From an optimization exercise on the open Yosys and OpenROAD flow, aimed at a short achievable clock period and few clock cycles; shortcuts taken in it are not production practice. Where RTL was checked, it was by simulation tests only, not by an equivalence proof against the original. The series may have gaps, and a smaller design here may also do less where the tests do not look. The RTL of run 2 was laid out without a check of its function. No activity file was given, so power comes from the tool's default toggle rates.

<file path="design/flow/design.v">
`timescale 1ns / 1ps
module REG32(
    input clk,
    input rst,
    input CE,
    input [31:0] D,
    output reg [31:0] Q
);
    always @(posedge clk or posedge rst) begin
        if (rst) Q <= 32'b0;
        else if (CE) Q <= D;
    end
endmodule
`timescale 1ns / 1ps
module MUX2T1_32 (
    input [31:0] I0,
    input [31:0] I1,
    input S,
    output [31:0] O
);
    assign O = S ? I1 : I0;
endmodule
`timescale 1ns / 1ps
module MUX4T1_32(
    input [31:0] I0,
    input [31:0] I1,
    input [31:0] I2,
    input [31:0] I3,
    input [1:0] S,
    output [31:0] O
);
    assign O = S[1] ? (S[0] ? I3 : I2) : (S[0] ? I1 : I0);
endmodule
`timescale 1ns / 1ps
module MUX8T1_32 (
    input [31:0] I0,
    input [31:0] I1,
    input [31:0] I2,
    input [31:0] I3,
    input [31:0] I4,
    input [31:0] I5,
    input [31:0] I6,
    input [31:0] I7,
    input [2:0] S,
    output [31:0] O
);
    assign O = (S == 3'b000) ? I0 :
               (S == 3'b001) ? I1 :
               (S == 3'b010) ? I2 :
               (S == 3'b011) ? I3 :
               (S == 3'b100) ? I4 :
               (S == 3'b101) ? I5 :
               (S == 3'b110) ? I6 : I7;
endmodule
`timescale 1ns / 1ps
module add_32(
    input [31:0] A,
    input [31:0] B,
    output [31:0] O
);
    assign O = A + B;
endmodule
`timescale 1ns / 1ps
module ALU (
    input [31:0] A,
    input [31:0] B,
    input [3:0] ALU_operation,
    output reg [31:0] res,
    output reg zero
);
    always @(*) begin
        case (ALU_operation)
            4'b0000: res = A + B;  
            4'b0001: res = A - B;  
            4'b0010: res = A << B[4:0];  
            4'b0011: res = ($signed(A) < $signed(B)) ? 1 : 0;  
            4'b0100: res = (A < B) ? 1 : 0;  
            4'b0101: res = A ^ B;  
            4'b0110: res = A >> B[4:0];  
            4'b0111: res = $signed(A) >>> B[4:0];  
            4'b1000: res = A | B;  
            4'b1001: res = A & B;  
            4'b1010: res = (A == B) ? 1 : 0;  
            default: res = 32'b0;
        endcase
        zero = (res == 32'b0) ? 1 : 0;
    end
endmodule
`timescale 1ns / 1ps
module Regs(
    input clk,
    input rst,
    input [4:0] Rs1_addr,
    input [4:0] Rs2_addr,
    input [4:0] Wt_addr,
    input [31:0] Wt_data,
    input RegWrite,
    output [31:0] Rs1_data,
    output [31:0] Rs2_data,
    output [31:0] Reg00,
    output [31:0] Reg01,
    output [31:0] Reg02,
    output [31:0] Reg03,
    output [31:0] Reg04,
    output [31:0] Reg05,
    output [31:0] Reg06,
    output [31:0] Reg07,
    output [31:0] Reg08,
    output [31:0] Reg09,
    output [31:0] Reg10,
    output [31:0] Reg11,
    output [31:0] Reg12,
    output [31:0] Reg13,
    output [31:0] Reg14,
    output [31:0] Reg15,
    output [31:0] Reg16,
    output [31:0] Reg17,
    output [31:0] Reg18,
    output [31:0] Reg19,
    output [31:0] Reg20,
    output [31:0] Reg21,
    output [31:0] Reg22,
    output [31:0] Reg23,
    output [31:0] Reg24,
    output [31:0] Reg25,
    output [31:0] Reg26,
    output [31:0] Reg27,
    output [31:0] Reg28,
    output [31:0] Reg29,
    output [31:0] Reg30,
    output [31:0] Reg31
);
    wire [31:0] rf[31:0];
    assign rf[0] = 32'b0;
    genvar g;
    generate
        for (g = 1; g < 32; g = g + 1) begin : gen_reg
            reg [31:0] r;
            always @(negedge clk or posedge rst) begin
                if (rst) r <= 0;
                else if (RegWrite && Wt_addr == g) r <= Wt_data;
            end
            assign rf[g] = r;
        end
    endgenerate
    assign Reg00 = rf[0];
    assign Reg01 = rf[1];
    assign Reg02 = rf[2];
    assign Reg03 = rf[3];
    assign Reg04 = rf[4];
    assign Reg05 = rf[5];
    assign Reg06 = rf[6];
    assign Reg07 = rf[7];
    assign Reg08 = rf[8];
    assign Reg09 = rf[9];
    assign Reg10 = rf[10];
    assign Reg11 = rf[11];
    assign Reg12 = rf[12];
    assign Reg13 = rf[13];
    assign Reg14 = rf[14];
    assign Reg15 = rf[15];
    assign Reg16 = rf[16];
    assign Reg17 = rf[17];
    assign Reg18 = rf[18];
    assign Reg19 = rf[19];
    assign Reg20 = rf[20];
    assign Reg21 = rf[21];
    assign Reg22 = rf[22];
    assign Reg23 = rf[23];
    assign Reg24 = rf[24];
    assign Reg25 = rf[25];
    assign Reg26 = rf[26];
    assign Reg27 = rf[27];
    assign Reg28 = rf[28];
    assign Reg29 = rf[29];
    assign Reg30 = rf[30];
    assign Reg31 = rf[31];
    assign Rs1_data = (Rs1_addr == 0) ? 0 : rf[Rs1_addr];
    assign Rs2_data = (Rs2_addr == 0) ? 0 : rf[Rs2_addr];
endmodule
`timescale 1ns / 1ps
module ImmGen(
    input [2:0] ImmSel,
    input [31:0] inst_field,
    output reg [31:0] Imm_out
);
    always @(*) begin
        Imm_out = 32'b0;  
        case (ImmSel)
            3'b000: Imm_out = {inst_field[31:12], 12'h000};  
            3'b001: Imm_out = {{21{inst_field[31]}}, inst_field[30:20]};  
            3'b010: Imm_out = {{21{inst_field[31]}}, inst_field[30:25], inst_field[11:7]};  
            3'b011: Imm_out = {{20{inst_field[31]}}, inst_field[7], inst_field[30:25], inst_field[11:8], 1'b0};  
            3'b100: Imm_out = {{12{inst_field[31]}}, inst_field[19:12], inst_field[20], inst_field[30:21], 1'b0};  
        endcase
    end
endmodule
`timescale 1ns / 1ps
module SCPU_ctrl (
    input Fun7,
    input MIO_ready,
    input [2:0] Fun3,
    input [4:0] OPcode,
    output reg UT,
    output reg MemRW,
    output reg CPU_MIO,
    output reg RegWrite,
    output reg ALUSrc_B,
    output reg Unsigned,
    output reg [1:0] Jump,
    output reg [1:0] Branch,
    output reg [1:0] MemtoReg,
    output reg [1:0] SLType,
    output reg [2:0] ImmSel,
    output reg [3:0] ALU_Control
);
    reg [1:0] ALUOp;
    always @(*) begin
        {ALUSrc_B, MemtoReg, RegWrite, MemRW, Jump, ALUOp, Unsigned, SLType} = 12'b000000000000;  
        case (OPcode)
            5'b01100: {ALUSrc_B, MemtoReg, RegWrite, MemRW, Jump, ALUOp, Unsigned, SLType} = 12'b000100010000;  
            5'b00100: {ALUSrc_B, MemtoReg, RegWrite, MemRW, Jump, ALUOp, Unsigned, SLType} = 12'b100100011000;  
            5'b00000: begin  
                case (Fun3)
                    3'b000: {ALUSrc_B, MemtoReg, RegWrite, MemRW, Jump, ALUOp, Unsigned, SLType} = 12'b101100000010;  
                    3'b001: {ALUSrc_B, MemtoReg, RegWrite, MemRW, Jump, ALUOp, Unsigned, SLType} = 12'b101100000011;  
                    3'b010: {ALUSrc_B, MemtoReg, RegWrite, MemRW, Jump, ALUOp, Unsigned, SLType} = 12'b101100000001;  
                    3'b100: {ALUSrc_B, MemtoReg, RegWrite, MemRW, Jump, ALUOp, Unsigned, SLType} = 12'b101100000110;  
                    3'b101: {ALUSrc_B, MemtoReg, RegWrite, MemRW, Jump, ALUOp, Unsigned, SLType} = 12'b101100000111;  
                endcase
            end
            5'b01000: begin  
                case (Fun3)
                    3'b000: {ALUSrc_B, MemtoReg, RegWrite, MemRW, Jump, ALUOp, Unsigned, SLType} = 12'b100010000010;  
                    3'b001: {ALUSrc_B, MemtoReg, RegWrite, MemRW, Jump, ALUOp, Unsigned, SLType} = 12'b100010000011;  
                    3'b010: {ALUSrc_B, MemtoReg, RegWrite, MemRW, Jump, ALUOp, Unsigned, SLType} = 12'b100010000001;  
                endcase
            end
            5'b11000: {ALUSrc_B, MemtoReg, RegWrite, MemRW, Jump, ALUOp, Unsigned, SLType} = 12'b000000001000;  
            5'b11011: {ALUSrc_B, MemtoReg, RegWrite, MemRW, Jump, ALUOp, Unsigned, SLType} = 12'b110100100000;  
            5'b11001: {ALUSrc_B, MemtoReg, RegWrite, MemRW, Jump, ALUOp, Unsigned, SLType} = 12'b110101000000;  
            5'b01101: {ALUSrc_B, MemtoReg, RegWrite, MemRW, Jump, ALUOp, Unsigned, SLType} = 12'b011100000000;  
            5'b00101: {ALUSrc_B, MemtoReg, RegWrite, MemRW, Jump, ALUOp, Unsigned, SLType} = 12'b011100000000;  
        endcase
        Branch[0] = (OPcode == 5'b11000 && (Fun3 == 3'b000 || Fun3 == 3'b100 || Fun3 == 3'b110)) ? 1'b1 : 1'b0;
        Branch[1] = (OPcode == 5'b11000 && (Fun3 == 3'b001 || Fun3 == 3'b101 || Fun3 == 3'b111)) ? 1'b1 : 1'b0;
        UT = (OPcode == 5'b00101) ? 1'b1 : 1'b0;
    end
    always @(*) begin
        ImmSel = 3'b001;  
        case (OPcode)
            5'b00100: ImmSel = 3'b001;  
            5'b00000: ImmSel = 3'b001;  
            5'b01000: ImmSel = 3'b010;  
            5'b11000: ImmSel = 3'b011;  
            5'b11011: ImmSel = 3'b100;  
            5'b11001: ImmSel = 3'b001;  
            5'b01101: ImmSel = 3'b000;  
            5'b00101: ImmSel = 3'b000;  
        endcase
    end
    always @(*) begin
        ALU_Control = 4'b0000;  
        case (ALUOp)
            2'b00: ALU_Control = 4'b0000;  
            2'b01: begin  
                case (Fun3)
                    3'b000: ALU_Control = 4'b1010;  
                    3'b001: ALU_Control = 4'b1010;  
                    3'b100: ALU_Control = 4'b0011;  
                    3'b101: ALU_Control = 4'b0011;  
                    3'b110: ALU_Control = 4'b0100;  
                    3'b111: ALU_Control = 4'b0100;  
                endcase
            end
            2'b10: begin  
                case ({Fun3, Fun7})
                    4'b0000: ALU_Control = 4'b0000;  
                    4'b0001: ALU_Control = 4'b0001;  
                    4'b0010: ALU_Control = 4'b0010;  
                    4'b0100: ALU_Control = 4'b0011;  
                    4'b0110: ALU_Control = 4'b0100;  
                    4'b1000: ALU_Control = 4'b0101;  
                    4'b1010: ALU_Control = 4'b0110;  
                    4'b1011: ALU_Control = 4'b0111;  
                    4'b1100: ALU_Control = 4'b1000;  
                    4'b1110: ALU_Control = 4'b1001;  
                endcase
            end
            2'b11: begin  
                case (Fun3)
                    3'b000: ALU_Control = 4'b0000;  
                    3'b001: ALU_Control = 4'b0010;  
                    3'b010: ALU_Control = 4'b0011;  
                    3'b011: ALU_Control = 4'b0100;  
                    3'b100: ALU_Control = 4'b0101;  
                    3'b110: ALU_Control = 4'b1000;  
                    3'b111: ALU_Control = 4'b1001;  
                    3'b101: begin
                        case (Fun7)
                            1'b0: ALU_Control = 4'b0110;  
                            1'b1: ALU_Control = 4'b0111;  
                        endcase
                    end
                endcase
            end
        endcase
        CPU_MIO = 0;
    end
endmodule
`timescale 1ns / 1ps
module DataProcess(
    input Unsigned,
    input [1:0] Addr,
    input [1:0] SLType,
    input [31:0] Data_in,
    output reg [31:0] DataTMUX
);
    reg [31:0] tmp;
    always @(*) begin
        case (Addr)
            2'b00: tmp = Data_in;
            2'b01: tmp = {8'b0, Data_in[31:8]};
            2'b10: tmp = {16'b0, Data_in[31:16]};
            2'b11: tmp = {24'b0, Data_in[31:24]};
        endcase
        case (SLType)
            3'b001: DataTMUX = tmp[31:0];  
            3'b010: DataTMUX = (Unsigned) ? {{24{1'b0}}, tmp[7:0]} : {{24{tmp[7]}}, tmp[7:0]};  
            3'b011: DataTMUX = (Unsigned) ? {{16{1'b0}}, tmp[15:0]} : {{16{tmp[15]}}, tmp[15:0]};  
            default: DataTMUX = 32'b0;
        endcase
    end
endmodule
`timescale 1ns / 1ps
module MemRWProcess(
    input MemRW_in,
    input [1:0] Addr,
    input [1:0] SLType,
    input [31:0] Rs2_data,
    output reg [3:0] MemRW_out,
    output reg [31:0] Data_out
);
    always @(*) begin
        MemRW_out = 4'b0;
        Data_out = Rs2_data;
        if (MemRW_in) begin
            case (SLType)
                2'b01: {MemRW_out, Data_out} = {4'b1111, Rs2_data};  
                2'b10: begin  
                    case (Addr)
                        2'b00: {MemRW_out, Data_out} = {4'b0001, 24'b0, Rs2_data[7:0]};
                        2'b01: {MemRW_out, Data_out} = {4'b0010, 16'b0, Rs2_data[7:0], 8'b0};
                        2'b10: {MemRW_out, Data_out} = {4'b0100, 8'b0, Rs2_data[7:0], 16'b0};
                        2'b11: {MemRW_out, Data_out} = {4'b1000, Rs2_data[7:0], 24'b0};
                    endcase
                end
                2'b11: begin  
                    case (Addr)
                        2'b00: {MemRW_out, Data_out} = {4'b0011, 16'b0, Rs2_data[15:0]};
                        2'b01: {MemRW_out, Data_out} = {4'b0110, 8'b0, Rs2_data[15:0], 8'b0};
                        2'b10: {MemRW_out, Data_out} = {4'b1100, Rs2_data[15:0], 16'b0};
                    endcase
                end
            endcase
        end
    end
endmodule
`timescale 1ns / 1ps
module IF (
    input clk,
    input rst,
    input stall,
    input ALU_0,
    input [1:0] Jump,
    input [1:0] Branch,
    input [31:0] PCPI,
    input [31:0] PC_jalr,
    output [31:0] PC_out
);
    wire JB;
    wire [31:0] PC_in;
    assign PC_in = (Jump == 2'b01) ? PCPI :  
                   (Jump == 2'b10) ? PC_jalr :  
                   ((Branch[0] & ALU_0) | (Branch[1] & ~ALU_0)) ? PCPI :  
                   (Jump[0] | Jump[1] | Branch[0] | Branch[1]) ? PC_out : PC_out + 4;  
    REG32 PC (
        .clk(clk),
        .rst(rst),
        .CE(~stall),
        .D(PC_in),
        .Q(PC_out)
    );
endmodule
`timescale 1ns / 1ps
module ID (
    input clk,
    input rst,
    input RegWrite_in,
    input [4:0] Rd_addr,
    input [31:0] Wt_data,
    input [31:0] Inst_in,
    output [4:0] Rd_addr_out,
    output [31:0] Rs1_out,
    output [31:0] Rs2_out,
    output [31:0] Imm_out,
    output UT,
    output MemRW,
    output ALUSrc_B,
    output Unsigned,
    output RegWrite_out,
    output [1:0] Jump,
    output [1:0] Branch,
    output [1:0] SLType,
    output [1:0] MemtoReg,
    output [3:0] ALU_Control,
    output [31:0] x0,
    output [31:0] ra,
    output [31:0] sp,
    output [31:0] gp,
    output [31:0] tp,
    output [31:0] t0,
    output [31:0] t1,
    output [31:0] t2,
    output [31:0] s0,
    output [31:0] s1,
    output [31:0] a0,
    output [31:0] a1,
    output [31:0] a2,
    output [31:0] a3,
    output [31:0] a4,
    output [31:0] a5,
    output [31:0] a6,
    output [31:0] a7,
    output [31:0] s2,
    output [31:0] s3,
    output [31:0] s4,
    output [31:0] s5,
    output [31:0] s6,
    output [31:0] s7,
    output [31:0] s8,
    output [31:0] s9,
    output [31:0] s10,
    output [31:0] s11,
    output [31:0] t3,
    output [31:0] t4,
    output [31:0] t5,
    output [31:0] t6
);
    wire [2:0] ImmSel;
    Regs Regs (
        .clk(clk),
        .rst(rst),
        .Rs1_addr(Inst_in[19:15]),
        .Rs2_addr(Inst_in[24:20]),
        .Wt_addr(Rd_addr),
        .Wt_data(Wt_data),
        .RegWrite(RegWrite_in),
        .Rs1_data(Rs1_out),
        .Rs2_data(Rs2_out),
        .Reg00(x0),
        .Reg01(ra),
        .Reg02(sp),
        .Reg03(gp),
        .Reg04(tp),
        .Reg05(t0),
        .Reg06(t1),
        .Reg07(t2),
        .Reg08(s0),
        .Reg09(s1),
        .Reg10(a0),
        .Reg11(a1),
        .Reg12(a2),
        .Reg13(a3),
        .Reg14(a4),
        .Reg15(a5),
        .Reg16(a6),
        .Reg17(a7),
        .Reg18(s2),
        .Reg19(s3),
        .Reg20(s4),
        .Reg21(s5),
        .Reg22(s6),
        .Reg23(s7),
        .Reg24(s8),
        .Reg25(s9),
        .Reg26(s10),
        .Reg27(s11),
        .Reg28(t3),
        .Reg29(t4),
        .Reg30(t5),
        .Reg31(t6)
    );
    assign Rd_addr_out = Inst_in[11:7];
    ImmGen ImmGen (
        .ImmSel(ImmSel),
        .inst_field(Inst_in),
        .Imm_out(Imm_out)
    );
    SCPU_ctrl SCPU_ctrl (
        .Fun7(Inst_in[30]),
        .Fun3(Inst_in[14:12]),
        .OPcode(Inst_in[6:2]),
        .UT(UT),
        .MemRW(MemRW),
        .RegWrite(RegWrite_out),
        .ALUSrc_B(ALUSrc_B),
        .Unsigned(Unsigned),
        .Jump(Jump),
        .Branch(Branch),
        .MemtoReg(MemtoReg),
        .SLType(SLType),
        .ImmSel(ImmSel),
        .ALU_Control(ALU_Control)
    );
endmodule
`timescale 1ns / 1ps
module Ex (
    input [31:0] PC_in,
    input [31:0] Rs1_in,
    input [31:0] Rs2_in,
    input [31:0] Imm_in,
    input UT,
    input ALUSrc_B,
    input [3:0] ALU_control,
    output [31:0] UI_out,
    output [31:0] ALU_out,
    output [31:0] PCP4_out
);
    wire [31:0] PCPI;
    wire [31:0] M2_0_res;
    add_32 A0 (
        .A(PC_in),
        .B(32'h00000004),
        .O(PCP4_out)
    );
    add_32 A1 (
        .A(PC_in),
        .B(Imm_in),
        .O(PCPI)
    );
    MUX2T1_32 M2_0 (
        .I0(Rs2_in),
        .I1(Imm_in),
        .S(ALUSrc_B),
        .O(M2_0_res)
    );
    MUX2T1_32 M2_2 (
        .I0(Imm_in),
        .I1(PCPI),
        .S(UT),
        .O(UI_out)
    );
    ALU ALU (
        .A(Rs1_in),
        .B(M2_0_res),
        .ALU_operation(ALU_control),
        .res(ALU_out)
    );
endmodule
`timescale 1ns / 1ps
module Mem (
    input Unsigned,
    input MemRW_in,
    input [1:0] SLType,
    input [31:0] PCP4,
    input [31:0] ALU_in,
    input [31:0] Rs2_in,
    input [31:0] Data_in,
    output [3:0] MemRW_out,
    output [31:0] Data_in_Mem,
    output [31:0] Data_to_Mem
);
    MemRWProcess MP (
        .MemRW_in(MemRW_in),
        .Addr(ALU_in[1:0]),
        .SLType(SLType),
        .MemRW_out(MemRW_out),
        .Rs2_data(Rs2_in),
        .Data_out(Data_to_Mem)
    );
    DataProcess DP (
        .Unsigned(Unsigned),
        .Addr(ALU_in[1:0]),
        .SLType(SLType),
        .Data_in(Data_in),
        .DataTMUX(Data_in_Mem)
    );
endmodule
`timescale 1ns / 1ps
module WB (
    input [1:0] MemtoReg,
    input [31:0] UI,
    input [31:0] PCP4,
    input [31:0] ALU_in,
    input [31:0] Data_in,
    output [31:0] Data_out
);
    MUX4T1_32 M4_1 (
        .I0(ALU_in),
        .I1(Data_in),
        .I2(PCP4),
        .I3(UI),
        .S(MemtoReg),
        .O(Data_out)
    );
endmodule
`timescale 1ns / 1ps
module StallUnit (
    input jump,  
    input MemRead_ID_Ex,  
    input RegWrite_ID_Ex,
    input [4:0] Rd_ID_Ex,
    input [4:0] Rs1_IF_ID,
    input [4:0] Rs2_IF_ID,
    output bubble
);
    assign bubble = (MemRead_ID_Ex || (jump && RegWrite_ID_Ex && Rd_ID_Ex != 0))
                 && (Rs1_IF_ID == Rd_ID_Ex || Rs2_IF_ID == Rd_ID_Ex);
endmodule
`timescale 1ns / 1ps
module ForwardingUnit (
    input UT,
    input ALUSrc_B,
    input RegWrite_Ex_Mem,
    input RegWrite_Mem_WB,
    input [1:0] MemtoReg_Ex_Mem,
    input [1:0] MemtoReg_Mem_WB,
    input [4:0] Rs1_ID_Ex,
    input [4:0] Rs2_ID_Ex,
    input [4:0] Rd_Ex_Mem,
    input [4:0] Rd_Mem_WB,
    output reg [2:0] Forward_rs1,
    output reg [2:0] Forward_rs2,
    output reg [1:0] Forward_to_Mem
);
    always @(*) begin
        if (UT) begin
            Forward_rs1 = 3'b011;
        end else begin
            if (RegWrite_Ex_Mem && Rd_Ex_Mem != 0 && Rs1_ID_Ex == Rd_Ex_Mem) begin
                case (MemtoReg_Ex_Mem)
                    2'b10: Forward_rs1 = 3'b100;  
                    2'b11: Forward_rs1 = 3'b110;  
                    default: Forward_rs1 = 3'b001;  
                endcase
            end else if (RegWrite_Mem_WB && Rd_Mem_WB != 0 && Rs1_ID_Ex == Rd_Mem_WB) begin
                case (MemtoReg_Mem_WB)
                    2'b10: Forward_rs1 = 3'b101;  
                    2'b11: Forward_rs1 = 3'b111;  
                    default: Forward_rs1 = 3'b010;  
                endcase
            end else Forward_rs1 = 3'b000;
        end
        if (ALUSrc_B) begin
            Forward_rs2 = 3'b011;  
        end else begin
            if (RegWrite_Ex_Mem && Rd_Ex_Mem != 0 && Rs2_ID_Ex == Rd_Ex_Mem) begin
                case (MemtoReg_Ex_Mem)
                    2'b10: Forward_rs2 = 3'b100;  
                    2'b11: Forward_rs2 = 3'b110;  
                    default: Forward_rs2 = 3'b001;  
                endcase
            end else if (RegWrite_Mem_WB && Rd_Mem_WB != 0 && Rs2_ID_Ex == Rd_Mem_WB) begin
                case (MemtoReg_Mem_WB)
                    2'b10: Forward_rs2 = 3'b101;  
                    2'b11: Forward_rs2 = 3'b111;  
                    default: Forward_rs2 = 3'b010;  
                endcase
            end else Forward_rs2 = 3'b000;
        end
        if (RegWrite_Ex_Mem && Rd_Ex_Mem != 0 && Rs2_ID_Ex == Rd_Ex_Mem) begin
            if (MemtoReg_Ex_Mem == 2'b11) Forward_to_Mem = 2'b11;  
            else Forward_to_Mem = 2'b01;  
        end else if (RegWrite_Mem_WB && Rd_Mem_WB != 0 && Rs2_ID_Ex == Rd_Mem_WB) Forward_to_Mem = 2'b10;
        else Forward_to_Mem = 2'b00;
    end
endmodule
`timescale 1ns / 1ps
module Reg_IF_ID (
    input en,
    input clk,
    input rst,
    input flush,
    input stall,
    input [31:0] PC_in,
    input [31:0] inst_in,
    output reg [31:0] PC_out,
    output reg [31:0] inst_out
);
    always @(posedge clk or posedge rst) begin
        if (rst) begin
            PC_out <= 32'b0;
            inst_out <= 32'h00000013;
        end else if (en) begin
            if (stall) begin
                PC_out <= PC_out;
                inst_out <= inst_out;
            end else if (flush) begin
                PC_out <= PC_out;
                inst_out <= 32'h00000013;
            end else begin
                PC_out <= PC_in;
                inst_out <= inst_in;
            end
        end
    end
endmodule
`timescale 1ns / 1ps
module Reg_ID_Ex (
    input en,
    input clk,
    input rst,
    input flush,
    input [31:0] PC_in,
    input [4:0] Rd_addr_in,
    input [31:0] Rs1_in,
    input [31:0] Rs2_in,
    input [31:0] Imm_in,
    input [4:0] Rs1_addr_in,
    input [4:0] Rs2_addr_in,
    input UT_in,
    input MemRW_in,
    input ALUSrc_B_in,
    input Unsigned_in,
    input RegWrite_in,
    input [1:0] SLType_in,
    input [1:0] MemtoReg_in,
    input [3:0] ALU_Control_in,
    output reg [31:0] PC_out,
    output reg [4:0] Rd_addr_out,
    output reg [31:0] Rs1_out,
    output reg [31:0] Rs2_out,
    output reg [31:0] Imm_out,
    output reg [4:0] Rs1_addr_out,
    output reg [4:0] Rs2_addr_out,
    output reg UT_out,
    output reg MemRW_out,
    output reg ALUSrc_B_out,
    output reg Unsigned_out,
    output reg RegWrite_out,
    output reg [1:0] SLType_out,
    output reg [1:0] MemtoReg_out,
    output reg [3:0] ALU_Control_out
);
    always @(posedge clk or posedge rst) begin
        if (rst) begin
            PC_out <= 32'b0;
            Rd_addr_out <= 5'b0;
            Rs1_out <= 32'b0;
            Rs2_out <= 32'b0;
            Imm_out <= 32'b0;
            Rs1_addr_out <= 32'b0;
            Rs2_addr_out <= 32'b0;
            UT_out <= 1'b0;
            MemRW_out <= 1'b0;
            ALUSrc_B_out <= 1'b0;
            Unsigned_out <= 1'b0;
            RegWrite_out <= 1'b0;
            SLType_out <= 2'b0;
            MemtoReg_out <= 2'b0;
            ALU_Control_out <= 4'b0;
        end else if (en) begin
            if (flush) begin
                PC_out <= PC_in;
                Rd_addr_out <= Rd_addr_in;
                Rs1_out <= Rs1_in;
                Rs2_out <= Rs2_in;
                Imm_out <= Imm_in;
                Rs1_addr_out <= Rs1_addr_in;
                Rs2_addr_out <= Rs2_addr_in;
                UT_out <= 1'b0;
                MemRW_out <= 1'b0;
                ALUSrc_B_out <= 1'b0;
                Unsigned_out <= 1'b0;
                RegWrite_out <= 1'b0;
                SLType_out <= 2'b0;
                MemtoReg_out <= 2'b0;
                ALU_Control_out <= 4'b0;
            end else begin
                PC_out <= PC_in;
                Rd_addr_out <= Rd_addr_in;
                Rs1_out <= Rs1_in;
                Rs2_out <= Rs2_in;
                Imm_out <= Imm_in;
                Rs1_addr_out <= Rs1_addr_in;
                Rs2_addr_out <= Rs2_addr_in;
                UT_out <= UT_in;
                MemRW_out <= MemRW_in;
                ALUSrc_B_out <= ALUSrc_B_in;
                Unsigned_out <= Unsigned_in;
                RegWrite_out <= RegWrite_in;
                SLType_out <= SLType_in;
                MemtoReg_out <= MemtoReg_in;
                ALU_Control_out <= ALU_Control_in;
            end
        end
    end
endmodule
`timescale 1ns / 1ps
module Reg_Ex_Mem (
    input en,
    input clk,
    input rst,
    input MemRW_in,
    input Unsigned_in,
    input RegWrite_in,
    input [1:0] SLType_in,
    input [1:0] MemtoReg_in,
    input [4:0] Rd_addr_in,
    input [31:0] UI_in,
    input [31:0] ALU_in,
    input [31:0] PCP4_in,
    input [31:0] Data_to_Mem_in,
    output reg MemRW_out,
    output reg Unsigned_out,
    output reg RegWrite_out,
    output reg [1:0] SLType_out,
    output reg [1:0] MemtoReg_out,
    output reg [4:0] Rd_addr_out,
    output reg [31:0] UI_out,
    output reg [31:0] ALU_out,
    output reg [31:0] PCP4_out,
    output reg [31:0] Data_to_Mem_out
);
    always @(posedge clk or posedge rst) begin
        if (rst) begin
            MemRW_out <= 4'b0;
            Unsigned_out <= 1'b0;
            RegWrite_out <= 1'b0;
            SLType_out <= 2'b0;
            MemtoReg_out <= 2'b0;
            Rd_addr_out <= 5'b0;
            UI_out <= 32'b0;
            ALU_out <= 32'b0;
            PCP4_out <= 32'b0;
            Data_to_Mem_out <= 32'b0;
        end else if (en) begin
            MemRW_out <= MemRW_in;
            Unsigned_out <= Unsigned_in;
            RegWrite_out <= RegWrite_in;
            SLType_out <= SLType_in;
            MemtoReg_out <= MemtoReg_in;
            Rd_addr_out <= Rd_addr_in;
            UI_out <= UI_in;
            ALU_out <= ALU_in;
            PCP4_out <= PCP4_in;
            Data_to_Mem_out <= Data_to_Mem_in;
        end
    end
endmodule
`timescale 1ns / 1ps
module Reg_Mem_WB (
    input en,
    input clk,
    input rst,
    input Unsigned_in,
    input RegWrite_in,
    input [1:0] SLType_in,
    input [1:0] MemtoReg_in,
    input [4:0] Rd_addr_in,
    input [31:0] UI_in,
    input [31:0] ALU_in,
    input [31:0] Data_in,
    input [31:0] PCP4_in,
    output reg Unsigned_out,
    output reg RegWrite_out,
    output reg [1:0] SLType_out,
    output reg [1:0] MemtoReg_out,
    output reg [4:0] Rd_addr_out,
    output reg [31:0] UI_out,
    output reg [31:0] ALU_out,
    output reg [31:0] Data_out,
    output reg [31:0] PCP4_out
);
    always @(posedge clk or posedge rst) begin
        if (rst) begin
            Unsigned_out <= 1'b0;
            RegWrite_out <= 1'b0;
            SLType_out <= 2'b00;
            MemtoReg_out <= 2'b00;
            Rd_addr_out <= 5'b00000;
            UI_out <= 32'b0;
            ALU_out <= 32'b0;
            Data_out <= 32'b0;
            PCP4_out <= 32'b0;
        end else if (en) begin
            Unsigned_out <= Unsigned_in;
            RegWrite_out <= RegWrite_in;
            SLType_out <= SLType_in;
            MemtoReg_out <= MemtoReg_in;
            Rd_addr_out <= Rd_addr_in;
            UI_out <= UI_in;
            ALU_out <= ALU_in;
            Data_out <= Data_in;
            PCP4_out <= PCP4_in;
        end
    end
endmodule
`timescale 1ns / 1ps
module PCPU (
    input clk,
    input rst,
    input [31:0] Data_in, 
    input [31:0] inst_in,
    output [3:0] MemRW_out,  
    output [31:0] PC_out_IF,  
    output [31:0] Data_to_Mem,
    output [31:0] Addr_out
);
    wire [31:0] x0, ra, sp, gp, tp, t0, t1, t2, s0, s1, a0, a1, a2, a3, a4, a5, a6, a7, s2, s3, s4, s5, s6, s7, s8, s9, s10, s11, t3, t4, t5, t6;
    wire [31:0] PC_IF_ID;
    wire [31:0] inst_out_IF_ID;
    wire [31:0] PC_ID_Ex;
    wire [31:0] MemRW_ID_Ex;
    wire [31:0] Data_to_Reg_WB;
    wire UT_ID;
    wire MemRW_ID;
    wire ALUSrc_B_ID;
    wire Unsigned_ID;
    wire RegWrite_ID;
    wire [1:0] Jump_ID;
    wire [1:0] Branch_ID;
    wire [1:0] SLType_ID;
    wire [1:0] MemtoReg_ID;
    wire [3:0] ALU_control_ID;
    wire [4:0] Rd_addr_ID;
    wire [31:0] Rs1_out_ID;
    wire [31:0] Rs2_out_ID;
    wire [31:0] Imm_out_ID;
    wire [4:0] Rd_addr_ID_Ex;
    wire [31:0] Rs1_out_ID_Ex;
    wire [31:0] Rs2_out_ID_Ex;
    wire [31:0] Imm_out_ID_Ex;
    wire [4:0] Rs1_addr_ID_Ex;
    wire [4:0] Rs2_addr_ID_Ex;
    wire UT_ID_Ex;
    wire ALUSrc_B_ID_Ex;
    wire Unsigned_ID_Ex;
    wire RegWrite_ID_Ex;
    wire [1:0] SLType_ID_Ex;
    wire [1:0] MemtoReg_ID_Ex;
    wire [3:0] ALU_control_ID_Ex;
    wire bubble;
    wire [31:0] UI_Ex;
    wire [31:0] ALU_out_Ex;
    wire [31:0] PCP4_out_Ex;
    wire MemRW_Ex_Mem;
    wire Unsigned_Ex_Mem;
    wire RegWrite_Ex_Mem;
    wire [1:0] SLType_Ex_Mem;
    wire [1:0] MemtoReg_Ex_Mem;
    wire [4:0] Rd_addr_Ex_Mem;
    wire [31:0] UI_Ex_Mem;
    wire [31:0] ALU_out_Ex_Mem;
    wire [31:0] PCP4_Ex_Mem;
    wire [31:0] Data_out_Mem;
    wire RegWrite_Mem_WB;
    wire [1:0] MemtoReg_Mem_WB;
    wire [4:0] Rd_addr_Mem_WB;
    wire [31:0] UI_Mem_WB;
    wire [31:0] ALU_out_Mem_WB;
    wire [31:0] Dmem_data_Mem_WB;
    wire [31:0] PCP4_Mem_WB;
    wire [2:0] Forward_rs1, Forward_rs2;
    wire [1:0] Forward_to_Mem;
    wire [31:0] Rs1_M8_out, Rs2_M8_out;
    wire JB, ALU_0;
    wire [4:0] Rs1_addr_IF_ID, Rs2_addr_IF_ID;
    wire [31:0] tmp, reg1, reg2;
    wire [31:0] Data_in_Mem;
    IF Instruction_Fetch (
        .clk(clk),
        .rst(rst),
        .stall(bubble),
        .ALU_0(ALU_0),
        .Jump(Jump_ID),
        .Branch(Branch_ID),
        .PCPI(PC_IF_ID + Imm_out_ID),
        .PC_jalr(reg1 + Imm_out_ID),
        .PC_out(PC_out_IF)
    );
    Reg_IF_ID Register_IF_ID (
        .en(1'b1),
        .clk(clk),
        .rst(rst),
        .flush(JB),
        .stall(bubble),
        .PC_in(PC_out_IF),
        .inst_in(inst_in),
        .PC_out(PC_IF_ID),
        .inst_out(inst_out_IF_ID)
    );
    ID Instruction_Decoder (
        .clk(clk),
        .rst(rst),
        .RegWrite_in(RegWrite_Mem_WB),
        .Rd_addr(Rd_addr_Mem_WB),
        .Wt_data(Data_to_Reg_WB),
        .Inst_in(inst_out_IF_ID),
        .Rd_addr_out(Rd_addr_ID),
        .Rs1_out(Rs1_out_ID),
        .Rs2_out(Rs2_out_ID),
        .Imm_out(Imm_out_ID),
        .UT(UT_ID),
        .MemRW(MemRW_ID),
        .ALUSrc_B(ALUSrc_B_ID),
        .Unsigned(Unsigned_ID),
        .RegWrite_out(RegWrite_ID),
        .Jump(Jump_ID),
        .Branch(Branch_ID),
        .SLType(SLType_ID),
        .MemtoReg(MemtoReg_ID),
        .ALU_Control(ALU_control_ID),
        .x0(x0),
        .ra(ra),
        .sp(sp),
        .gp(gp),
        .tp(tp),
        .t0(t0),
        .t1(t1),
        .t2(t2),
        .s0(s0),
        .s1(s1),
        .a0(a0),
        .a1(a1),
        .a2(a2),
        .a3(a3),
        .a4(a4),
        .a5(a5),
        .a6(a6),
        .a7(a7),
        .s2(s2),
        .s3(s3),
        .s4(s4),
        .s5(s5),
        .s6(s6),
        .s7(s7),
        .s8(s8),
        .s9(s9),
        .s10(s10),
        .s11(s11),
        .t3(t3),
        .t4(t4),
        .t5(t5),
        .t6(t6)
    );
    assign JB = Jump_ID[0] | Jump_ID[1] | Branch_ID[0] | Branch_ID[1];
    assign Rs1_addr_IF_ID = inst_out_IF_ID[19:15];
    assign Rs2_addr_IF_ID = inst_out_IF_ID[24:20];
    MUX4T1_32 M4_tmp (
        .I0(ALU_out_Ex_Mem),
        .I1(Data_in_Mem),
        .I2(PCP4_Ex_Mem),
        .I3(UI_Ex_Mem),
        .S(MemtoReg_Ex_Mem),
        .O(tmp)
    );
    assign reg1 = (JB && RegWrite_Ex_Mem && (Rd_addr_Ex_Mem != 0) && Rd_addr_Ex_Mem == Rs1_addr_IF_ID) ? tmp : Rs1_out_ID;
    assign reg2 = (JB && RegWrite_Ex_Mem && (Rd_addr_Ex_Mem != 0) && Rd_addr_Ex_Mem == Rs2_addr_IF_ID) ? tmp : Rs2_out_ID;
    assign ALU_0 = (ALU_control_ID == 4'b1010) ? (reg1 == reg2) :  
                   (ALU_control_ID == 4'b0011) ? ($signed(reg1) < $signed(reg2)) :  
                   (reg1 < reg2);  
    Reg_ID_Ex Register_ID_Ex (
        .en(1'b1),
        .clk(clk),
        .rst(rst),
        .flush(bubble),
        .PC_in(PC_IF_ID),
        .Rs1_addr_in(inst_out_IF_ID[19:15]),
        .Rs2_addr_in(inst_out_IF_ID[24:20]),
        .Rd_addr_in(Rd_addr_ID),
        .Rs1_in(Rs1_out_ID),
        .Rs2_in(Rs2_out_ID),
        .Imm_in(Imm_out_ID),
        .UT_in(UT_ID),
        .MemRW_in(MemRW_ID),
        .ALUSrc_B_in(ALUSrc_B_ID),
        .Unsigned_in(Unsigned_ID),
        .RegWrite_in(RegWrite_ID),
        .SLType_in(SLType_ID),
        .MemtoReg_in(MemtoReg_ID),
        .ALU_Control_in(ALU_control_ID),
        .PC_out(PC_ID_Ex),
        .Rs1_addr_out(Rs1_addr_ID_Ex),
        .Rs2_addr_out(Rs2_addr_ID_Ex),
        .Rd_addr_out(Rd_addr_ID_Ex),
        .Rs1_out(Rs1_out_ID_Ex),
        .Rs2_out(Rs2_out_ID_Ex),
        .Imm_out(Imm_out_ID_Ex),
        .UT_out(UT_ID_Ex),
        .MemRW_out(MemRW_ID_Ex),
        .ALUSrc_B_out(ALUSrc_B_ID_Ex),
        .Unsigned_out(Unsigned_ID_Ex),
        .RegWrite_out(RegWrite_ID_Ex),
        .SLType_out(SLType_ID_Ex),
        .MemtoReg_out(MemtoReg_ID_Ex),
        .ALU_Control_out(ALU_control_ID_Ex)
    );
    StallUnit HazardDetection (
        .jump(JB),
        .MemRead_ID_Ex((SLType_ID_Ex[0] | SLType_ID_Ex[1]) & RegWrite_ID_Ex),
        .RegWrite_ID_Ex(RegWrite_ID_Ex),
        .Rd_ID_Ex(Rd_addr_ID_Ex),
        .Rs1_IF_ID(Rs1_addr_IF_ID),
        .Rs2_IF_ID(Rs2_addr_IF_ID),
        .bubble(bubble)
    );
    ForwardingUnit ForwardingUnit (
        .UT(UT_ID_Ex),
        .ALUSrc_B(ALUSrc_B_ID_Ex),
        .RegWrite_Ex_Mem(RegWrite_Ex_Mem),
        .RegWrite_Mem_WB(RegWrite_Mem_WB),
        .MemtoReg_Ex_Mem(MemtoReg_Ex_Mem),
        .MemtoReg_Mem_WB(MemtoReg_Mem_WB),
        .Rs1_ID_Ex(Rs1_addr_ID_Ex),
        .Rs2_ID_Ex(Rs2_addr_ID_Ex),
        .Rd_Ex_Mem(Rd_addr_Ex_Mem),
        .Rd_Mem_WB(Rd_addr_Mem_WB),
        .Forward_rs1(Forward_rs1),
        .Forward_rs2(Forward_rs2),
        .Forward_to_Mem(Forward_to_Mem)
    );
    MUX8T1_32 M8_rs1 (
        .I0(Rs1_out_ID_Ex),
        .I1(ALU_out_Ex_Mem),
        .I2(Data_to_Reg_WB),
        .I3(PC_ID_Ex),
        .I4(PCP4_Ex_Mem),
        .I5(PCP4_Mem_WB),
        .I6(UI_Ex_Mem),
        .I7(UI_Mem_WB),
        .S(Forward_rs1),
        .O(Rs1_M8_out)
    );
    MUX8T1_32 M8_rs2 (
        .I0(Rs2_out_ID_Ex),
        .I1(ALU_out_Ex_Mem),
        .I2(Data_to_Reg_WB),
        .I3(Imm_out_ID_Ex),
        .I4(PCP4_Ex_Mem),
        .I5(PCP4_Mem_WB),
        .I6(UI_Ex_Mem),
        .I7(UI_Mem_WB),
        .S(Forward_rs2),
        .O(Rs2_M8_out)
    );
    Ex Execute (
        .PC_in(PC_ID_Ex),
        .Rs1_in(Rs1_M8_out),
        .Rs2_in(Rs2_M8_out),
        .Imm_in(Imm_out_ID_Ex),
        .UT(UT_ID_Ex),
        .ALUSrc_B(ALUSrc_B_ID_Ex),
        .ALU_control(ALU_control_ID_Ex),
        .UI_out(UI_Ex),
        .ALU_out(ALU_out_Ex),
        .PCP4_out(PCP4_out_Ex)
    );
    wire [31:0] Data_to_Mem_M4;
    wire [31:0] Rs2_out_Ex;
    MemRWProcess MP_Ex (
        .MemRW_in(MemRW_ID_Ex),
        .Addr(ALU_out_Ex[1:0]),
        .SLType(SLType_ID_Ex),
        .Rs2_data(Rs2_out_ID_Ex),
        .Data_out(Rs2_out_Ex)
    );
    MUX4T1_32 M4_to_Mem (
        .I0(Rs2_out_ID_Ex),
        .I1(ALU_out_Ex_Mem),
        .I2(Data_to_Reg_WB),
        .I3(UI_Ex_Mem),
        .S(Forward_to_Mem),
        .O(Data_to_Mem_M4)
    );
    wire [31:0] Data_to_Mem_out;
    Reg_Ex_Mem Register_Ex_Mem (
        .en(1'b1),
        .clk(clk),
        .rst(rst),
        .MemRW_in(MemRW_ID_Ex),
        .Unsigned_in(Unsigned_ID_Ex),
        .RegWrite_in(RegWrite_ID_Ex),
        .SLType_in(SLType_ID_Ex),
        .MemtoReg_in(MemtoReg_ID_Ex),
        .Rd_addr_in(Rd_addr_ID_Ex),
        .UI_in(UI_Ex),
        .ALU_in(ALU_out_Ex),
        .PCP4_in(PCP4_out_Ex),
        .Data_to_Mem_in(Data_to_Mem_M4),
        .MemRW_out(MemRW_Ex_Mem),
        .Unsigned_out(Unsigned_Ex_Mem),
        .RegWrite_out(RegWrite_Ex_Mem),
        .SLType_out(SLType_Ex_Mem),
        .MemtoReg_out(MemtoReg_Ex_Mem),
        .Rd_addr_out(Rd_addr_Ex_Mem),
        .UI_out(UI_Ex_Mem),
        .ALU_out(ALU_out_Ex_Mem),
        .PCP4_out(PCP4_Ex_Mem),
        .Data_to_Mem_out(Data_to_Mem_out)
    );
    assign Addr_out = ALU_out_Ex_Mem;
    Mem Memory_Access (
        .Unsigned(Unsigned_Ex_Mem),
        .MemRW_in(MemRW_Ex_Mem),
        .SLType(SLType_Ex_Mem),
        .PCP4(PCP4_Ex_Mem),
        .ALU_in(Addr_out),
        .Rs2_in(Data_to_Mem_out),
        .MemRW_out(MemRW_out),
        .Data_in(Data_in),
        .Data_in_Mem(Data_in_Mem),
        .Data_to_Mem(Data_to_Mem)
    );
    Reg_Mem_WB Register_Mem_WB (
        .en(1'b1),
        .clk(clk),
        .rst(rst),
        .RegWrite_in(RegWrite_Ex_Mem),
        .MemtoReg_in(MemtoReg_Ex_Mem),
        .Rd_addr_in(Rd_addr_Ex_Mem),
        .UI_in(UI_Ex_Mem),
        .ALU_in(Addr_out),
        .Data_in(Data_in_Mem),
        .PCP4_in(PCP4_Ex_Mem),
        .RegWrite_out(RegWrite_Mem_WB),
        .MemtoReg_out(MemtoReg_Mem_WB),
        .Rd_addr_out(Rd_addr_Mem_WB),
        .UI_out(UI_Mem_WB),
        .ALU_out(ALU_out_Mem_WB),
        .Data_out(Dmem_data_Mem_WB),
        .PCP4_out(PCP4_Mem_WB)
    );
    WB Write_Back (
        .MemtoReg(MemtoReg_Mem_WB),
        .UI(UI_Mem_WB),
        .PCP4(PCP4_Mem_WB),
        .ALU_in(ALU_out_Mem_WB),
        .Data_in(Dmem_data_Mem_WB),
        .Data_out(Data_to_Reg_WB)
    );
endmodule
</file>
<file path="design/flow/run.sh">
#!/bin/bash
# synth_recipe.tcl (not shown) runs the flow's synth.tcl, then flattens the netlist and writes it again
# the make line also repeats each setting of config.mk as NAME=value (left out here)
make -C /OpenROAD-flow-scripts/flow DESIGN_CONFIG=/design/flow/config.mk WORK_HOME=/design/flow/orfs CLKGATE_MAP_FILE= SYNTH_SCRIPT=/design/flow/synth_recipe.tcl finish
</file>
<file path="design/flow/config.mk">
export PLATFORM = sky130hd
export DESIGN_NAME = PCPU
export DESIGN_NICKNAME = PCPU
export VERILOG_FILES = /design/flow/design.v
export SDC_FILE = /design/flow/constraint.sdc
export NUM_CORES = 4
export LEC_CHECK = 0
export CAP_MARGIN = 20
export CORE_MARGIN = 2
export CORE_UTILIZATION = 40
export SLEW_MARGIN = 20
</file>
<file path="design/flow/constraint.sdc">
create_clock -name core_clock -period 12.0 [get_ports {clk}]
set_input_delay 2.4000 -clock core_clock [delete_from_list [all_inputs] [get_ports {clk}]]
set_output_delay 2.4000 -clock core_clock [all_outputs]
set_load 0.01 [all_outputs]
</file>
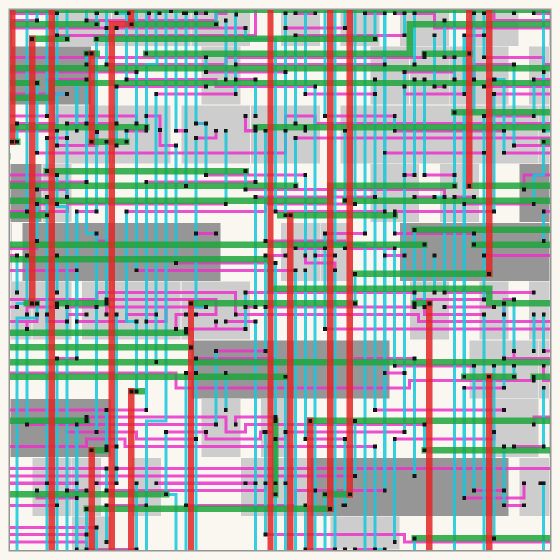
**Above:** run 1 (layout detail).
Region (223, 129) to (248, 154) µm. Cells in gray, sequential cells in the stronger gray; small squares are vias.
M3: drawn in green. M1: drawn in magenta. M4: drawn in red. M2: drawn in cyan.
Most frequent: nand2_1 (8), o21ai_0 (7). Sequential cells in the window: 5. 44 logic cells have their middle in the window. Netlist names of flops here include Instruction_Decoder.Regs.gen_reg.r (5).

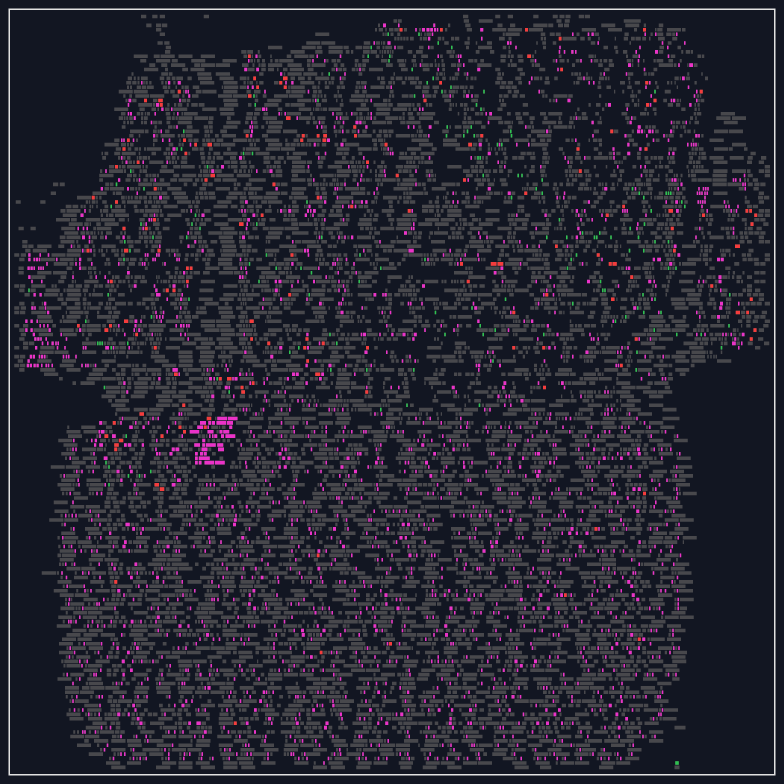
**Above:** run 1 (gate families picked out).
inv cells: drawn in green, cells 162, most used inv_1. and/or cells: drawn in red, cells 156, most used and3_1. nand cells: drawn in magenta, cells 2047, most used nand2_1, where widely spread.
Final Non-Filler Cells: 12800
multi-input gate share of the layout cell area: 46.5%
most common cell after layout, fill and taps aside: nand2_1

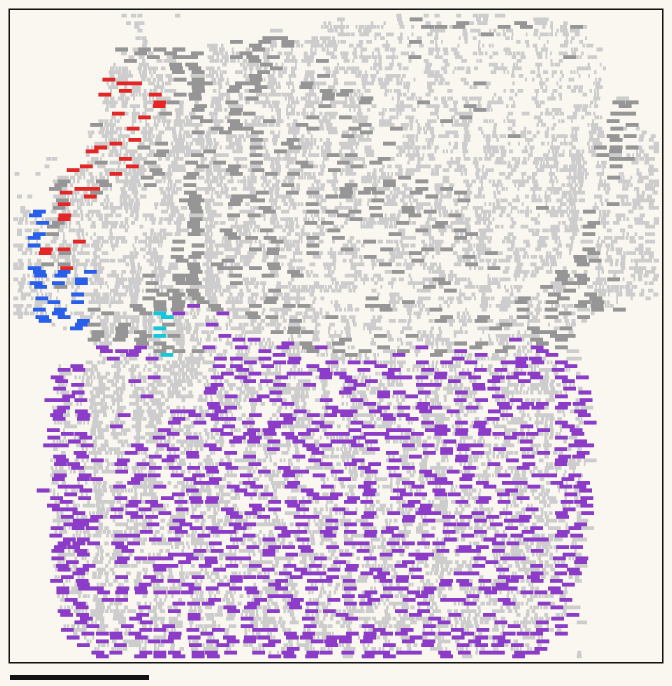
**Above:** run 1 (where the registers sit).
The bar under the picture is 100 µm long.
Instruction_Fetch.PC.Q: drawn in red, sequential cells 32, where top left. Instruction_Decoder.Regs.gen_reg.r: drawn in purple, sequential cells 992. Register_ID_Ex.Rs2_addr_out: drawn in cyan, sequential cells 5, where left middle. Register_IF_ID.inst_out: drawn in blue, sequential cells 30, where left middle.
Another 459 sequential cells are not colored.
Sequential Power: 0.00791 W
Reg area: 38000 µm²
sequential cell area share: 38.2%
Final Util: 45.9%

==> notes.md, run 1 <==
- CP delay by family, top: compound AO/OA/AOI/OAI gates
- Synth warn: 15
- Status: complete, no violations
- Switching power: approximately 0.0088 W
- Metal3 WL: between 80000 and 90000 µm
- Register share of total power: around 38%
- Origin of the critical flop-to-flop path: Instruction_Decoder.Regs.gen_reg[13].r[31]
- Post-CTS setup repair buffer count: 0
- Boundary pin count: between 150 and 200
- # setup viols final: 0
- Post-synthesis mux area share: roughly 4.5%
- Largest net degree at the start of global routing: roughly 120
- Clock share of power: 27.4%
- H-tree levels: 4
- Final Wtd Congestion: 1.07
- DRT Pass-1 Iters: 10
- Tot GR Track Use: 41.4%
- Simple-gate share of the synthesized area: between 10% and 20%
- FFs w/ async S/R, synth: 100%
- Clock group: 0.00579 W
- CTS clk-pin slew, worst paths: 0.06 ns
- Total Routed Length: 475000 µm
- ANT cells: 40
- Hold_buf cts: 0
- Vias in the first global route: 84300
- Antenna viol nets, final: 0
- Biggest register: Instruction_Decoder.Regs.gen.r
- Worst path depth: 26
- Hold Startpoint: Register_ID_Ex.MemtoReg_out[0]
- Comb. pwr: approximately 0.0074 W
- PortBufs: 163
- Setup WS post-layout: roughly 0.35 ns
- Vias: about 90000
- Required @ worst endpoint: ~13 ns
- WP data arrival: roughly 12 ns
- Reg-to-reg endpoint: Instruction_Fetch.PC.Q[29]
Testbench counts for the RTL of run 1, summed over its fixed seeds: cycles 34,588.
-- run 1: per-stage QoR --
step | util (%) | hold WS, ns | cells | total power [W]
2_1_floorplan | - | 0.331 | 9827 | 0.0116
5_1_grt | 45.9 | 0.358 | 12700 | 0.0218
3_5_place_dp | 43.0 | 0.342 | 12400 | 0.0149
4_1_cts | 45.8 | 0.347 | 12700 | 0.0206
6_report | 45.9 | 0.340 | 12800 | 0.0211
3_3_place_gp | 43.0 | 0.337 | 12400 | 0.0148
-- run 1: worst register-to-register path, cell delays in order, from the launching register on --
cell and delay [ns]:
dfrtn_1 0.36, inv_1 0.06, nor3_1 0.04, a2111o_1 0.43, or4_1 0.57, o31ai_1 0.34, buf_4 0.25, nor2_1 0.06
a21oi_1 0.20, inv_1 0.07, ha_1 0.29, nand4_1 0.14, nor2_1 0.08, buf_4 0.14, a21oi_1 0.12, o211ai_1 0.19
a2111oi_2 0.42, o21ai_1 0.24, buf_4 0.20, xnor2_1 0.20, o21a_2 0.30, buf_4 0.21, nand2_1 0.10, buf_4 0.17
o21ai_0 0.14, o21ai_0 0.10, o22a_1 0.19
**Run 1: wiring by layer**

The bar under the picture is 100 µm long.
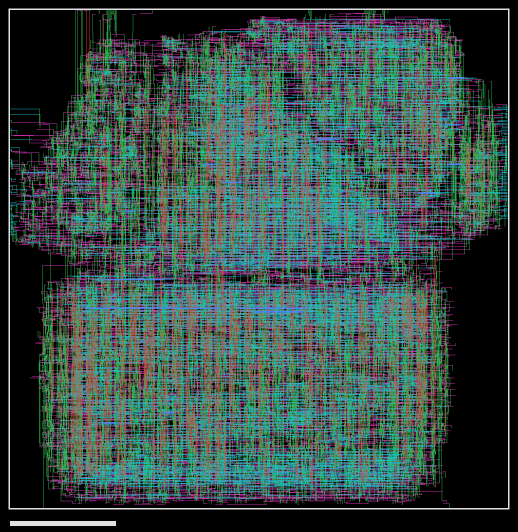

--- run 2 (changed files replaced; the others as in run 1) ---
==> design/flow/design.v <==
`timescale 1ns / 1ps
module PCPU (
    input clk,
    input rst,
    input [31:0] Data_in,
    input [31:0] inst_in,
    output [3:0] MemRW_out,
    output [31:0] PC_out_IF,
    output [31:0] Data_to_Mem,
    output [31:0] Addr_out
);
    reg [31:0] pc;
    reg [31:0] e_a, e_b, e_imm, e_pc, e_pc4;
    reg [4:0]  e_rd;
    reg        e_lb, e_lh, e_lbu, e_lhu;
    reg        e_wen, e_load, e_sb, e_sh, e_sw, e_jal, e_jalr;
    reg        e_beq, e_bne, e_blt, e_bge, e_bltu, e_bgeu;
    reg        fa_rf, fa_m, fa_w, fa_w2;           
    reg        fb_rf, fb_m, fb_w, fb_w2, fb_imm;   
    reg        fs_rf, fs_m, fs_w, fs_w2;           
    reg        s_add, s_sub, s_sll, s_slt, s_sltu, s_xor, s_srl, s_sra;
    reg        s_or, s_and, s_lui, s_auipc, s_link;
    reg [31:0] m_res, m_sd;
    reg [3:0]  m_be;
    reg [4:0]  m_rd;
    reg        m_wen, m_load, m_lb, m_lh, m_lbu, m_lhu;
    reg [31:0] w_val, w2_val;
    reg [4:0]  w_rd, w2_rd;
    reg        w_wen, w2_wen;
    wire [31:0] rf [0:31];
    assign rf[0] = 32'b0;
    genvar g;
    generate
        for (g = 1; g < 32; g = g + 1) begin : gen_reg
            reg [31:0] r;
            always @(posedge clk or posedge rst) begin
                if (rst) r <= 32'b0;
                else if (w_wen && w_rd == g) r <= w_val;
            end
            assign rf[g] = r;
        end
    endgenerate
    assign PC_out_IF = pc;
    wire [31:0] ins = inst_in;
    wire [4:0]  opc = ins[6:2];
    wire [2:0]  f3  = ins[14:12];
    wire [4:0]  rd  = ins[11:7];
    wire [4:0]  rs1 = ins[19:15];
    wire [4:0]  rs2 = ins[24:20];
    wire d_lui   = opc == 5'b01101;
    wire d_auipc = opc == 5'b00101;
    wire d_jal   = opc == 5'b11011;
    wire d_jalr  = opc == 5'b11001;
    wire d_br    = opc == 5'b11000;
    wire d_load  = opc == 5'b00000;
    wire d_store = opc == 5'b01000;
    wire d_opimm = opc == 5'b00100;
    wire d_op    = opc == 5'b01100;
    wire d_alu   = d_op | d_opimm;
    wire d_wen  = (d_lui | d_auipc | d_jal | d_jalr | d_load | d_alu) && rd != 5'd0;
    wire d_use1 = d_jalr | d_br | d_load | d_store | d_alu;
    wire d_use2 = d_br | d_store | d_op;
    wire d_bimm = d_opimm | d_load | d_store | d_jalr;
    wire [31:0] imm_i = {{21{ins[31]}}, ins[30:20]};
    wire [31:0] imm_s = {{21{ins[31]}}, ins[30:25], ins[11:7]};
    wire [31:0] imm_b = {{20{ins[31]}}, ins[7], ins[30:25], ins[11:8], 1'b0};
    wire [31:0] imm_u = {ins[31:12], 12'b0};
    wire [31:0] imm_j = {{12{ins[31]}}, ins[19:12], ins[20], ins[30:21], 1'b0};
    wire [31:0] d_imm = d_store ? imm_s :
                        d_br ? imm_b :
                        (d_lui | d_auipc) ? imm_u :
                        d_jal ? imm_j : imm_i;
    wire a_hit_e = e_wen && e_rd == rs1;
    wire a_hit_m = m_wen && m_rd == rs1;
    wire a_hit_w = w_wen && w_rd == rs1;
    wire b_hit_e = e_wen && e_rd == rs2;
    wire b_hit_m = m_wen && m_rd == rs2;
    wire b_hit_w = w_wen && w_rd == rs2;
    wire stall = e_load && ((d_use1 && a_hit_e) || (d_use2 && b_hit_e));
    wire [31:0] A = ({32{fa_rf}} & e_a) | ({32{fa_m}} & m_res) |
                    ({32{fa_w}} & w_val) | ({32{fa_w2}} & w2_val);
    wire [31:0] B = ({32{fb_rf}} & e_b) | ({32{fb_m}} & m_res) |
                    ({32{fb_w}} & w_val) | ({32{fb_w2}} & w2_val) |
                    ({32{fb_imm}} & e_imm);
    wire [31:0] S = ({32{fs_rf}} & e_b) | ({32{fs_m}} & m_res) |
                    ({32{fs_w}} & w_val) | ({32{fs_w2}} & w2_val);
    wire [31:0] sum  = A + B;
    wire [31:0] diff = A - B;
    wire        eq   = A == B;
    wire        lt   = $signed(A) < $signed(B);
    wire        ltu  = A < B;
    wire [31:0] shl  = A << B[4:0];
    wire [31:0] shr  = A >> B[4:0];
    wire [31:0] sha  = $signed(A) >>> B[4:0];
    wire [31:0] tgt  = e_pc + e_imm;
    wire [31:0] res = ({32{s_add}} & sum) | ({32{s_sub}} & diff) |
                      ({32{s_sll}} & shl) | ({32{s_srl}} & shr) | ({32{s_sra}} & sha) |
                      {31'b0, (s_slt & lt) | (s_sltu & ltu)} |
                      ({32{s_xor}} & (A ^ B)) | ({32{s_or}} & (A | B)) | ({32{s_and}} & (A & B)) |
                      ({32{s_lui}} & e_imm) | ({32{s_auipc}} & tgt) | ({32{s_link}} & e_pc4);
    wire taken = e_jal | e_jalr | (e_beq & eq) | (e_bne & ~eq) | (e_blt & lt) |
                 (e_bge & ~lt) | (e_bltu & ltu) | (e_bgeu & ~ltu);
    wire [31:0] npc = e_jalr ? sum : tgt;
    wire [3:0] x_be = e_sw ? 4'b1111 :
                      e_sh ? (sum[1] ? 4'b1100 : 4'b0011) :
                      e_sb ? (4'b0001 << sum[1:0]) : 4'b0000;
    wire [31:0] x_sd = e_sb ? {4{S[7:0]}} : e_sh ? {2{S[15:0]}} : S;
    assign Addr_out = m_res;
    assign MemRW_out = m_be;
    assign Data_to_Mem = m_sd;
    wire [31:0] dsh = Data_in >> {m_res[1:0], 3'b000};
    wire [31:0] ld = m_lb  ? {{24{dsh[7]}}, dsh[7:0]} :
                     m_lbu ? {24'b0, dsh[7:0]} :
                     m_lh  ? {{16{dsh[15]}}, dsh[15:0]} :
                     m_lhu ? {16'b0, dsh[15:0]} : Data_in;
    wire [31:0] m_val = m_load ? ld : m_res;
    always @(posedge clk or posedge rst) begin
        if (rst) begin
            pc <= 32'b0;
        end else if (taken) begin
            pc <= npc;
        end else if (!stall) begin
            pc <= pc + 32'd4;
        end
    end
    wire kill = taken | stall;
    always @(posedge clk or posedge rst) begin
        if (rst) begin
            e_a <= 0; e_b <= 0; e_imm <= 0; e_pc <= 0; e_pc4 <= 0; e_rd <= 0;
            e_lb <= 0; e_lh <= 0; e_lbu <= 0; e_lhu <= 0;
            e_wen <= 0; e_load <= 0; e_sb <= 0; e_sh <= 0; e_sw <= 0; e_jal <= 0; e_jalr <= 0;
            e_beq <= 0; e_bne <= 0; e_blt <= 0; e_bge <= 0; e_bltu <= 0; e_bgeu <= 0;
            fa_rf <= 0; fa_m <= 0; fa_w <= 0; fa_w2 <= 0;
            fb_rf <= 0; fb_m <= 0; fb_w <= 0; fb_w2 <= 0; fb_imm <= 0;
            fs_rf <= 0; fs_m <= 0; fs_w <= 0; fs_w2 <= 0;
            s_add <= 0; s_sub <= 0; s_sll <= 0; s_slt <= 0; s_sltu <= 0; s_xor <= 0;
            s_srl <= 0; s_sra <= 0; s_or <= 0; s_and <= 0; s_lui <= 0; s_auipc <= 0; s_link <= 0;
        end else begin
            e_a <= rf[rs1];
            e_b <= rf[rs2];
            e_imm <= d_imm;
            e_pc <= pc;
            e_pc4 <= pc + 32'd4;
            e_rd <= rd;
            e_lb  <= f3 == 3'd0;
            e_lh  <= f3 == 3'd1;
            e_lbu <= f3 == 3'd4;
            e_lhu <= f3 == 3'd5;
            fa_m  <= a_hit_e;
            fa_w  <= ~a_hit_e & a_hit_m;
            fa_w2 <= ~a_hit_e & ~a_hit_m & a_hit_w;
            fa_rf <= ~a_hit_e & ~a_hit_m & ~a_hit_w;
            fb_imm <= d_bimm;
            fb_m  <= ~d_bimm & b_hit_e;
            fb_w  <= ~d_bimm & ~b_hit_e & b_hit_m;
            fb_w2 <= ~d_bimm & ~b_hit_e & ~b_hit_m & b_hit_w;
            fb_rf <= ~d_bimm & ~b_hit_e & ~b_hit_m & ~b_hit_w;
            fs_m  <= b_hit_e;
            fs_w  <= ~b_hit_e & b_hit_m;
            fs_w2 <= ~b_hit_e & ~b_hit_m & b_hit_w;
            fs_rf <= ~b_hit_e & ~b_hit_m & ~b_hit_w;
            s_add  <= (d_op & f3 == 3'd0 & ~ins[30]) | (d_opimm & f3 == 3'd0) | d_load | d_store;
            s_sub  <= d_op & f3 == 3'd0 & ins[30];
            s_sll  <= d_alu & f3 == 3'd1;
            s_slt  <= d_alu & f3 == 3'd2;
            s_sltu <= d_alu & f3 == 3'd3;
            s_xor  <= d_alu & f3 == 3'd4;
            s_srl  <= d_alu & f3 == 3'd5 & ~ins[30];
            s_sra  <= d_alu & f3 == 3'd5 & ins[30];
            s_or   <= d_alu & f3 == 3'd6;
            s_and  <= d_alu & f3 == 3'd7;
            s_lui  <= d_lui;
            s_auipc <= d_auipc;
            s_link <= d_jal | d_jalr;
            if (kill) begin
                e_wen <= 0; e_load <= 0; e_sb <= 0; e_sh <= 0; e_sw <= 0; e_jal <= 0; e_jalr <= 0;
                e_beq <= 0; e_bne <= 0; e_blt <= 0; e_bge <= 0; e_bltu <= 0; e_bgeu <= 0;
            end else begin
                e_wen  <= d_wen;
                e_load <= d_load;
                e_sb   <= d_store & f3 == 3'd0;
                e_sh   <= d_store & f3 == 3'd1;
                e_sw   <= d_store & f3 == 3'd2;
                e_jal  <= d_jal;
                e_jalr <= d_jalr;
                e_beq  <= d_br & f3 == 3'd0;
                e_bne  <= d_br & f3 == 3'd1;
                e_blt  <= d_br & f3 == 3'd4;
                e_bge  <= d_br & f3 == 3'd5;
                e_bltu <= d_br & f3 == 3'd6;
                e_bgeu <= d_br & f3 == 3'd7;
            end
        end
    end
    always @(posedge clk or posedge rst) begin
        if (rst) begin
            m_res <= 0; m_sd <= 0; m_be <= 0; m_rd <= 0;
            m_wen <= 0; m_load <= 0; m_lb <= 0; m_lh <= 0; m_lbu <= 0; m_lhu <= 0;
            w_val <= 0; w_rd <= 0; w_wen <= 0;
            w2_val <= 0; w2_rd <= 0; w2_wen <= 0;
        end else begin
            m_res  <= res;
            m_sd   <= x_sd;
            m_be   <= x_be;
            m_rd   <= e_rd;
            m_wen  <= e_wen;
            m_load <= e_load;
            m_lb   <= e_load & e_lb;
            m_lh   <= e_load & e_lh;
            m_lbu  <= e_load & e_lbu;
            m_lhu  <= e_load & e_lhu;
            w_val  <= m_val;
            w_rd   <= m_rd;
            w_wen  <= m_wen;
            w2_val <= w_val;
            w2_rd  <= w_rd;
            w2_wen <= w_wen;
        end
    end
endmodule
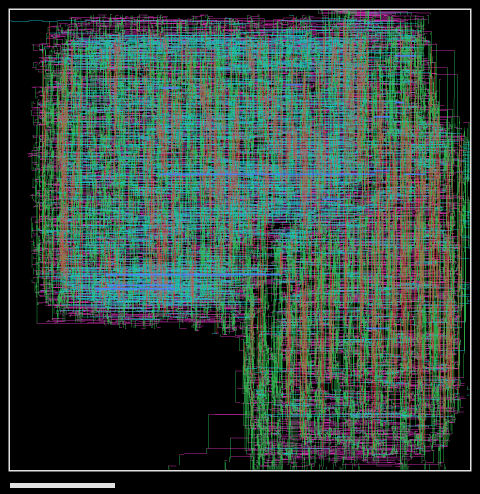
**Above:** run 2 (wiring by layer).
The bar under the picture is 100 µm long.
M3: drawn in cyan, wire length 55.5 mm. M1: drawn in magenta, wire length 131 mm. M2: drawn in green, wire length 155 mm. M4: drawn in red, wire length 34.0 mm. M5: drawn in blue, wire length 639 µm.

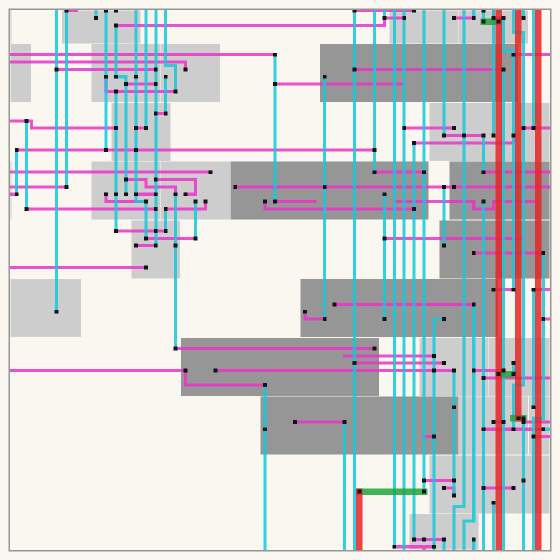
**Above:** run 2 (layout detail).
Region (206, 118) to (231, 143) µm. Cells in gray, sequential cells in the stronger gray; small squares are vias.
M4: drawn in red. M3: drawn in green. M2: drawn in cyan. M1: drawn in magenta.
Netlist names of flops here include w_rd (5). Most frequent: xor2_1 (9), dfrtp_1 (7), nand4b_1 (3). Sequential cells in the window: 7. 25 logic cells have their middle in the window.

==> notes.md, run 2 <==
- ANT cells: 24
- Simple-gate share of the synthesized area: around 9.3%
- Required @ worst endpoint: about 13 ns
- Final Wtd Congestion: 1.03
- Setup WS post-layout: around 5.5 ns
- Reg area: 34500 µm²
- Biggest register: gen.r
- Origin of the critical flop-to-flop path: w_val[4]
- Tot GR Track Use: between 30% and 40%
- Reg-to-reg endpoint: e_sb
- Vias in the first global route: approximately 65000
- Total Routed Length: between 300000 and 400000 µm
- PortBufs: 163
- Antenna viol nets, final: 0
- FFs w/ async S/R, synth: 100%
- Metal3 WL: between 50000 and 60000 µm
- DRT Pass-1 Iters: 12
- Final Non-Filler Cells: about 9500
- Largest net degree at the start of global routing: roughly 170
- Post-CTS setup repair buffer count: 0
- Power Total: around 0.014 W
- Worst path depth: 13
- Sequential cell area share: 40.7%
- CP delay by family, top: simple AND/OR/NAND/NOR gates
- Vias: about 68000
- # setup viols final: 0
- Hold WS: between 0.3 and 0.4 ns
- Clock share of power: a little under two fifths
- Boundary pin count: 166
- Status: complete, no violations
- Multi-input gate share of the layout cell area: 44.7%
- Synth warn: 1
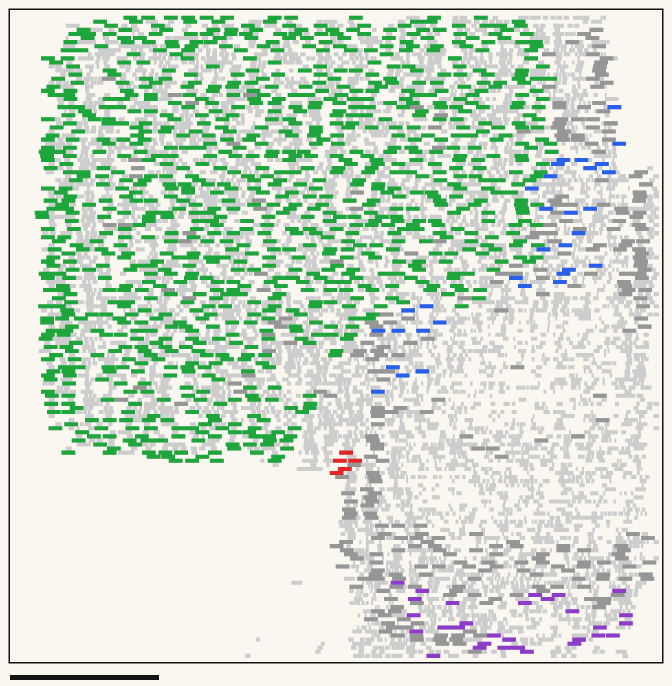
**Above:** run 2 (where the registers sit).
The bar under the picture is 100 µm long.
e_pc: drawn in purple, sequential cells 30, where bottom right. w2_val: drawn in blue, sequential cells 32. gen_reg.r: drawn in green, sequential cells 992. w_rd: drawn in red, sequential cells 5.

-- run 2: cell count changes in the layout (fill, tap and decap cells not counted), moves of 166 or more --
cell / delta
o21ai_0: -1180
nand2_1: -1148
dfrtn_1: -992
mux2_2: +882
dfrtp_1: +850
a22oi_1: +351
a21oi_1: -258
buf_4: -179
nor2_1: -166
-- run 2: worst reg2reg max path, delay by kind of cell (launching register included) --
family | cells | cell delay, ns
and+or+nand+nor | 7 | 2.61
muxes | 2 | 0.97
AOI/OAI and AO/OA | 2 | 0.74
buffers and inverters | 1 | 0.27
adders and majority gates | 1 | 0.62
DFF | 1 | 1.07
-- run 2: power groups by stage --
stage	clock network (W)	logic [W]	registers, W
finish	0.00517	0.00282	0.00575
floorplan	0	0.00175	0.00556
CTS	0.00518	0.00275	0.00571
global placement	0	0.00270	0.00578
global route	0.00537	0.00298	0.00578
detailed placement	0	0.00273	0.00579
-- run 2: worst max path at each step --
stage | from | slack, ns | endpoint
final | w_val[4] | 5.54 | e_sb
after global routing | w_val[4] | 5.25 | e_sb
after CTS | w_val[4] | 5.69 | e_sb
after detailed placement | w_val[4] | 5.71 | e_sb
after global placement | w_val[4] | 5.71 | e_sb
after floorplan | rst | -9.48 | e_a[0]
**Run 2: the clock network**

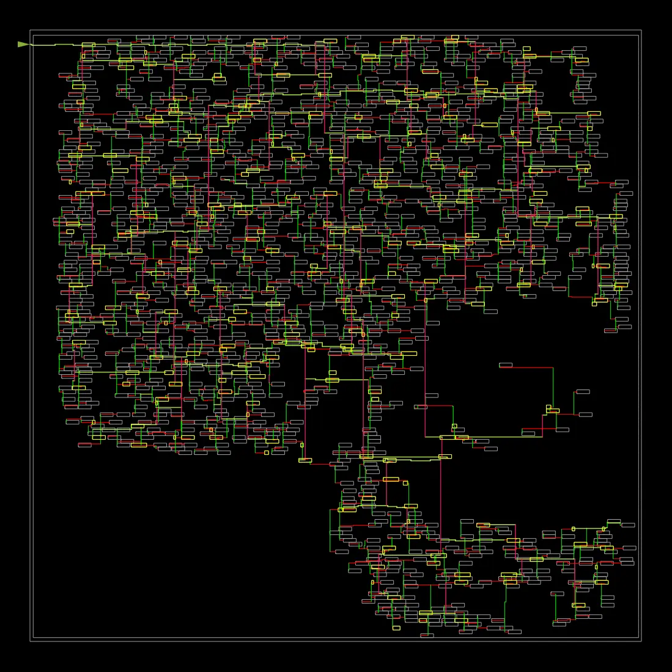

--- run 3 (changed files replaced; the others as in run 2) ---
removed: design/flow/run.sh
==> design/flow/design.v <==
`timescale 1ns / 1ps
module PCPU (
    input clk,
    input rst,
    input [31:0] Data_in,
    input [31:0] inst_in,
    output [3:0] MemRW_out,
    output [31:0] PC_out_IF,
    output [31:0] Data_to_Mem,
    output [31:0] Addr_out
);
    reg [31:0] pc;           
    reg        e_sq;         
    reg        e_pt;         
    reg        e_auipc;      
    reg [31:0] e_a, e_b, e_imm, e_pc, e_pc4;
    reg [4:0]  e_rd;
    reg        e_lb, e_lh, e_lbu, e_lhu;
    reg        e_wen, e_load, e_sb, e_sh, e_sw, e_jal, e_jalr;
    reg        r_j, r_eq, r_ne, r_lt, r_ge, r_ltu, r_geu;
    reg        fa_rf, fa_m, fa_w, fa_w2;           
    reg        fb_rf, fb_m, fb_w, fb_w2, fb_imm;   
    reg        fs_rf, fs_m, fs_w, fs_w2;           
    reg        s_add, s_sub, s_sll, s_slt, s_sltu, s_xor, s_srl, s_sra;
    reg        s_or, s_and, s_lui, s_auipc, s_link;
    reg [31:0] m_res, m_sd;
    reg [3:0]  m_be;
    reg [4:0]  m_rd;
    reg        m_wen, m_load, m_lb, m_lh, m_lbu, m_lhu;
    reg [31:0] w_val, w2_val;
    reg [4:0]  w_rd, w2_rd;
    reg        w_wen, w2_wen;
    wire [31:0] rf [0:31];
    assign rf[0] = 32'b0;
    genvar g;
    generate
        for (g = 1; g < 32; g = g + 1) begin : gen_reg
            reg [31:0] r;
            always @(posedge clk or posedge rst) begin
                if (rst) r <= 32'b0;
                else if (w_wen && w_rd == g) r <= w_val;
            end
            assign rf[g] = r;
        end
    endgenerate
    wire [31:0] fpc = pc;
    wire [31:0] fpc4 = fpc + 32'd4;
    assign PC_out_IF = fpc;
    wire [31:0] ins = inst_in;
    wire [4:0]  opc = ins[6:2];
    wire [2:0]  f3  = ins[14:12];
    wire [4:0]  rd  = ins[11:7];
    wire [4:0]  rs1 = ins[19:15];
    wire [4:0]  rs2 = ins[24:20];
    wire d_lui   = opc == 5'b01101;
    wire d_auipc = opc == 5'b00101;
    wire d_jal   = opc == 5'b11011;
    wire d_jalr  = opc == 5'b11001;
    wire d_br    = opc == 5'b11000;
    wire d_load  = opc == 5'b00000;
    wire d_store = opc == 5'b01000;
    wire d_opimm = opc == 5'b00100;
    wire d_op    = opc == 5'b01100;
    wire d_alu   = d_op | d_opimm;
    wire d_wen  = (d_lui | d_auipc | d_jal | d_jalr | d_load | d_alu) && rd != 5'd0;
    wire d_use1 = d_jalr | d_br | d_load | d_store | d_alu;
    wire d_use2 = d_br | d_store | d_op;
    wire d_bimm = d_opimm | d_load | d_store | d_jalr;
    wire [31:0] imm_i = {{21{ins[31]}}, ins[30:20]};
    wire [31:0] imm_s = {{21{ins[31]}}, ins[30:25], ins[11:7]};
    wire [31:0] imm_b = {{20{ins[31]}}, ins[7], ins[30:25], ins[11:8], 1'b0};
    wire [31:0] imm_u = {ins[31:12], 12'b0};
    wire [31:0] imm_j = {{12{ins[31]}}, ins[19:12], ins[20], ins[30:21], 1'b0};
    wire [31:0] d_imm = d_store ? imm_s :
                        d_br ? imm_b :
                        (d_lui | d_auipc) ? imm_u :
                        d_jal ? imm_j : imm_i;
    wire e_v = ~e_sq;
    wire a_hit_e = e_wen && e_v && e_rd == rs1;
    wire a_hit_m = m_wen && m_rd == rs1;
    wire a_hit_w = w_wen && w_rd == rs1;
    wire b_hit_e = e_wen && e_v && e_rd == rs2;
    wire b_hit_m = m_wen && m_rd == rs2;
    wire b_hit_w = w_wen && w_rd == rs2;
    wire stall = e_load && e_v && ((d_use1 && a_hit_e) || (d_use2 && b_hit_e));
    wire [31:0] tgt  = e_pc + e_imm;    
    wire [10:0] j_lo = {1'b0, fpc[9:0]} + {1'b0, imm_j[9:0]};
    wire [10:0] b_lo = {1'b0, fpc[9:0]} + {1'b0, imm_b[9:0]};
    wire [10:0] r_lo = {1'b0, tgt[9:0]} + {1'b0, imm_i[9:0]};
    wire j_ok = (imm_j[31:10] == {22{imm_j[31]}}) & (j_lo[10] == imm_j[31]);
    wire b_ok = (imm_b[31:10] == {22{1'b1}}) & b_lo[10];
    wire r_ok = (imm_i[31:10] == {22{imm_i[31]}}) & (r_lo[10] == imm_i[31]);
    wire p_jal = d_jal & j_ok;
    wire p_br  = d_br & b_ok;
    wire p_jr  = d_jalr & e_auipc & a_hit_e & r_ok;
    wire ptaken = p_jal | p_br | p_jr;
    wire [31:0] ptgt = d_jalr ? {tgt[31:10], r_lo[9:0]} :
                       d_jal  ? {fpc[31:10], j_lo[9:0]} : {fpc[31:10], b_lo[9:0]};
    wire [31:0] A = ({32{fa_rf}} & e_a) | ({32{fa_m}} & m_res) |
                    ({32{fa_w}} & w_val) | ({32{fa_w2}} & w2_val);
    wire [31:0] B = ({32{fb_rf}} & e_b) | ({32{fb_m}} & m_res) |
                    ({32{fb_w}} & w_val) | ({32{fb_w2}} & w2_val) |
                    ({32{fb_imm}} & e_imm);
    wire [31:0] S = ({32{fs_rf}} & e_b) | ({32{fs_m}} & m_res) |
                    ({32{fs_w}} & w_val) | ({32{fs_w2}} & w2_val);
    wire [31:0] sum  = A + B;
    wire [31:0] diff = A - B;
    wire        eq   = A == B;
    wire        lt   = $signed(A) < $signed(B);
    wire        ltu  = A < B;
    wire [31:0] shl  = A << B[4:0];
    wire [31:0] shr  = A >> B[4:0];
    wire [31:0] sha  = $signed(A) >>> B[4:0];
    wire [31:0] res = ({32{s_add}} & sum) | ({32{s_sub}} & diff) |
                      ({32{s_sll}} & shl) | ({32{s_srl}} & shr) | ({32{s_sra}} & sha) |
                      {31'b0, (s_slt & lt) | (s_sltu & ltu)} |
                      ({32{s_xor}} & (A ^ B)) | ({32{s_or}} & (A | B)) | ({32{s_and}} & (A & B)) |
                      ({32{s_lui}} & e_imm) | ({32{s_auipc}} & tgt) | ({32{s_link}} & e_pc4);
    wire taken = e_v & (r_j | (r_eq & eq) | (r_ne & ~eq) | (r_lt & lt) | (r_ge & ~lt) |
                        (r_ltu & ltu) | (r_geu & ~ltu));
    wire [31:0] npc = e_jalr ? sum : e_pt ? e_pc4 : tgt;
    wire [3:0] x_be = e_sq ? 4'b0000 :
                      e_sw ? 4'b1111 :
                      e_sh ? (sum[1] ? 4'b1100 : 4'b0011) :
                      e_sb ? (4'b0001 << sum[1:0]) : 4'b0000;
    wire [31:0] x_sd = e_sb ? {4{S[7:0]}} : e_sh ? {2{S[15:0]}} : S;
    assign Addr_out = m_res;
    assign MemRW_out = m_be;
    assign Data_to_Mem = m_sd;
    wire [31:0] dsh = Data_in >> {m_res[1:0], 3'b000};
    wire [31:0] ld = m_lb  ? {{24{dsh[7]}}, dsh[7:0]} :
                     m_lbu ? {24'b0, dsh[7:0]} :
                     m_lh  ? {{16{dsh[15]}}, dsh[15:0]} :
                     m_lhu ? {16'b0, dsh[15:0]} : Data_in;
    wire [31:0] m_val = m_load ? ld : m_res;
    wire [31:0] fd_next = stall ? pc : ptaken ? ptgt : fpc4;
    always @(posedge clk or posedge rst) begin
        if (rst) begin
            pc <= 32'b0;
            e_sq <= 1'b1;
        end else begin
            pc <= taken ? npc : fd_next;
            e_sq <= taken | stall;
        end
    end
    always @(posedge clk or posedge rst) begin
        if (rst) begin
            e_a <= 0; e_b <= 0; e_imm <= 0; e_pc <= 0; e_pc4 <= 0; e_rd <= 0; e_pt <= 0; e_auipc <= 0;
            e_lb <= 0; e_lh <= 0; e_lbu <= 0; e_lhu <= 0;
            e_wen <= 0; e_load <= 0; e_sb <= 0; e_sh <= 0; e_sw <= 0; e_jal <= 0; e_jalr <= 0;
            r_j <= 0; r_eq <= 0; r_ne <= 0; r_lt <= 0; r_ge <= 0; r_ltu <= 0; r_geu <= 0;
            fa_rf <= 0; fa_m <= 0; fa_w <= 0; fa_w2 <= 0;
            fb_rf <= 0; fb_m <= 0; fb_w <= 0; fb_w2 <= 0; fb_imm <= 0;
            fs_rf <= 0; fs_m <= 0; fs_w <= 0; fs_w2 <= 0;
            s_add <= 0; s_sub <= 0; s_sll <= 0; s_slt <= 0; s_sltu <= 0; s_xor <= 0;
            s_srl <= 0; s_sra <= 0; s_or <= 0; s_and <= 0; s_lui <= 0; s_auipc <= 0; s_link <= 0;
        end else begin
            e_a <= rf[rs1];
            e_b <= rf[rs2];
            e_imm <= d_imm;
            e_pc <= fpc;
            e_pc4 <= fpc4;
            e_rd <= rd;
            e_pt <= ptaken;
            e_auipc <= d_auipc & d_wen;
            e_lb  <= f3 == 3'd0;
            e_lh  <= f3 == 3'd1;
            e_lbu <= f3 == 3'd4;
            e_lhu <= f3 == 3'd5;
            fa_m  <= a_hit_e;
            fa_w  <= ~a_hit_e & a_hit_m;
            fa_w2 <= ~a_hit_e & ~a_hit_m & a_hit_w;
            fa_rf <= ~a_hit_e & ~a_hit_m & ~a_hit_w;
            fb_imm <= d_bimm;
            fb_m  <= ~d_bimm & b_hit_e;
            fb_w  <= ~d_bimm & ~b_hit_e & b_hit_m;
            fb_w2 <= ~d_bimm & ~b_hit_e & ~b_hit_m & b_hit_w;
            fb_rf <= ~d_bimm & ~b_hit_e & ~b_hit_m & ~b_hit_w;
            fs_m  <= b_hit_e;
            fs_w  <= ~b_hit_e & b_hit_m;
            fs_w2 <= ~b_hit_e & ~b_hit_m & b_hit_w;
            fs_rf <= ~b_hit_e & ~b_hit_m & ~b_hit_w;
            s_add  <= (d_op & f3 == 3'd0 & ~ins[30]) | (d_opimm & f3 == 3'd0) | d_load | d_store;
            s_sub  <= d_op & f3 == 3'd0 & ins[30];
            s_sll  <= d_alu & f3 == 3'd1;
            s_slt  <= d_alu & f3 == 3'd2;
            s_sltu <= d_alu & f3 == 3'd3;
            s_xor  <= d_alu & f3 == 3'd4;
            s_srl  <= d_alu & f3 == 3'd5 & ~ins[30];
            s_sra  <= d_alu & f3 == 3'd5 & ins[30];
            s_or   <= d_alu & f3 == 3'd6;
            s_and  <= d_alu & f3 == 3'd7;
            s_lui  <= d_lui;
            s_auipc <= d_auipc;
            s_link <= d_jal | d_jalr;
            e_wen  <= d_wen;
            e_load <= d_load;
            e_sb   <= d_store & f3 == 3'd0;
            e_sh   <= d_store & f3 == 3'd1;
            e_sw   <= d_store & f3 == 3'd2;
            e_jal  <= d_jal;
            e_jalr <= d_jalr;
            r_j   <= (d_jal | d_jalr) & ~ptaken;
            r_eq  <= d_br & (ptaken ? f3 == 3'd1 : f3 == 3'd0);
            r_ne  <= d_br & (ptaken ? f3 == 3'd0 : f3 == 3'd1);
            r_lt  <= d_br & (ptaken ? f3 == 3'd5 : f3 == 3'd4);
            r_ge  <= d_br & (ptaken ? f3 == 3'd4 : f3 == 3'd5);
            r_ltu <= d_br & (ptaken ? f3 == 3'd7 : f3 == 3'd6);
            r_geu <= d_br & (ptaken ? f3 == 3'd6 : f3 == 3'd7);
        end
    end
    always @(posedge clk or posedge rst) begin
        if (rst) begin
            m_res <= 0; m_sd <= 0; m_be <= 0; m_rd <= 0;
            m_wen <= 0; m_load <= 0; m_lb <= 0; m_lh <= 0; m_lbu <= 0; m_lhu <= 0;
            w_val <= 0; w_rd <= 0; w_wen <= 0;
            w2_val <= 0; w2_rd <= 0; w2_wen <= 0;
        end else begin
            m_res  <= res;
            m_sd   <= x_sd;
            m_be   <= x_be;
            m_rd   <= e_rd;
            m_wen  <= e_wen & e_v;
            m_load <= e_load & e_v;
            m_lb   <= e_load & e_lb;
            m_lh   <= e_load & e_lh;
            m_lbu  <= e_load & e_lbu;
            m_lhu  <= e_load & e_lhu;
            w_val  <= m_val;
            w_rd   <= m_rd;
            w_wen  <= m_wen;
            w2_val <= w_val;
            w2_rd  <= w_rd;
            w2_wen <= w_wen;
        end
    end
endmodule
==> design/flow/flow/run.sh <==
#!/bin/bash
set -uo pipefail
bash standard.sh SETUP_SLACK_MARGIN=8 finish > standard_make.log 2>&1
==> design/flow/standard.sh <==
#!/bin/bash
# synth_recipe.tcl (not shown) runs the flow's synth.tcl, then flattens the netlist and writes it again
# the make line also repeats each setting of config.mk as NAME=value (left out here)
make -C /OpenROAD-flow-scripts/flow DESIGN_CONFIG=/design/flow/config.mk WORK_HOME=/design/flow/orfs CLKGATE_MAP_FILE= SYNTH_SCRIPT=/design/flow/synth_recipe.tcl "${@:-finish}"
==> design/flow/config.mk <==
export PLATFORM = sky130hd
export DESIGN_NAME = PCPU
export DESIGN_NICKNAME = PCPU
export VERILOG_FILES = /design/flow/design.v
export SDC_FILE = /design/flow/constraint.sdc
export NUM_CORES = 4
export LEC_CHECK = 0
export CAP_MARGIN = 20
export CORE_MARGIN = 2
export CORE_UTILIZATION = 35
export SLEW_MARGIN = 20
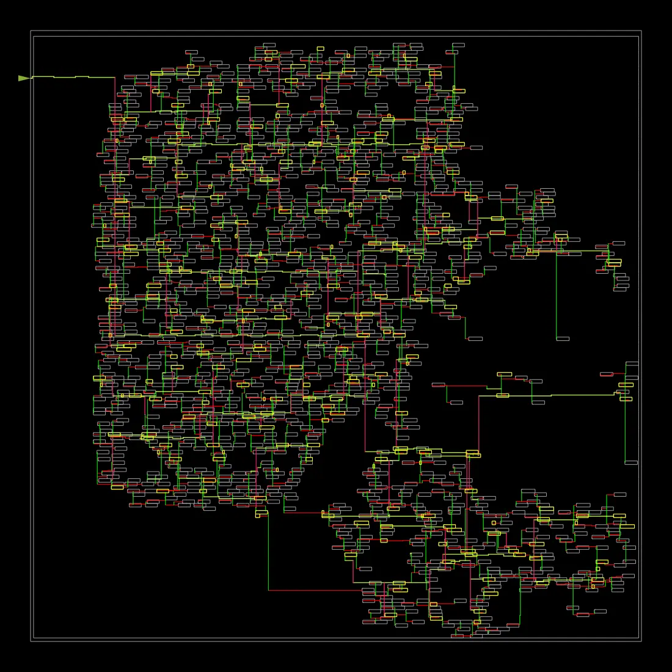
**Above:** run 3 (the clock network).
Worst Skew: 0.0525 ns
Seq cells: 1382
Clk Latency, worst-skew pair: 0.86 ns
cts bufs inserted: 152
CLK BUF: 215

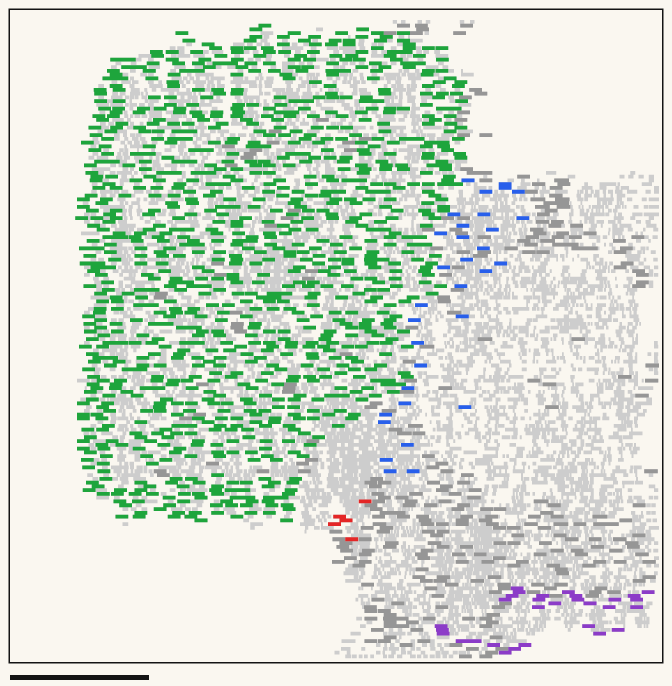
**Above:** run 3 (where the registers sit).
The bar under the picture is 100 µm long.
gen_reg.r: drawn in green, sequential cells 992. w2_val: drawn in blue, sequential cells 32. e_pc: drawn in purple, sequential cells 30, where bottom right. w_rd: drawn in red, sequential cells 5, where bottom middle.
sequential cell area share: 37.1%
Reg area: 34700 µm²
Sequential Power: 0.00569 W
Final Util: 43.5%

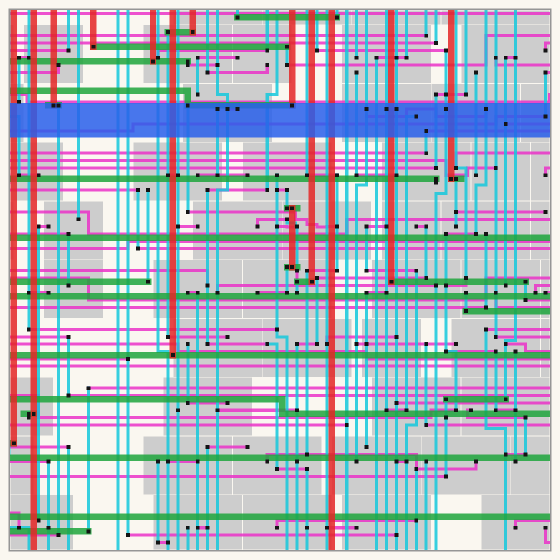
**Above:** run 3 (layout detail).
Region (222, 128) to (247, 153) µm. Cells in gray, sequential cells in the stronger gray; small squares are vias.
M2: drawn in cyan. M5: drawn in blue. M3: drawn in green. M1: drawn in magenta. M4: drawn in red.
Sequential cells in the window: 0. 40 logic cells have their middle in the window. Most frequent: nor2_4 (18), buf_6 (11), buf_4 (9).

==> notes.md, run 3 <==
- Status: complete, no violations
- Simple-gate share of the synthesized area: under 10%
- ANT cells: 30
- Multi-input gate share of the layout cell area: between 40 and 50%
- Largest net degree at the start of global routing: 180
- PortBufs: about 160
- Antenna viol nets, final: 0
- H-tree levels: 4
- Reg-to-reg endpoint: pc[28]
- # setup viols final: 0
- Tot GR Track Use: between 30% and 40%
- Hold_buf cts: 0
- Post-CTS setup repair buffer count: 237
- DRT Pass-1 Iters: 14
- FFs w/ async S/R, synth: 100%
- Vias: around 73000
- Switching power: between 0.005 and 0.006 W
- CP Cell Sequence: buf_6, buf_12, ha_4, inv_2, fa_2, nor2b_4, o2111ai_4, and3_4, o31ai_4, mux2i_1, nand4_1, and2_4, buf_12, or3_1, a31oi_1, nand2_1, nand2_1
- CTS clk-pin slew, worst paths: ~0.060 ns
- Post-synthesis mux area share: 16.8%
- Register share of total power: between 30% and 40%
- Comb. pwr: about 0.0042 W
- Biggest register: gen.r
- Synth warn: 1
- Setup WS post-layout: about 7.4 ns
- Vias in the first global route: approximately 69000
- Hold Startpoint: m_wen
- Inst Count DP: between 9000 and 10000
- Hold WS: a little over 0.4 ns
- Final Wtd Congestion: about 1.0
- Clock group: around 0.0052 W
- Total Routed Length: 413000 µm
- Pwr top: registers
- Metal3 WL: ~61000 µm
- Most common cell after layout, fill and taps aside: dfrtp_1
- Origin of the critical flop-to-flop path: fa_m
- Final Non-Filler Cells: 10400
- WP data arrival: 5.42 ns
- Power Total: 0.0150 W
Testbench counts for the RTL of run 3, summed over its fixed seeds: cycles 27,341.
-- run 3: changes by cell type in the layout (fill, tap and decap cells not counted), sizes merged, moves of 56 or more --
cell / previous run / this run
clkdlybuf4s50: 163 / 40
o21ai: 146 / 202
dlygate4sd2: 0 / 68
nand2: 435 / 521
a21oi: 204 / 274
buf: 195 / 572
-- run 3: worst register-to-register path, cell delays in order (launching register included) --
cell and delay, ns:
dfrtp_2 0.55, clkbuf_16 0.24, a22o_1 0.25, a221o_2 0.42, ha_4 0.25, or3_4 0.41, or2_0 0.27, or4_4 0.56
mux2i_2 0.24, and3_4 0.25, nand3_4 0.10, and2_4 0.20, o21ai_4 0.32, nor3_4 0.09, o21bai_1 0.16, a21o_1 0.19
-- run 3: worst max path at each step --
stage / startpoint / endpoint / slack (ns) / cells after the start
3_5_place_dp: inst_in[21] / pc[19] / 5.11 / 15
4_1_cts: inst_in[20] / pc[27] / 7.51 / 16
3_3_place_gp: inst_in[21] / pc[19] / 5.07 / 15
5_1_grt: inst_in[20] / pc[19] / 7.28 / 17
6_report: inst_in[20] / pc[16] / 7.36 / 17
2_1_floorplan: rst / e_a[0] / -9.52 / 1
**Run 3: gate families picked out**

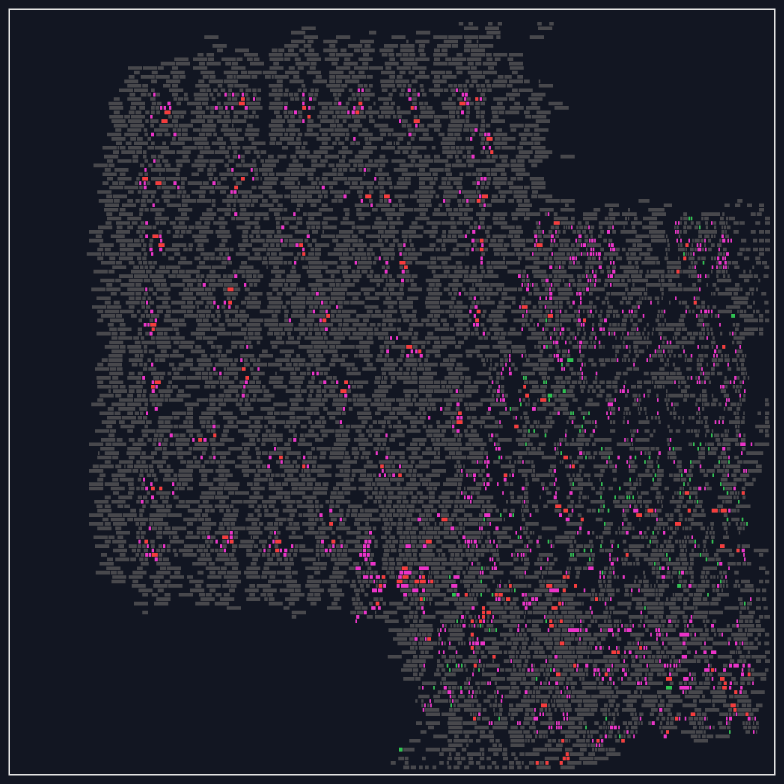

--- run 4 (changed files replaced; the others as in run 3) ---
==> design/flow/design.v <==
`timescale 1ns / 1ps
module PCPU (
    input clk,
    input rst,
    input [31:0] Data_in,
    input [31:0] inst_in,
    output [3:0] MemRW_out,
    output [31:0] PC_out_IF,
    output [31:0] Data_to_Mem,
    output [31:0] Addr_out
);
    reg [31:0] pc;           
    reg        e_sq;         
    reg        e_pt;         
    reg        e_rf;         
    reg        np;           
    reg        e_auipc0;     
    reg [31:0] e_a, e_b, e_s, e_imm, e_pc, e_pc4;    
    reg [4:0]  e_rd;
    reg        e_lb, e_lh, e_lbu, e_lhu;
    reg        e_wen, e_load, e_sb, e_sh, e_sw, e_jal, e_jalr;
    reg        r_j, r_eq, r_ne, r_lt, r_ge, r_ltu, r_geu;
    reg        fa_m, fb_m, fs_m;    
    reg        c_ab, c_mb, c_am, c_mm;  
    reg        s_add, s_sub, s_sll, s_slt, s_sltu, s_xor, s_srl, s_sra;
    reg        s_or, s_and, s_lui, s_auipc, s_link;
    reg [31:0] m_res, m_sd;
    reg [31:0] m_addr;    
    reg [3:0]  m_be;
    reg [4:0]  m_rd;
    reg        m_wen, m_load, m_lb, m_lh, m_lbu, m_lhu;
    reg [31:0] w_val;
    reg [4:0]  w_rd;
    reg        w_wen;
    wire [31:0] rf [0:31];
    assign rf[0] = 32'b0;
    genvar g;
    generate
        for (g = 1; g < 32; g = g + 1) begin : gen_reg
            reg [31:0] r;
            always @(posedge clk or posedge rst) begin
                if (rst) r <= 32'b0;
                else if (w_wen && w_rd == g) r <= w_val;
            end
            assign rf[g] = r;
        end
    endgenerate
    wire [31:0] fpc = pc;
    wire [31:0] fpc4 = fpc + 32'd4;
    assign PC_out_IF = fpc;
    wire [31:0] ins = inst_in;
    wire [4:0]  opc = ins[6:2];
    wire [2:0]  f3  = ins[14:12];
    wire [4:0]  rd  = ins[11:7];
    wire [4:0]  rs1 = ins[19:15];
    wire [4:0]  rs2 = ins[24:20];
    wire d_lui   = opc == 5'b01101;
    wire d_auipc = opc == 5'b00101;
    wire d_jal   = opc == 5'b11011;
    wire d_jalr  = opc == 5'b11001;
    wire d_br    = opc == 5'b11000;
    wire d_load  = opc == 5'b00000;
    wire d_store = opc == 5'b01000;
    wire d_opimm = opc == 5'b00100;
    wire d_op    = opc == 5'b01100;
    wire d_alu   = d_op | d_opimm;
    wire d_wen  = (d_lui | d_auipc | d_jal | d_jalr | d_load | d_alu) && rd != 5'd0;
    wire d_use1 = d_jalr | d_br | d_load | d_store | d_alu;
    wire d_use2 = d_br | d_store | d_op;
    wire d_bimm = d_opimm | d_load | d_store | d_jalr;
    wire [31:0] imm_i = {{21{ins[31]}}, ins[30:20]};
    wire [31:0] imm_s = {{21{ins[31]}}, ins[30:25], ins[11:7]};
    wire [31:0] imm_b = {{20{ins[31]}}, ins[7], ins[30:25], ins[11:8], 1'b0};
    wire [31:0] imm_u = {ins[31:12], 12'b0};
    wire [31:0] imm_j = {{12{ins[31]}}, ins[19:12], ins[20], ins[30:21], 1'b0};
    wire [31:0] d_imm = d_store ? imm_s :
                        d_br ? imm_b :
                        (d_lui | d_auipc) ? imm_u :
                        d_jal ? imm_j : imm_i;
    wire e_v = ~e_sq;
    wire a_hit_e = e_wen && e_v && e_rd == rs1;
    wire a_hit_m = m_wen && m_rd == rs1;
    wire a_hit_w = w_wen && w_rd == rs1;
    wire b_hit_e = e_wen && e_v && e_rd == rs2;
    wire b_hit_m = m_wen && m_rd == rs2;
    wire b_hit_w = w_wen && w_rd == rs2;
    wire stall = e_load && e_v && ((d_use1 && a_hit_e) || (d_use2 && b_hit_e));
    wire [31:0] tgt  = e_pc + e_imm;    
    wire [10:0] j_lo = {1'b0, fpc[9:0]} + {1'b0, imm_j[9:0]};
    wire [10:0] b_lo = {1'b0, fpc[9:0]} + {1'b0, imm_b[9:0]};
    wire [10:0] r_lo = {1'b0, e_pc[9:0]} + {1'b0, imm_i[9:0]};
    wire j_small = imm_j[31:10] == {22{imm_j[31]}};
    wire b_small = imm_b[31:10] == {22{1'b1}};
    wire r_small = imm_i[31:10] == {22{imm_i[31]}};
    wire nowrap = ~&fpc[9:2];
    wire p_jal = d_jal & j_small;
    wire p_br  = d_br & b_small;
    wire p_jr  = d_jalr & e_auipc0 & ~&e_pc[9:2] & a_hit_e & r_small;
    wire ptaken = (p_jal | p_br | p_jr) & nowrap & ~np;
    wire t_bad = d_jalr ? r_lo[10] != imm_i[31] :
                 d_jal  ? j_lo[10] != imm_j[31] : ~b_lo[10];
    wire [9:0] ptgt = d_jalr ? r_lo[9:0] : d_jal ? j_lo[9:0] : b_lo[9:0];
    wire [31:0] A = fa_m ? m_res : e_a;
    wire [31:0] B = fb_m ? m_res : e_b;
    wire [31:0] S = fs_m ? m_res : e_s;
    wire [31:0] sum_ab = e_a + e_b;
    wire [31:0] sum_mb = m_res + e_b;
    wire [31:0] sum_am = e_a + m_res;
    wire [31:0] sum_mm = {m_res[30:0], 1'b0};
    wire [31:0] dif_ab = e_a - e_b;
    wire [31:0] dif_mb = m_res - e_b;
    wire [31:0] dif_am = e_a - m_res;
    wire [31:0] sum  = ({32{c_ab}} & sum_ab) | ({32{c_mb}} & sum_mb) |
                       ({32{c_am}} & sum_am) | ({32{c_mm}} & sum_mm);
    wire [31:0] diff = ({32{c_ab}} & dif_ab) | ({32{c_mb}} & dif_mb) |
                       ({32{c_am}} & dif_am);
    wire eq  = (c_ab & (e_a == e_b)) | (c_mb & (m_res == e_b)) |
               (c_am & (e_a == m_res)) | c_mm;
    wire lt  = (c_ab & ($signed(e_a) < $signed(e_b))) | (c_mb & ($signed(m_res) < $signed(e_b))) |
               (c_am & ($signed(e_a) < $signed(m_res)));
    wire ltu = (c_ab & (e_a < e_b)) | (c_mb & (m_res < e_b)) | (c_am & (e_a < m_res));
    wire [31:0] shl  = A << B[4:0];
    wire [31:0] shr  = A >> B[4:0];
    wire [31:0] sha  = $signed(A) >>> B[4:0];
    wire [31:0] res = ({32{s_add}} & sum) | ({32{s_sub}} & diff) |
                      ({32{s_sll}} & shl) | ({32{s_srl}} & shr) | ({32{s_sra}} & sha) |
                      {31'b0, (s_slt & lt) | (s_sltu & ltu)} |
                      ({32{s_xor}} & (A ^ B)) | ({32{s_or}} & (A | B)) | ({32{s_and}} & (A & B)) |
                      ({32{s_lui}} & e_imm) | ({32{s_auipc}} & tgt) | ({32{s_link}} & e_pc4);
    wire taken = e_v & (e_rf | r_j | (r_eq & eq) | (r_ne & ~eq) | (r_lt & lt) | (r_ge & ~lt) |
                        (r_ltu & ltu) | (r_geu & ~ltu));
    wire [31:0] npc = e_rf ? e_pc : e_jalr ? sum : e_pt ? e_pc4 : tgt;
    wire [3:0] x_be = e_sq ? 4'b0000 :
                      e_sw ? 4'b1111 :
                      e_sh ? (sum[1] ? 4'b1100 : 4'b0011) :
                      e_sb ? (4'b0001 << sum[1:0]) : 4'b0000;
    wire [31:0] x_sd = e_sb ? {4{S[7:0]}} : e_sh ? {2{S[15:0]}} : S;
    assign Addr_out = m_addr;
    assign MemRW_out = m_be;
    assign Data_to_Mem = m_sd;
    wire [31:0] dsh = Data_in >> {m_res[1:0], 3'b000};
    wire [31:0] ld = m_lb  ? {{24{dsh[7]}}, dsh[7:0]} :
                     m_lbu ? {24'b0, dsh[7:0]} :
                     m_lh  ? {{16{dsh[15]}}, dsh[15:0]} :
                     m_lhu ? {16'b0, dsh[15:0]} : Data_in;
    wire [31:0] m_val = m_load ? ld : m_res;
    wire [31:0] fd_next = stall ? pc : {fpc4[31:10], ptaken ? ptgt : fpc4[9:0]};
    wire [31:0] rs1v = a_hit_m ? m_val : a_hit_w ? w_val : rf[rs1];
    wire [31:0] rs2v = b_hit_m ? m_val : b_hit_w ? w_val : rf[rs2];
    always @(posedge clk or posedge rst) begin
        if (rst) begin
            pc <= 32'b0;
            e_sq <= 1'b1;
            np <= 1'b0;
        end else begin
            np <= stall ? np : e_v & e_rf;
            pc <= taken ? npc : fd_next;
            e_sq <= taken | stall;
        end
    end
    always @(posedge clk or posedge rst) begin
        if (rst) begin
            e_a <= 0; e_b <= 0; e_imm <= 0; e_pc <= 0; e_pc4 <= 0; e_rd <= 0; e_pt <= 0; e_rf <= 0; e_auipc0 <= 0;
            e_lb <= 0; e_lh <= 0; e_lbu <= 0; e_lhu <= 0;
            e_wen <= 0; e_load <= 0; e_sb <= 0; e_sh <= 0; e_sw <= 0; e_jal <= 0; e_jalr <= 0;
            r_j <= 0; r_eq <= 0; r_ne <= 0; r_lt <= 0; r_ge <= 0; r_ltu <= 0; r_geu <= 0;
            fa_m <= 0; fb_m <= 0; fs_m <= 0; e_s <= 0;
            c_ab <= 0; c_mb <= 0; c_am <= 0; c_mm <= 0;
            s_add <= 0; s_sub <= 0; s_sll <= 0; s_slt <= 0; s_sltu <= 0; s_xor <= 0;
            s_srl <= 0; s_sra <= 0; s_or <= 0; s_and <= 0; s_lui <= 0; s_auipc <= 0; s_link <= 0;
        end else begin
            e_a <= rs1v;
            e_b <= d_bimm ? d_imm : rs2v;
            e_s <= rs2v;
            e_imm <= d_imm;
            e_pc <= fpc;
            e_pc4 <= fpc4;
            e_rd <= rd;
            e_pt <= ptaken;
            e_rf <= ptaken & t_bad;
            e_auipc0 <= d_auipc & d_wen & (ins[31:12] == 20'b0);
            e_lb  <= f3 == 3'd0;
            e_lh  <= f3 == 3'd1;
            e_lbu <= f3 == 3'd4;
            e_lhu <= f3 == 3'd5;
            fa_m <= a_hit_e;
            fb_m <= ~d_bimm & b_hit_e;
            fs_m <= b_hit_e;
            c_ab <= ~a_hit_e & ~(~d_bimm & b_hit_e);
            c_mb <=  a_hit_e & ~(~d_bimm & b_hit_e);
            c_am <= ~a_hit_e &  (~d_bimm & b_hit_e);
            c_mm <=  a_hit_e &  (~d_bimm & b_hit_e);
            s_add  <= (d_op & f3 == 3'd0 & ~ins[30]) | (d_opimm & f3 == 3'd0) | d_load | d_store;
            s_sub  <= d_op & f3 == 3'd0 & ins[30];
            s_sll  <= d_alu & f3 == 3'd1;
            s_slt  <= d_alu & f3 == 3'd2;
            s_sltu <= d_alu & f3 == 3'd3;
            s_xor  <= d_alu & f3 == 3'd4;
            s_srl  <= d_alu & f3 == 3'd5 & ~ins[30];
            s_sra  <= d_alu & f3 == 3'd5 & ins[30];
            s_or   <= d_alu & f3 == 3'd6;
            s_and  <= d_alu & f3 == 3'd7;
            s_lui  <= d_lui;
            s_auipc <= d_auipc;
            s_link <= d_jal | d_jalr;
            e_wen  <= d_wen;
            e_load <= d_load;
            e_sb   <= d_store & f3 == 3'd0;
            e_sh   <= d_store & f3 == 3'd1;
            e_sw   <= d_store & f3 == 3'd2;
            e_jal  <= d_jal;
            e_jalr <= d_jalr;
            r_j   <= (d_jal | d_jalr) & ~ptaken;
            r_eq  <= d_br & (ptaken ? f3 == 3'd1 : f3 == 3'd0);
            r_ne  <= d_br & (ptaken ? f3 == 3'd0 : f3 == 3'd1);
            r_lt  <= d_br & (ptaken ? f3 == 3'd5 : f3 == 3'd4);
            r_ge  <= d_br & (ptaken ? f3 == 3'd4 : f3 == 3'd5);
            r_ltu <= d_br & (ptaken ? f3 == 3'd7 : f3 == 3'd6);
            r_geu <= d_br & (ptaken ? f3 == 3'd6 : f3 == 3'd7);
        end
    end
    always @(posedge clk or posedge rst) begin
        if (rst) begin
            m_res <= 0; m_addr <= 0; m_sd <= 0; m_be <= 0; m_rd <= 0;
            m_wen <= 0; m_load <= 0; m_lb <= 0; m_lh <= 0; m_lbu <= 0; m_lhu <= 0;
            w_val <= 0; w_rd <= 0; w_wen <= 0;
        end else begin
            m_res  <= res;
            m_addr <= sum;
            m_sd   <= x_sd;
            m_be   <= x_be;
            m_rd   <= e_rd;
            m_wen  <= e_wen & e_v & ~e_rf;
            m_load <= e_load & e_v;
            m_lb   <= e_load & e_lb;
            m_lh   <= e_load & e_lh;
            m_lbu  <= e_load & e_lbu;
            m_lhu  <= e_load & e_lhu;
            w_val  <= m_val;
            w_rd   <= m_rd;
            w_wen  <= m_wen;
        end
    end
endmodule
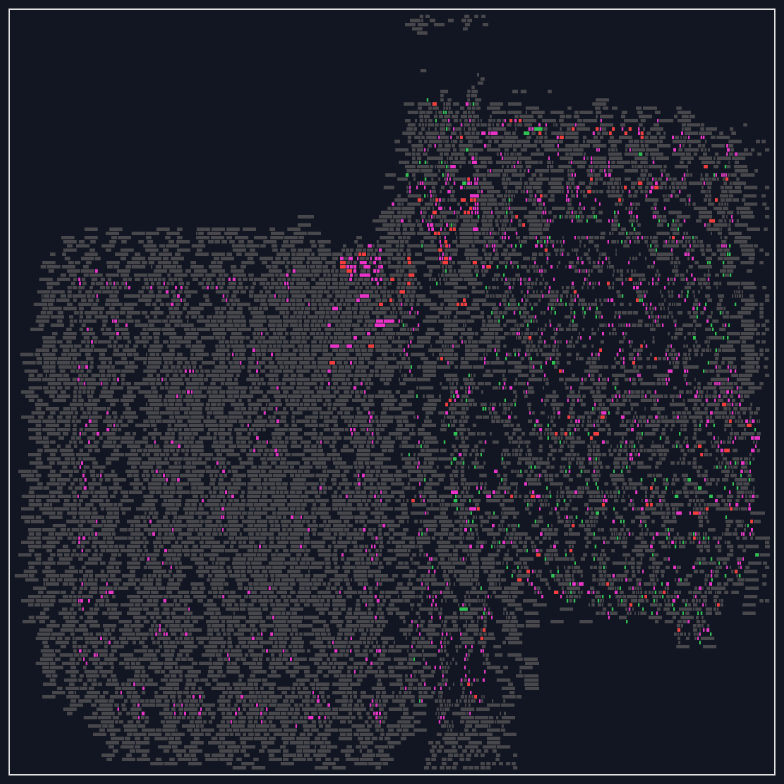
**Above:** run 4 (gate families picked out).
and/or cells: drawn in red, cells 124, most used and2_1. inv cells: drawn in green, cells 279, most used inv_1. nand cells: drawn in magenta, cells 922, most used nand2_1.

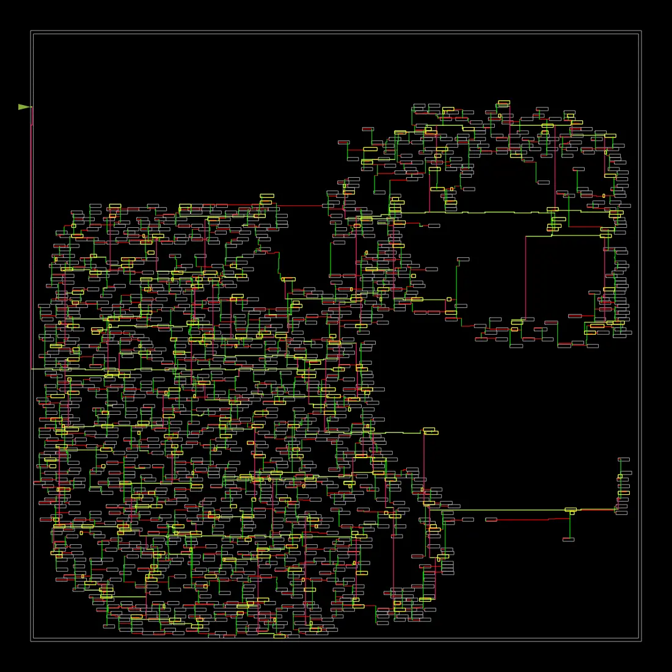
**Above:** run 4 (the clock network).
Seq cells: 1410
Clock Sinks: 1410
Worst Skew: 0.0669 ns

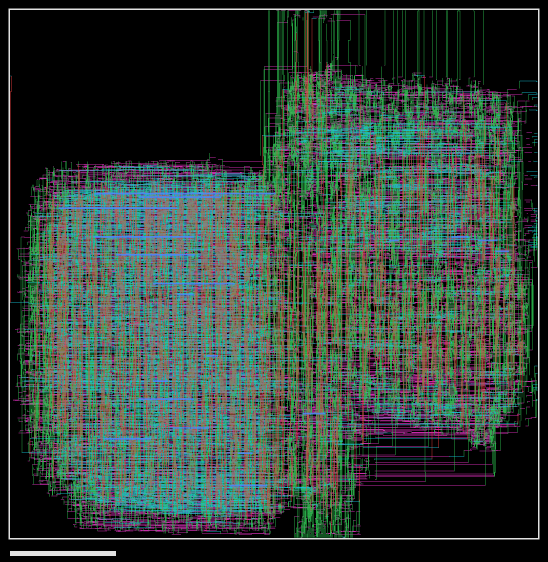
**Above:** run 4 (wiring by layer).
The bar under the picture is 100 µm long.
M1: drawn in magenta, wire length 158 mm. M5: drawn in blue, wire length 870 µm. M3: drawn in cyan, wire length 70.2 mm. M2: drawn in green, wire length 191 mm. M4: drawn in red, wire length 53.7 mm.

==> notes.md, run 4 <==
- Status: complete, no violations
- Hold WS: 0.418 ns
- H-tree levels: 4
- Clk Latency, worst-skew pair: approximately 0.88 ns
- Reg-to-reg endpoint: pc[7]
- WP data arrival: roughly 5.4 ns
- Register share of total power: 35.9%
- Post-synthesis mux area share: around 16%
- Hold Startpoint: m_wen
- # setup viols final: 0
- Origin of the critical flop-to-flop path: e_a[31]
- Setup WS post-layout: 7.35 ns
- Simple-gate share of the synthesized area: roughly 9.7%
- Final Non-Filler Cells: 12400
- CLK BUF: 221
- Sequential Power: just under 0.006 W
- Tot GR Track Use: a little over a third
- Final Util: 45.3%
- Pwr top: registers
- CP delay by family, top: simple AND/OR/NAND/NOR gates
- DRT Pass-1 Iters: 11
- CP Cell Sequence: buf_6, buf_12, or2_4, buf_4, nor2_4, bufbuf_16, a22oi_1, nand2_1, nor4_4, a21oi_4, a21oi_2, o21ai_2, mux2_4
- Total Routed Length: about 470000 µm
- Largest net degree at the start of global routing: roughly 170
- Synth warn: 1
- PortBufs: 163
- Sequential cell area share: around 32%
- FFs w/ async S/R, synth: 100%
- Clock group: 0.00522 W
- Cts bufs inserted: between 150 and 200
- Hold_buf cts: 0
- Switching power: approximately 0.0060 W
- ANT cells: 55
- Final Wtd Congestion: 1.01
- Boundary pin count: approximately 170
- Comb. pwr: ~0.0052 W
- Inst Count DP: between 10000 and 15000
- Required @ worst endpoint: between 10 and 15 ns
Testbench counts for the RTL of run 4, summed over its fixed seeds: cycles 27,405.
## run 4: cell count changes after synthesis, sizes merged, moves of 51 or more
cell / change
ha: +157
nor3: +107
inv: +140
a221o: +92
nand2: +87
a22oi: -284
nand3: -77
xnor2: +107
clkbuf: +51
o21ai: +129
nand4: -57
a22o: +81
nor2: +153
a21oi: +194
## run 4: worst max-delay path by stage
stage | from | to | slack, ns | cells after the start
2_1_floorplan | rst | c_ab | -9.91 | 1
3_3_place_gp | inst_in[6] | pc[2] | 4.44 | 13
3_5_place_dp | inst_in[22] | e_b[1] | 4.64 | 12
4_1_cts | inst_in[20] | pc[8] | 7.75 | 15
5_1_grt | inst_in[24] | e_b[12] | 7.45 | 13
6_report | inst_in[24] | e_b[12] | 7.35 | 13
## run 4: per-layer routing
| layer | routed length [µm] | vias to the layer above |
|---|---|---|
| li1 | - | 33000 |
| met2 | 191000 | 7775 |
| met4 | 53700 | 39 |
| met3 | 70200 | 2955 |
| met5 | 870 | - |
| met1 | 158000 | 42100 |
## run 4: kinds of logic after synthesis
group	Yosys count
AO/OA/AOI/OAI	2520
XOR/XNOR	262
adder cells (fa/ha/maj)	320
buffers and inverters	976
flip-flops	1410
multiplexers	1202
AND/OR/NAND/NOR	1798
**Run 4: layout detail**

Region (236, 137) to (261, 162) µm. Cells in gray, sequential cells in the stronger gray; small squares are vias.
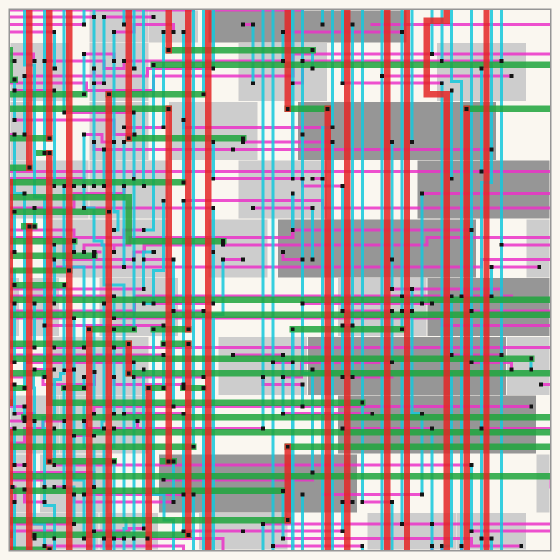

==> run 5, diff against run 4 <==
--- a/design/flow/design.v
+++ b/design/flow/design.v
@@ -145,8 +145,14 @@
                      m_lhu ? {16'b0, dsh[15:0]} : Data_in;
     wire [31:0] m_val = m_load ? ld : m_res;
     wire [31:0] fd_next = stall ? pc : {fpc4[31:10], ptaken ? ptgt : fpc4[9:0]};
-    wire [31:0] rs1v = a_hit_m ? m_val : a_hit_w ? w_val : rf[rs1];
-    wire [31:0] rs2v = b_hit_m ? m_val : b_hit_w ? w_val : rf[rs2];
+    wire        a_rf  = ~a_hit_m & ~a_hit_w;
+    wire        s_rf  = ~b_hit_m & ~b_hit_w;
+    wire        b_rf  = ~d_bimm & s_rf;
+    wire [31:0] a_byp = a_hit_m ? m_val : w_val;
+    wire [31:0] s_byp = b_hit_m ? m_val : w_val;
+    wire [31:0] b_byp = d_bimm ? d_imm : s_byp;
+    wire [31:0] rf1 = rf[rs1];
+    wire [31:0] rf2 = rf[rs2];
     always @(posedge clk or posedge rst) begin
         if (rst) begin
             pc <= 32'b0;
@@ -169,9 +175,9 @@
             s_add <= 0; s_sub <= 0; s_sll <= 0; s_slt <= 0; s_sltu <= 0; s_xor <= 0;
             s_srl <= 0; s_sra <= 0; s_or <= 0; s_and <= 0; s_lui <= 0; s_auipc <= 0; s_link <= 0;
         end else begin
-            e_a <= rs1v;
-            e_b <= d_bimm ? d_imm : rs2v;
-            e_s <= rs2v;
+            e_a <= a_rf ? rf1 : a_byp;
+            e_b <= b_rf ? rf2 : b_byp;
+            e_s <= s_rf ? rf2 : s_byp;
             e_imm <= d_imm;
             e_pc <= fpc;
             e_pc4 <= fpc4;
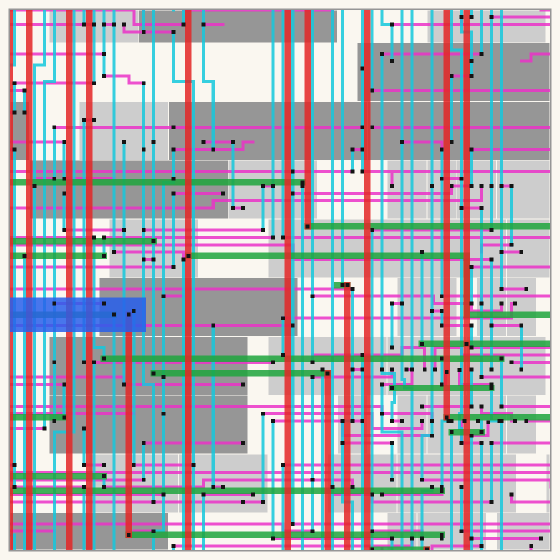
**Above:** run 5 (layout detail).
Region (236, 137) to (261, 162) µm. Cells in gray, sequential cells in the stronger gray; small squares are vias.
M4: drawn in red. M2: drawn in cyan. M1: drawn in magenta. M3: drawn in green. M5: drawn in blue.
34 logic cells have their middle in the window. Most frequent: dfrtp_1 (8), mux2_2 (6), nor2_1 (3). Netlist names of flops here include gen_reg.r (7), w_val (2). Sequential cells in the window: 9.

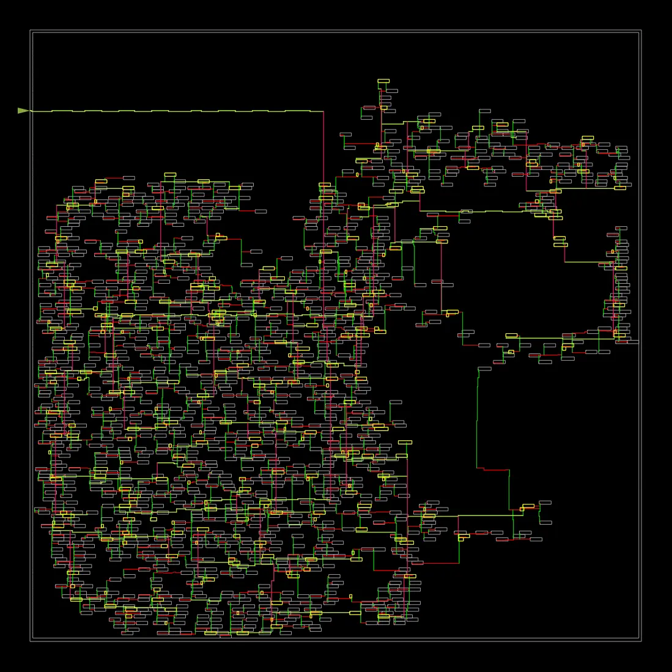
**Above:** run 5 (the clock network).
cts bufs inserted: 156
Worst Skew: 0.0949 ns
Clock group: 0.00503 W

==> notes.md, run 5 <==
- Status: complete, no violations
- Top post-synthesis cells by count: dfrtp_1 (1409), mux2_2 (1048), clkbuf_1 (541), nor2_1 (521), nand2_1 (461)
- Setup TNS: 0 ns
- Wire length on met1: around 160000 µm
- Clk Latency, worst-skew pair: just under 0.9 ns
- Vias: approximately 86000
- Biggest register: gen.r
- Total Routed Length: slightly below 500000 µm
- # setup viols final: 0
- H-tree levels: 4
- CP Cell Sequence: buf_12, buf_16, nand3b_1, buf_6, nor2_4, buf_6, buf_12, buf_12, a222oi_1, nand3_1, or4_4, a222oi_1, inv_1, mux2_4
- Final Wtd Congestion: between 1 and 1.5
- Hold_buf cts: 0
- Inst Count DP: 11300
- CP delay by family, top: buffers and inverters
- Tot GR Track Use: around 37%
- Post-synthesis mux area share: between 10% and 20%
- Drc violations: 0
- Antenna viol nets, final: 0
- CP Buf/Inv Count: 7
- Simple-gate share of the synthesized area: 9.89%
- Largest net degree at the start of global routing: 164
- Synth warn: 1
- Post-CTS setup repair buffer count: roughly 440
- WP data arrival: between 5 and 6 ns
- Boundary pin count: between 150 and 200
- FFs w/ async S/R, synth: 100%
- CTS clk-pin slew, worst paths: 0.06 ns
- Power Total: 0.0160 W
- Final Util: between 40% and 50%
- PortBufs: 163
- Max layer used: met5
- Required @ worst endpoint: roughly 13 ns
- Vias/cell: around 7
- DRT Pass-1 Iters: 19
- Hold WS: 0.441 ns
Testbench counts for the RTL of run 5, summed over its fixed seeds: cycles 27,405.
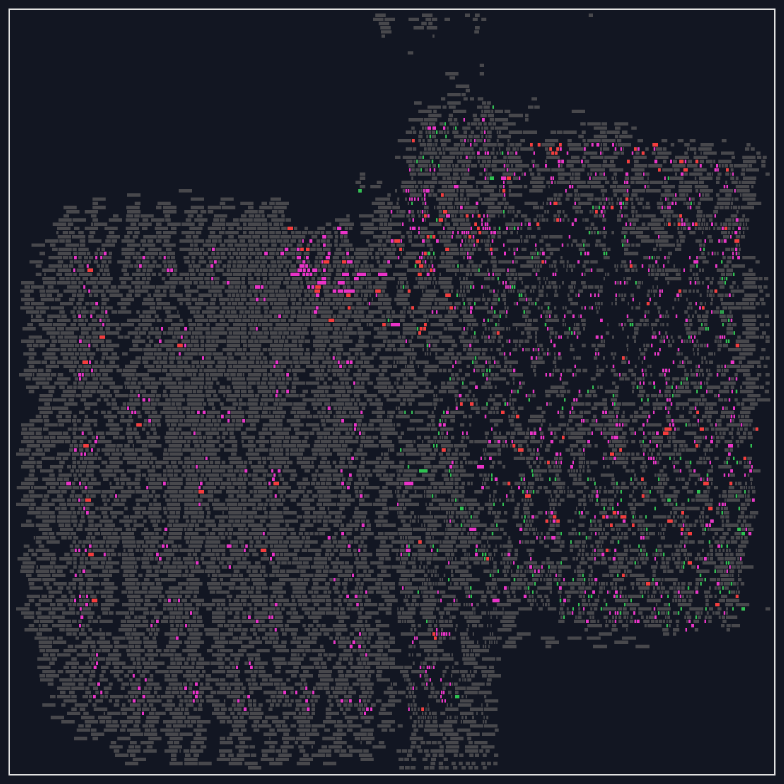
**Above:** run 5 (gate families picked out).
nand cells: drawn in magenta, cells 881, most used nand2_1. inv cells: drawn in green, cells 266, most used inv_1. and/or cells: drawn in red, cells 142, most used and3_1.
most common cell after layout, fill and taps aside: dfrtp_1
Final Non-Filler Cells: 12300
multi-input gate share of the layout cell area: 46.6%

run 5: cell count changes after synthesis, sizes merged, moves of 38 or more:
cell and delta:
a21oi -62, nand2 -147, nand3 +50, a22oi -44, a222oi +50, a221o -87
a221oi +71, nand4 +50, nor2 +38
run 5: power by group:
part	internal, W	leakage (nW)	switching [W]
Sequential	0.00520	19.1	0.000666
Combinational	0.00207	28.5	0.00305
Clock	0.00279	2.57	0.00224
run 5: path summary, 6_finish.rpt:
| check | slack [ns] | endpoint | cells after the start | from |
|---|---|---|---|---|
| min in group asynchronous | 2.02 | e_a[29] | 2 | rst |
| min | 0.44 | m_rd[4] | 0 | e_rd[4] |
| max in group asynchronous | 8.17 | gen_reg[1].r[3] | 4 | rst |
| max | 7.37 | e_b[0] | 14 | inst_in[23] |
| min reg2reg | 0.44 | m_rd[4] | 0 | e_rd[4] |
| max reg2reg | 7.82 | pc[21] | 18 | e_b[26] |
run 5: final cells by class:
class / count / area, µm²
Antenna cell: 41 / 103
Clock buffer: 210 / 4330
Clock inverter: 74 / 942
Fill cell: 21900 / 132000
Inverter: 266 / 1050
Multi-Input combinational cell: 6012 / 51700
Sequential cell: 1410 / 35400
Tap cell: 3202 / 4010
Timing Repair Buffer: 1129 / 13400

==> re-timing with driven ports <==
In the flow no input, the clock included, has a driving cell. The finished layouts below were timed again as built, in two steps. Step 1 (the two cells are an assumption about what drives the block):
set clk [get_ports {clk}]
set_driving_cell -lib_cell sky130_fd_sc_hd__clkbuf_16 $clk
set_driving_cell -lib_cell sky130_fd_sc_hd__buf_2 [delete_from_list [all_inputs] $clk]
Step 2 also shifts input and output timing later by t, the mid clock arrival at the registers, as if the neighbouring blocks saw the same clock. a / b / c = ideal / step 1 / step 2; a / b = the first two.
| run | t, ns | setup slack, ns | cell pins on the clock port's net |
|---|---|---|---|
| run 2 | 0.914 | 5.543 / 5.543 / 5.319 | 1 |
| run 3 | 0.943 | 7.359 / 7.383 / 6.454 | 1 |
| run 4 | 0.947 | 7.350 / 7.414 / 6.468 | 1 |
| run 5 | 0.921 | 7.370 / 7.402 / 6.481 | 1 |
After both steps every run listed still meets setup and hold. For run 3, which loses most, drivers alone change the setup slack by +0.024 ns; drivers and shift together by -0.905 ns.
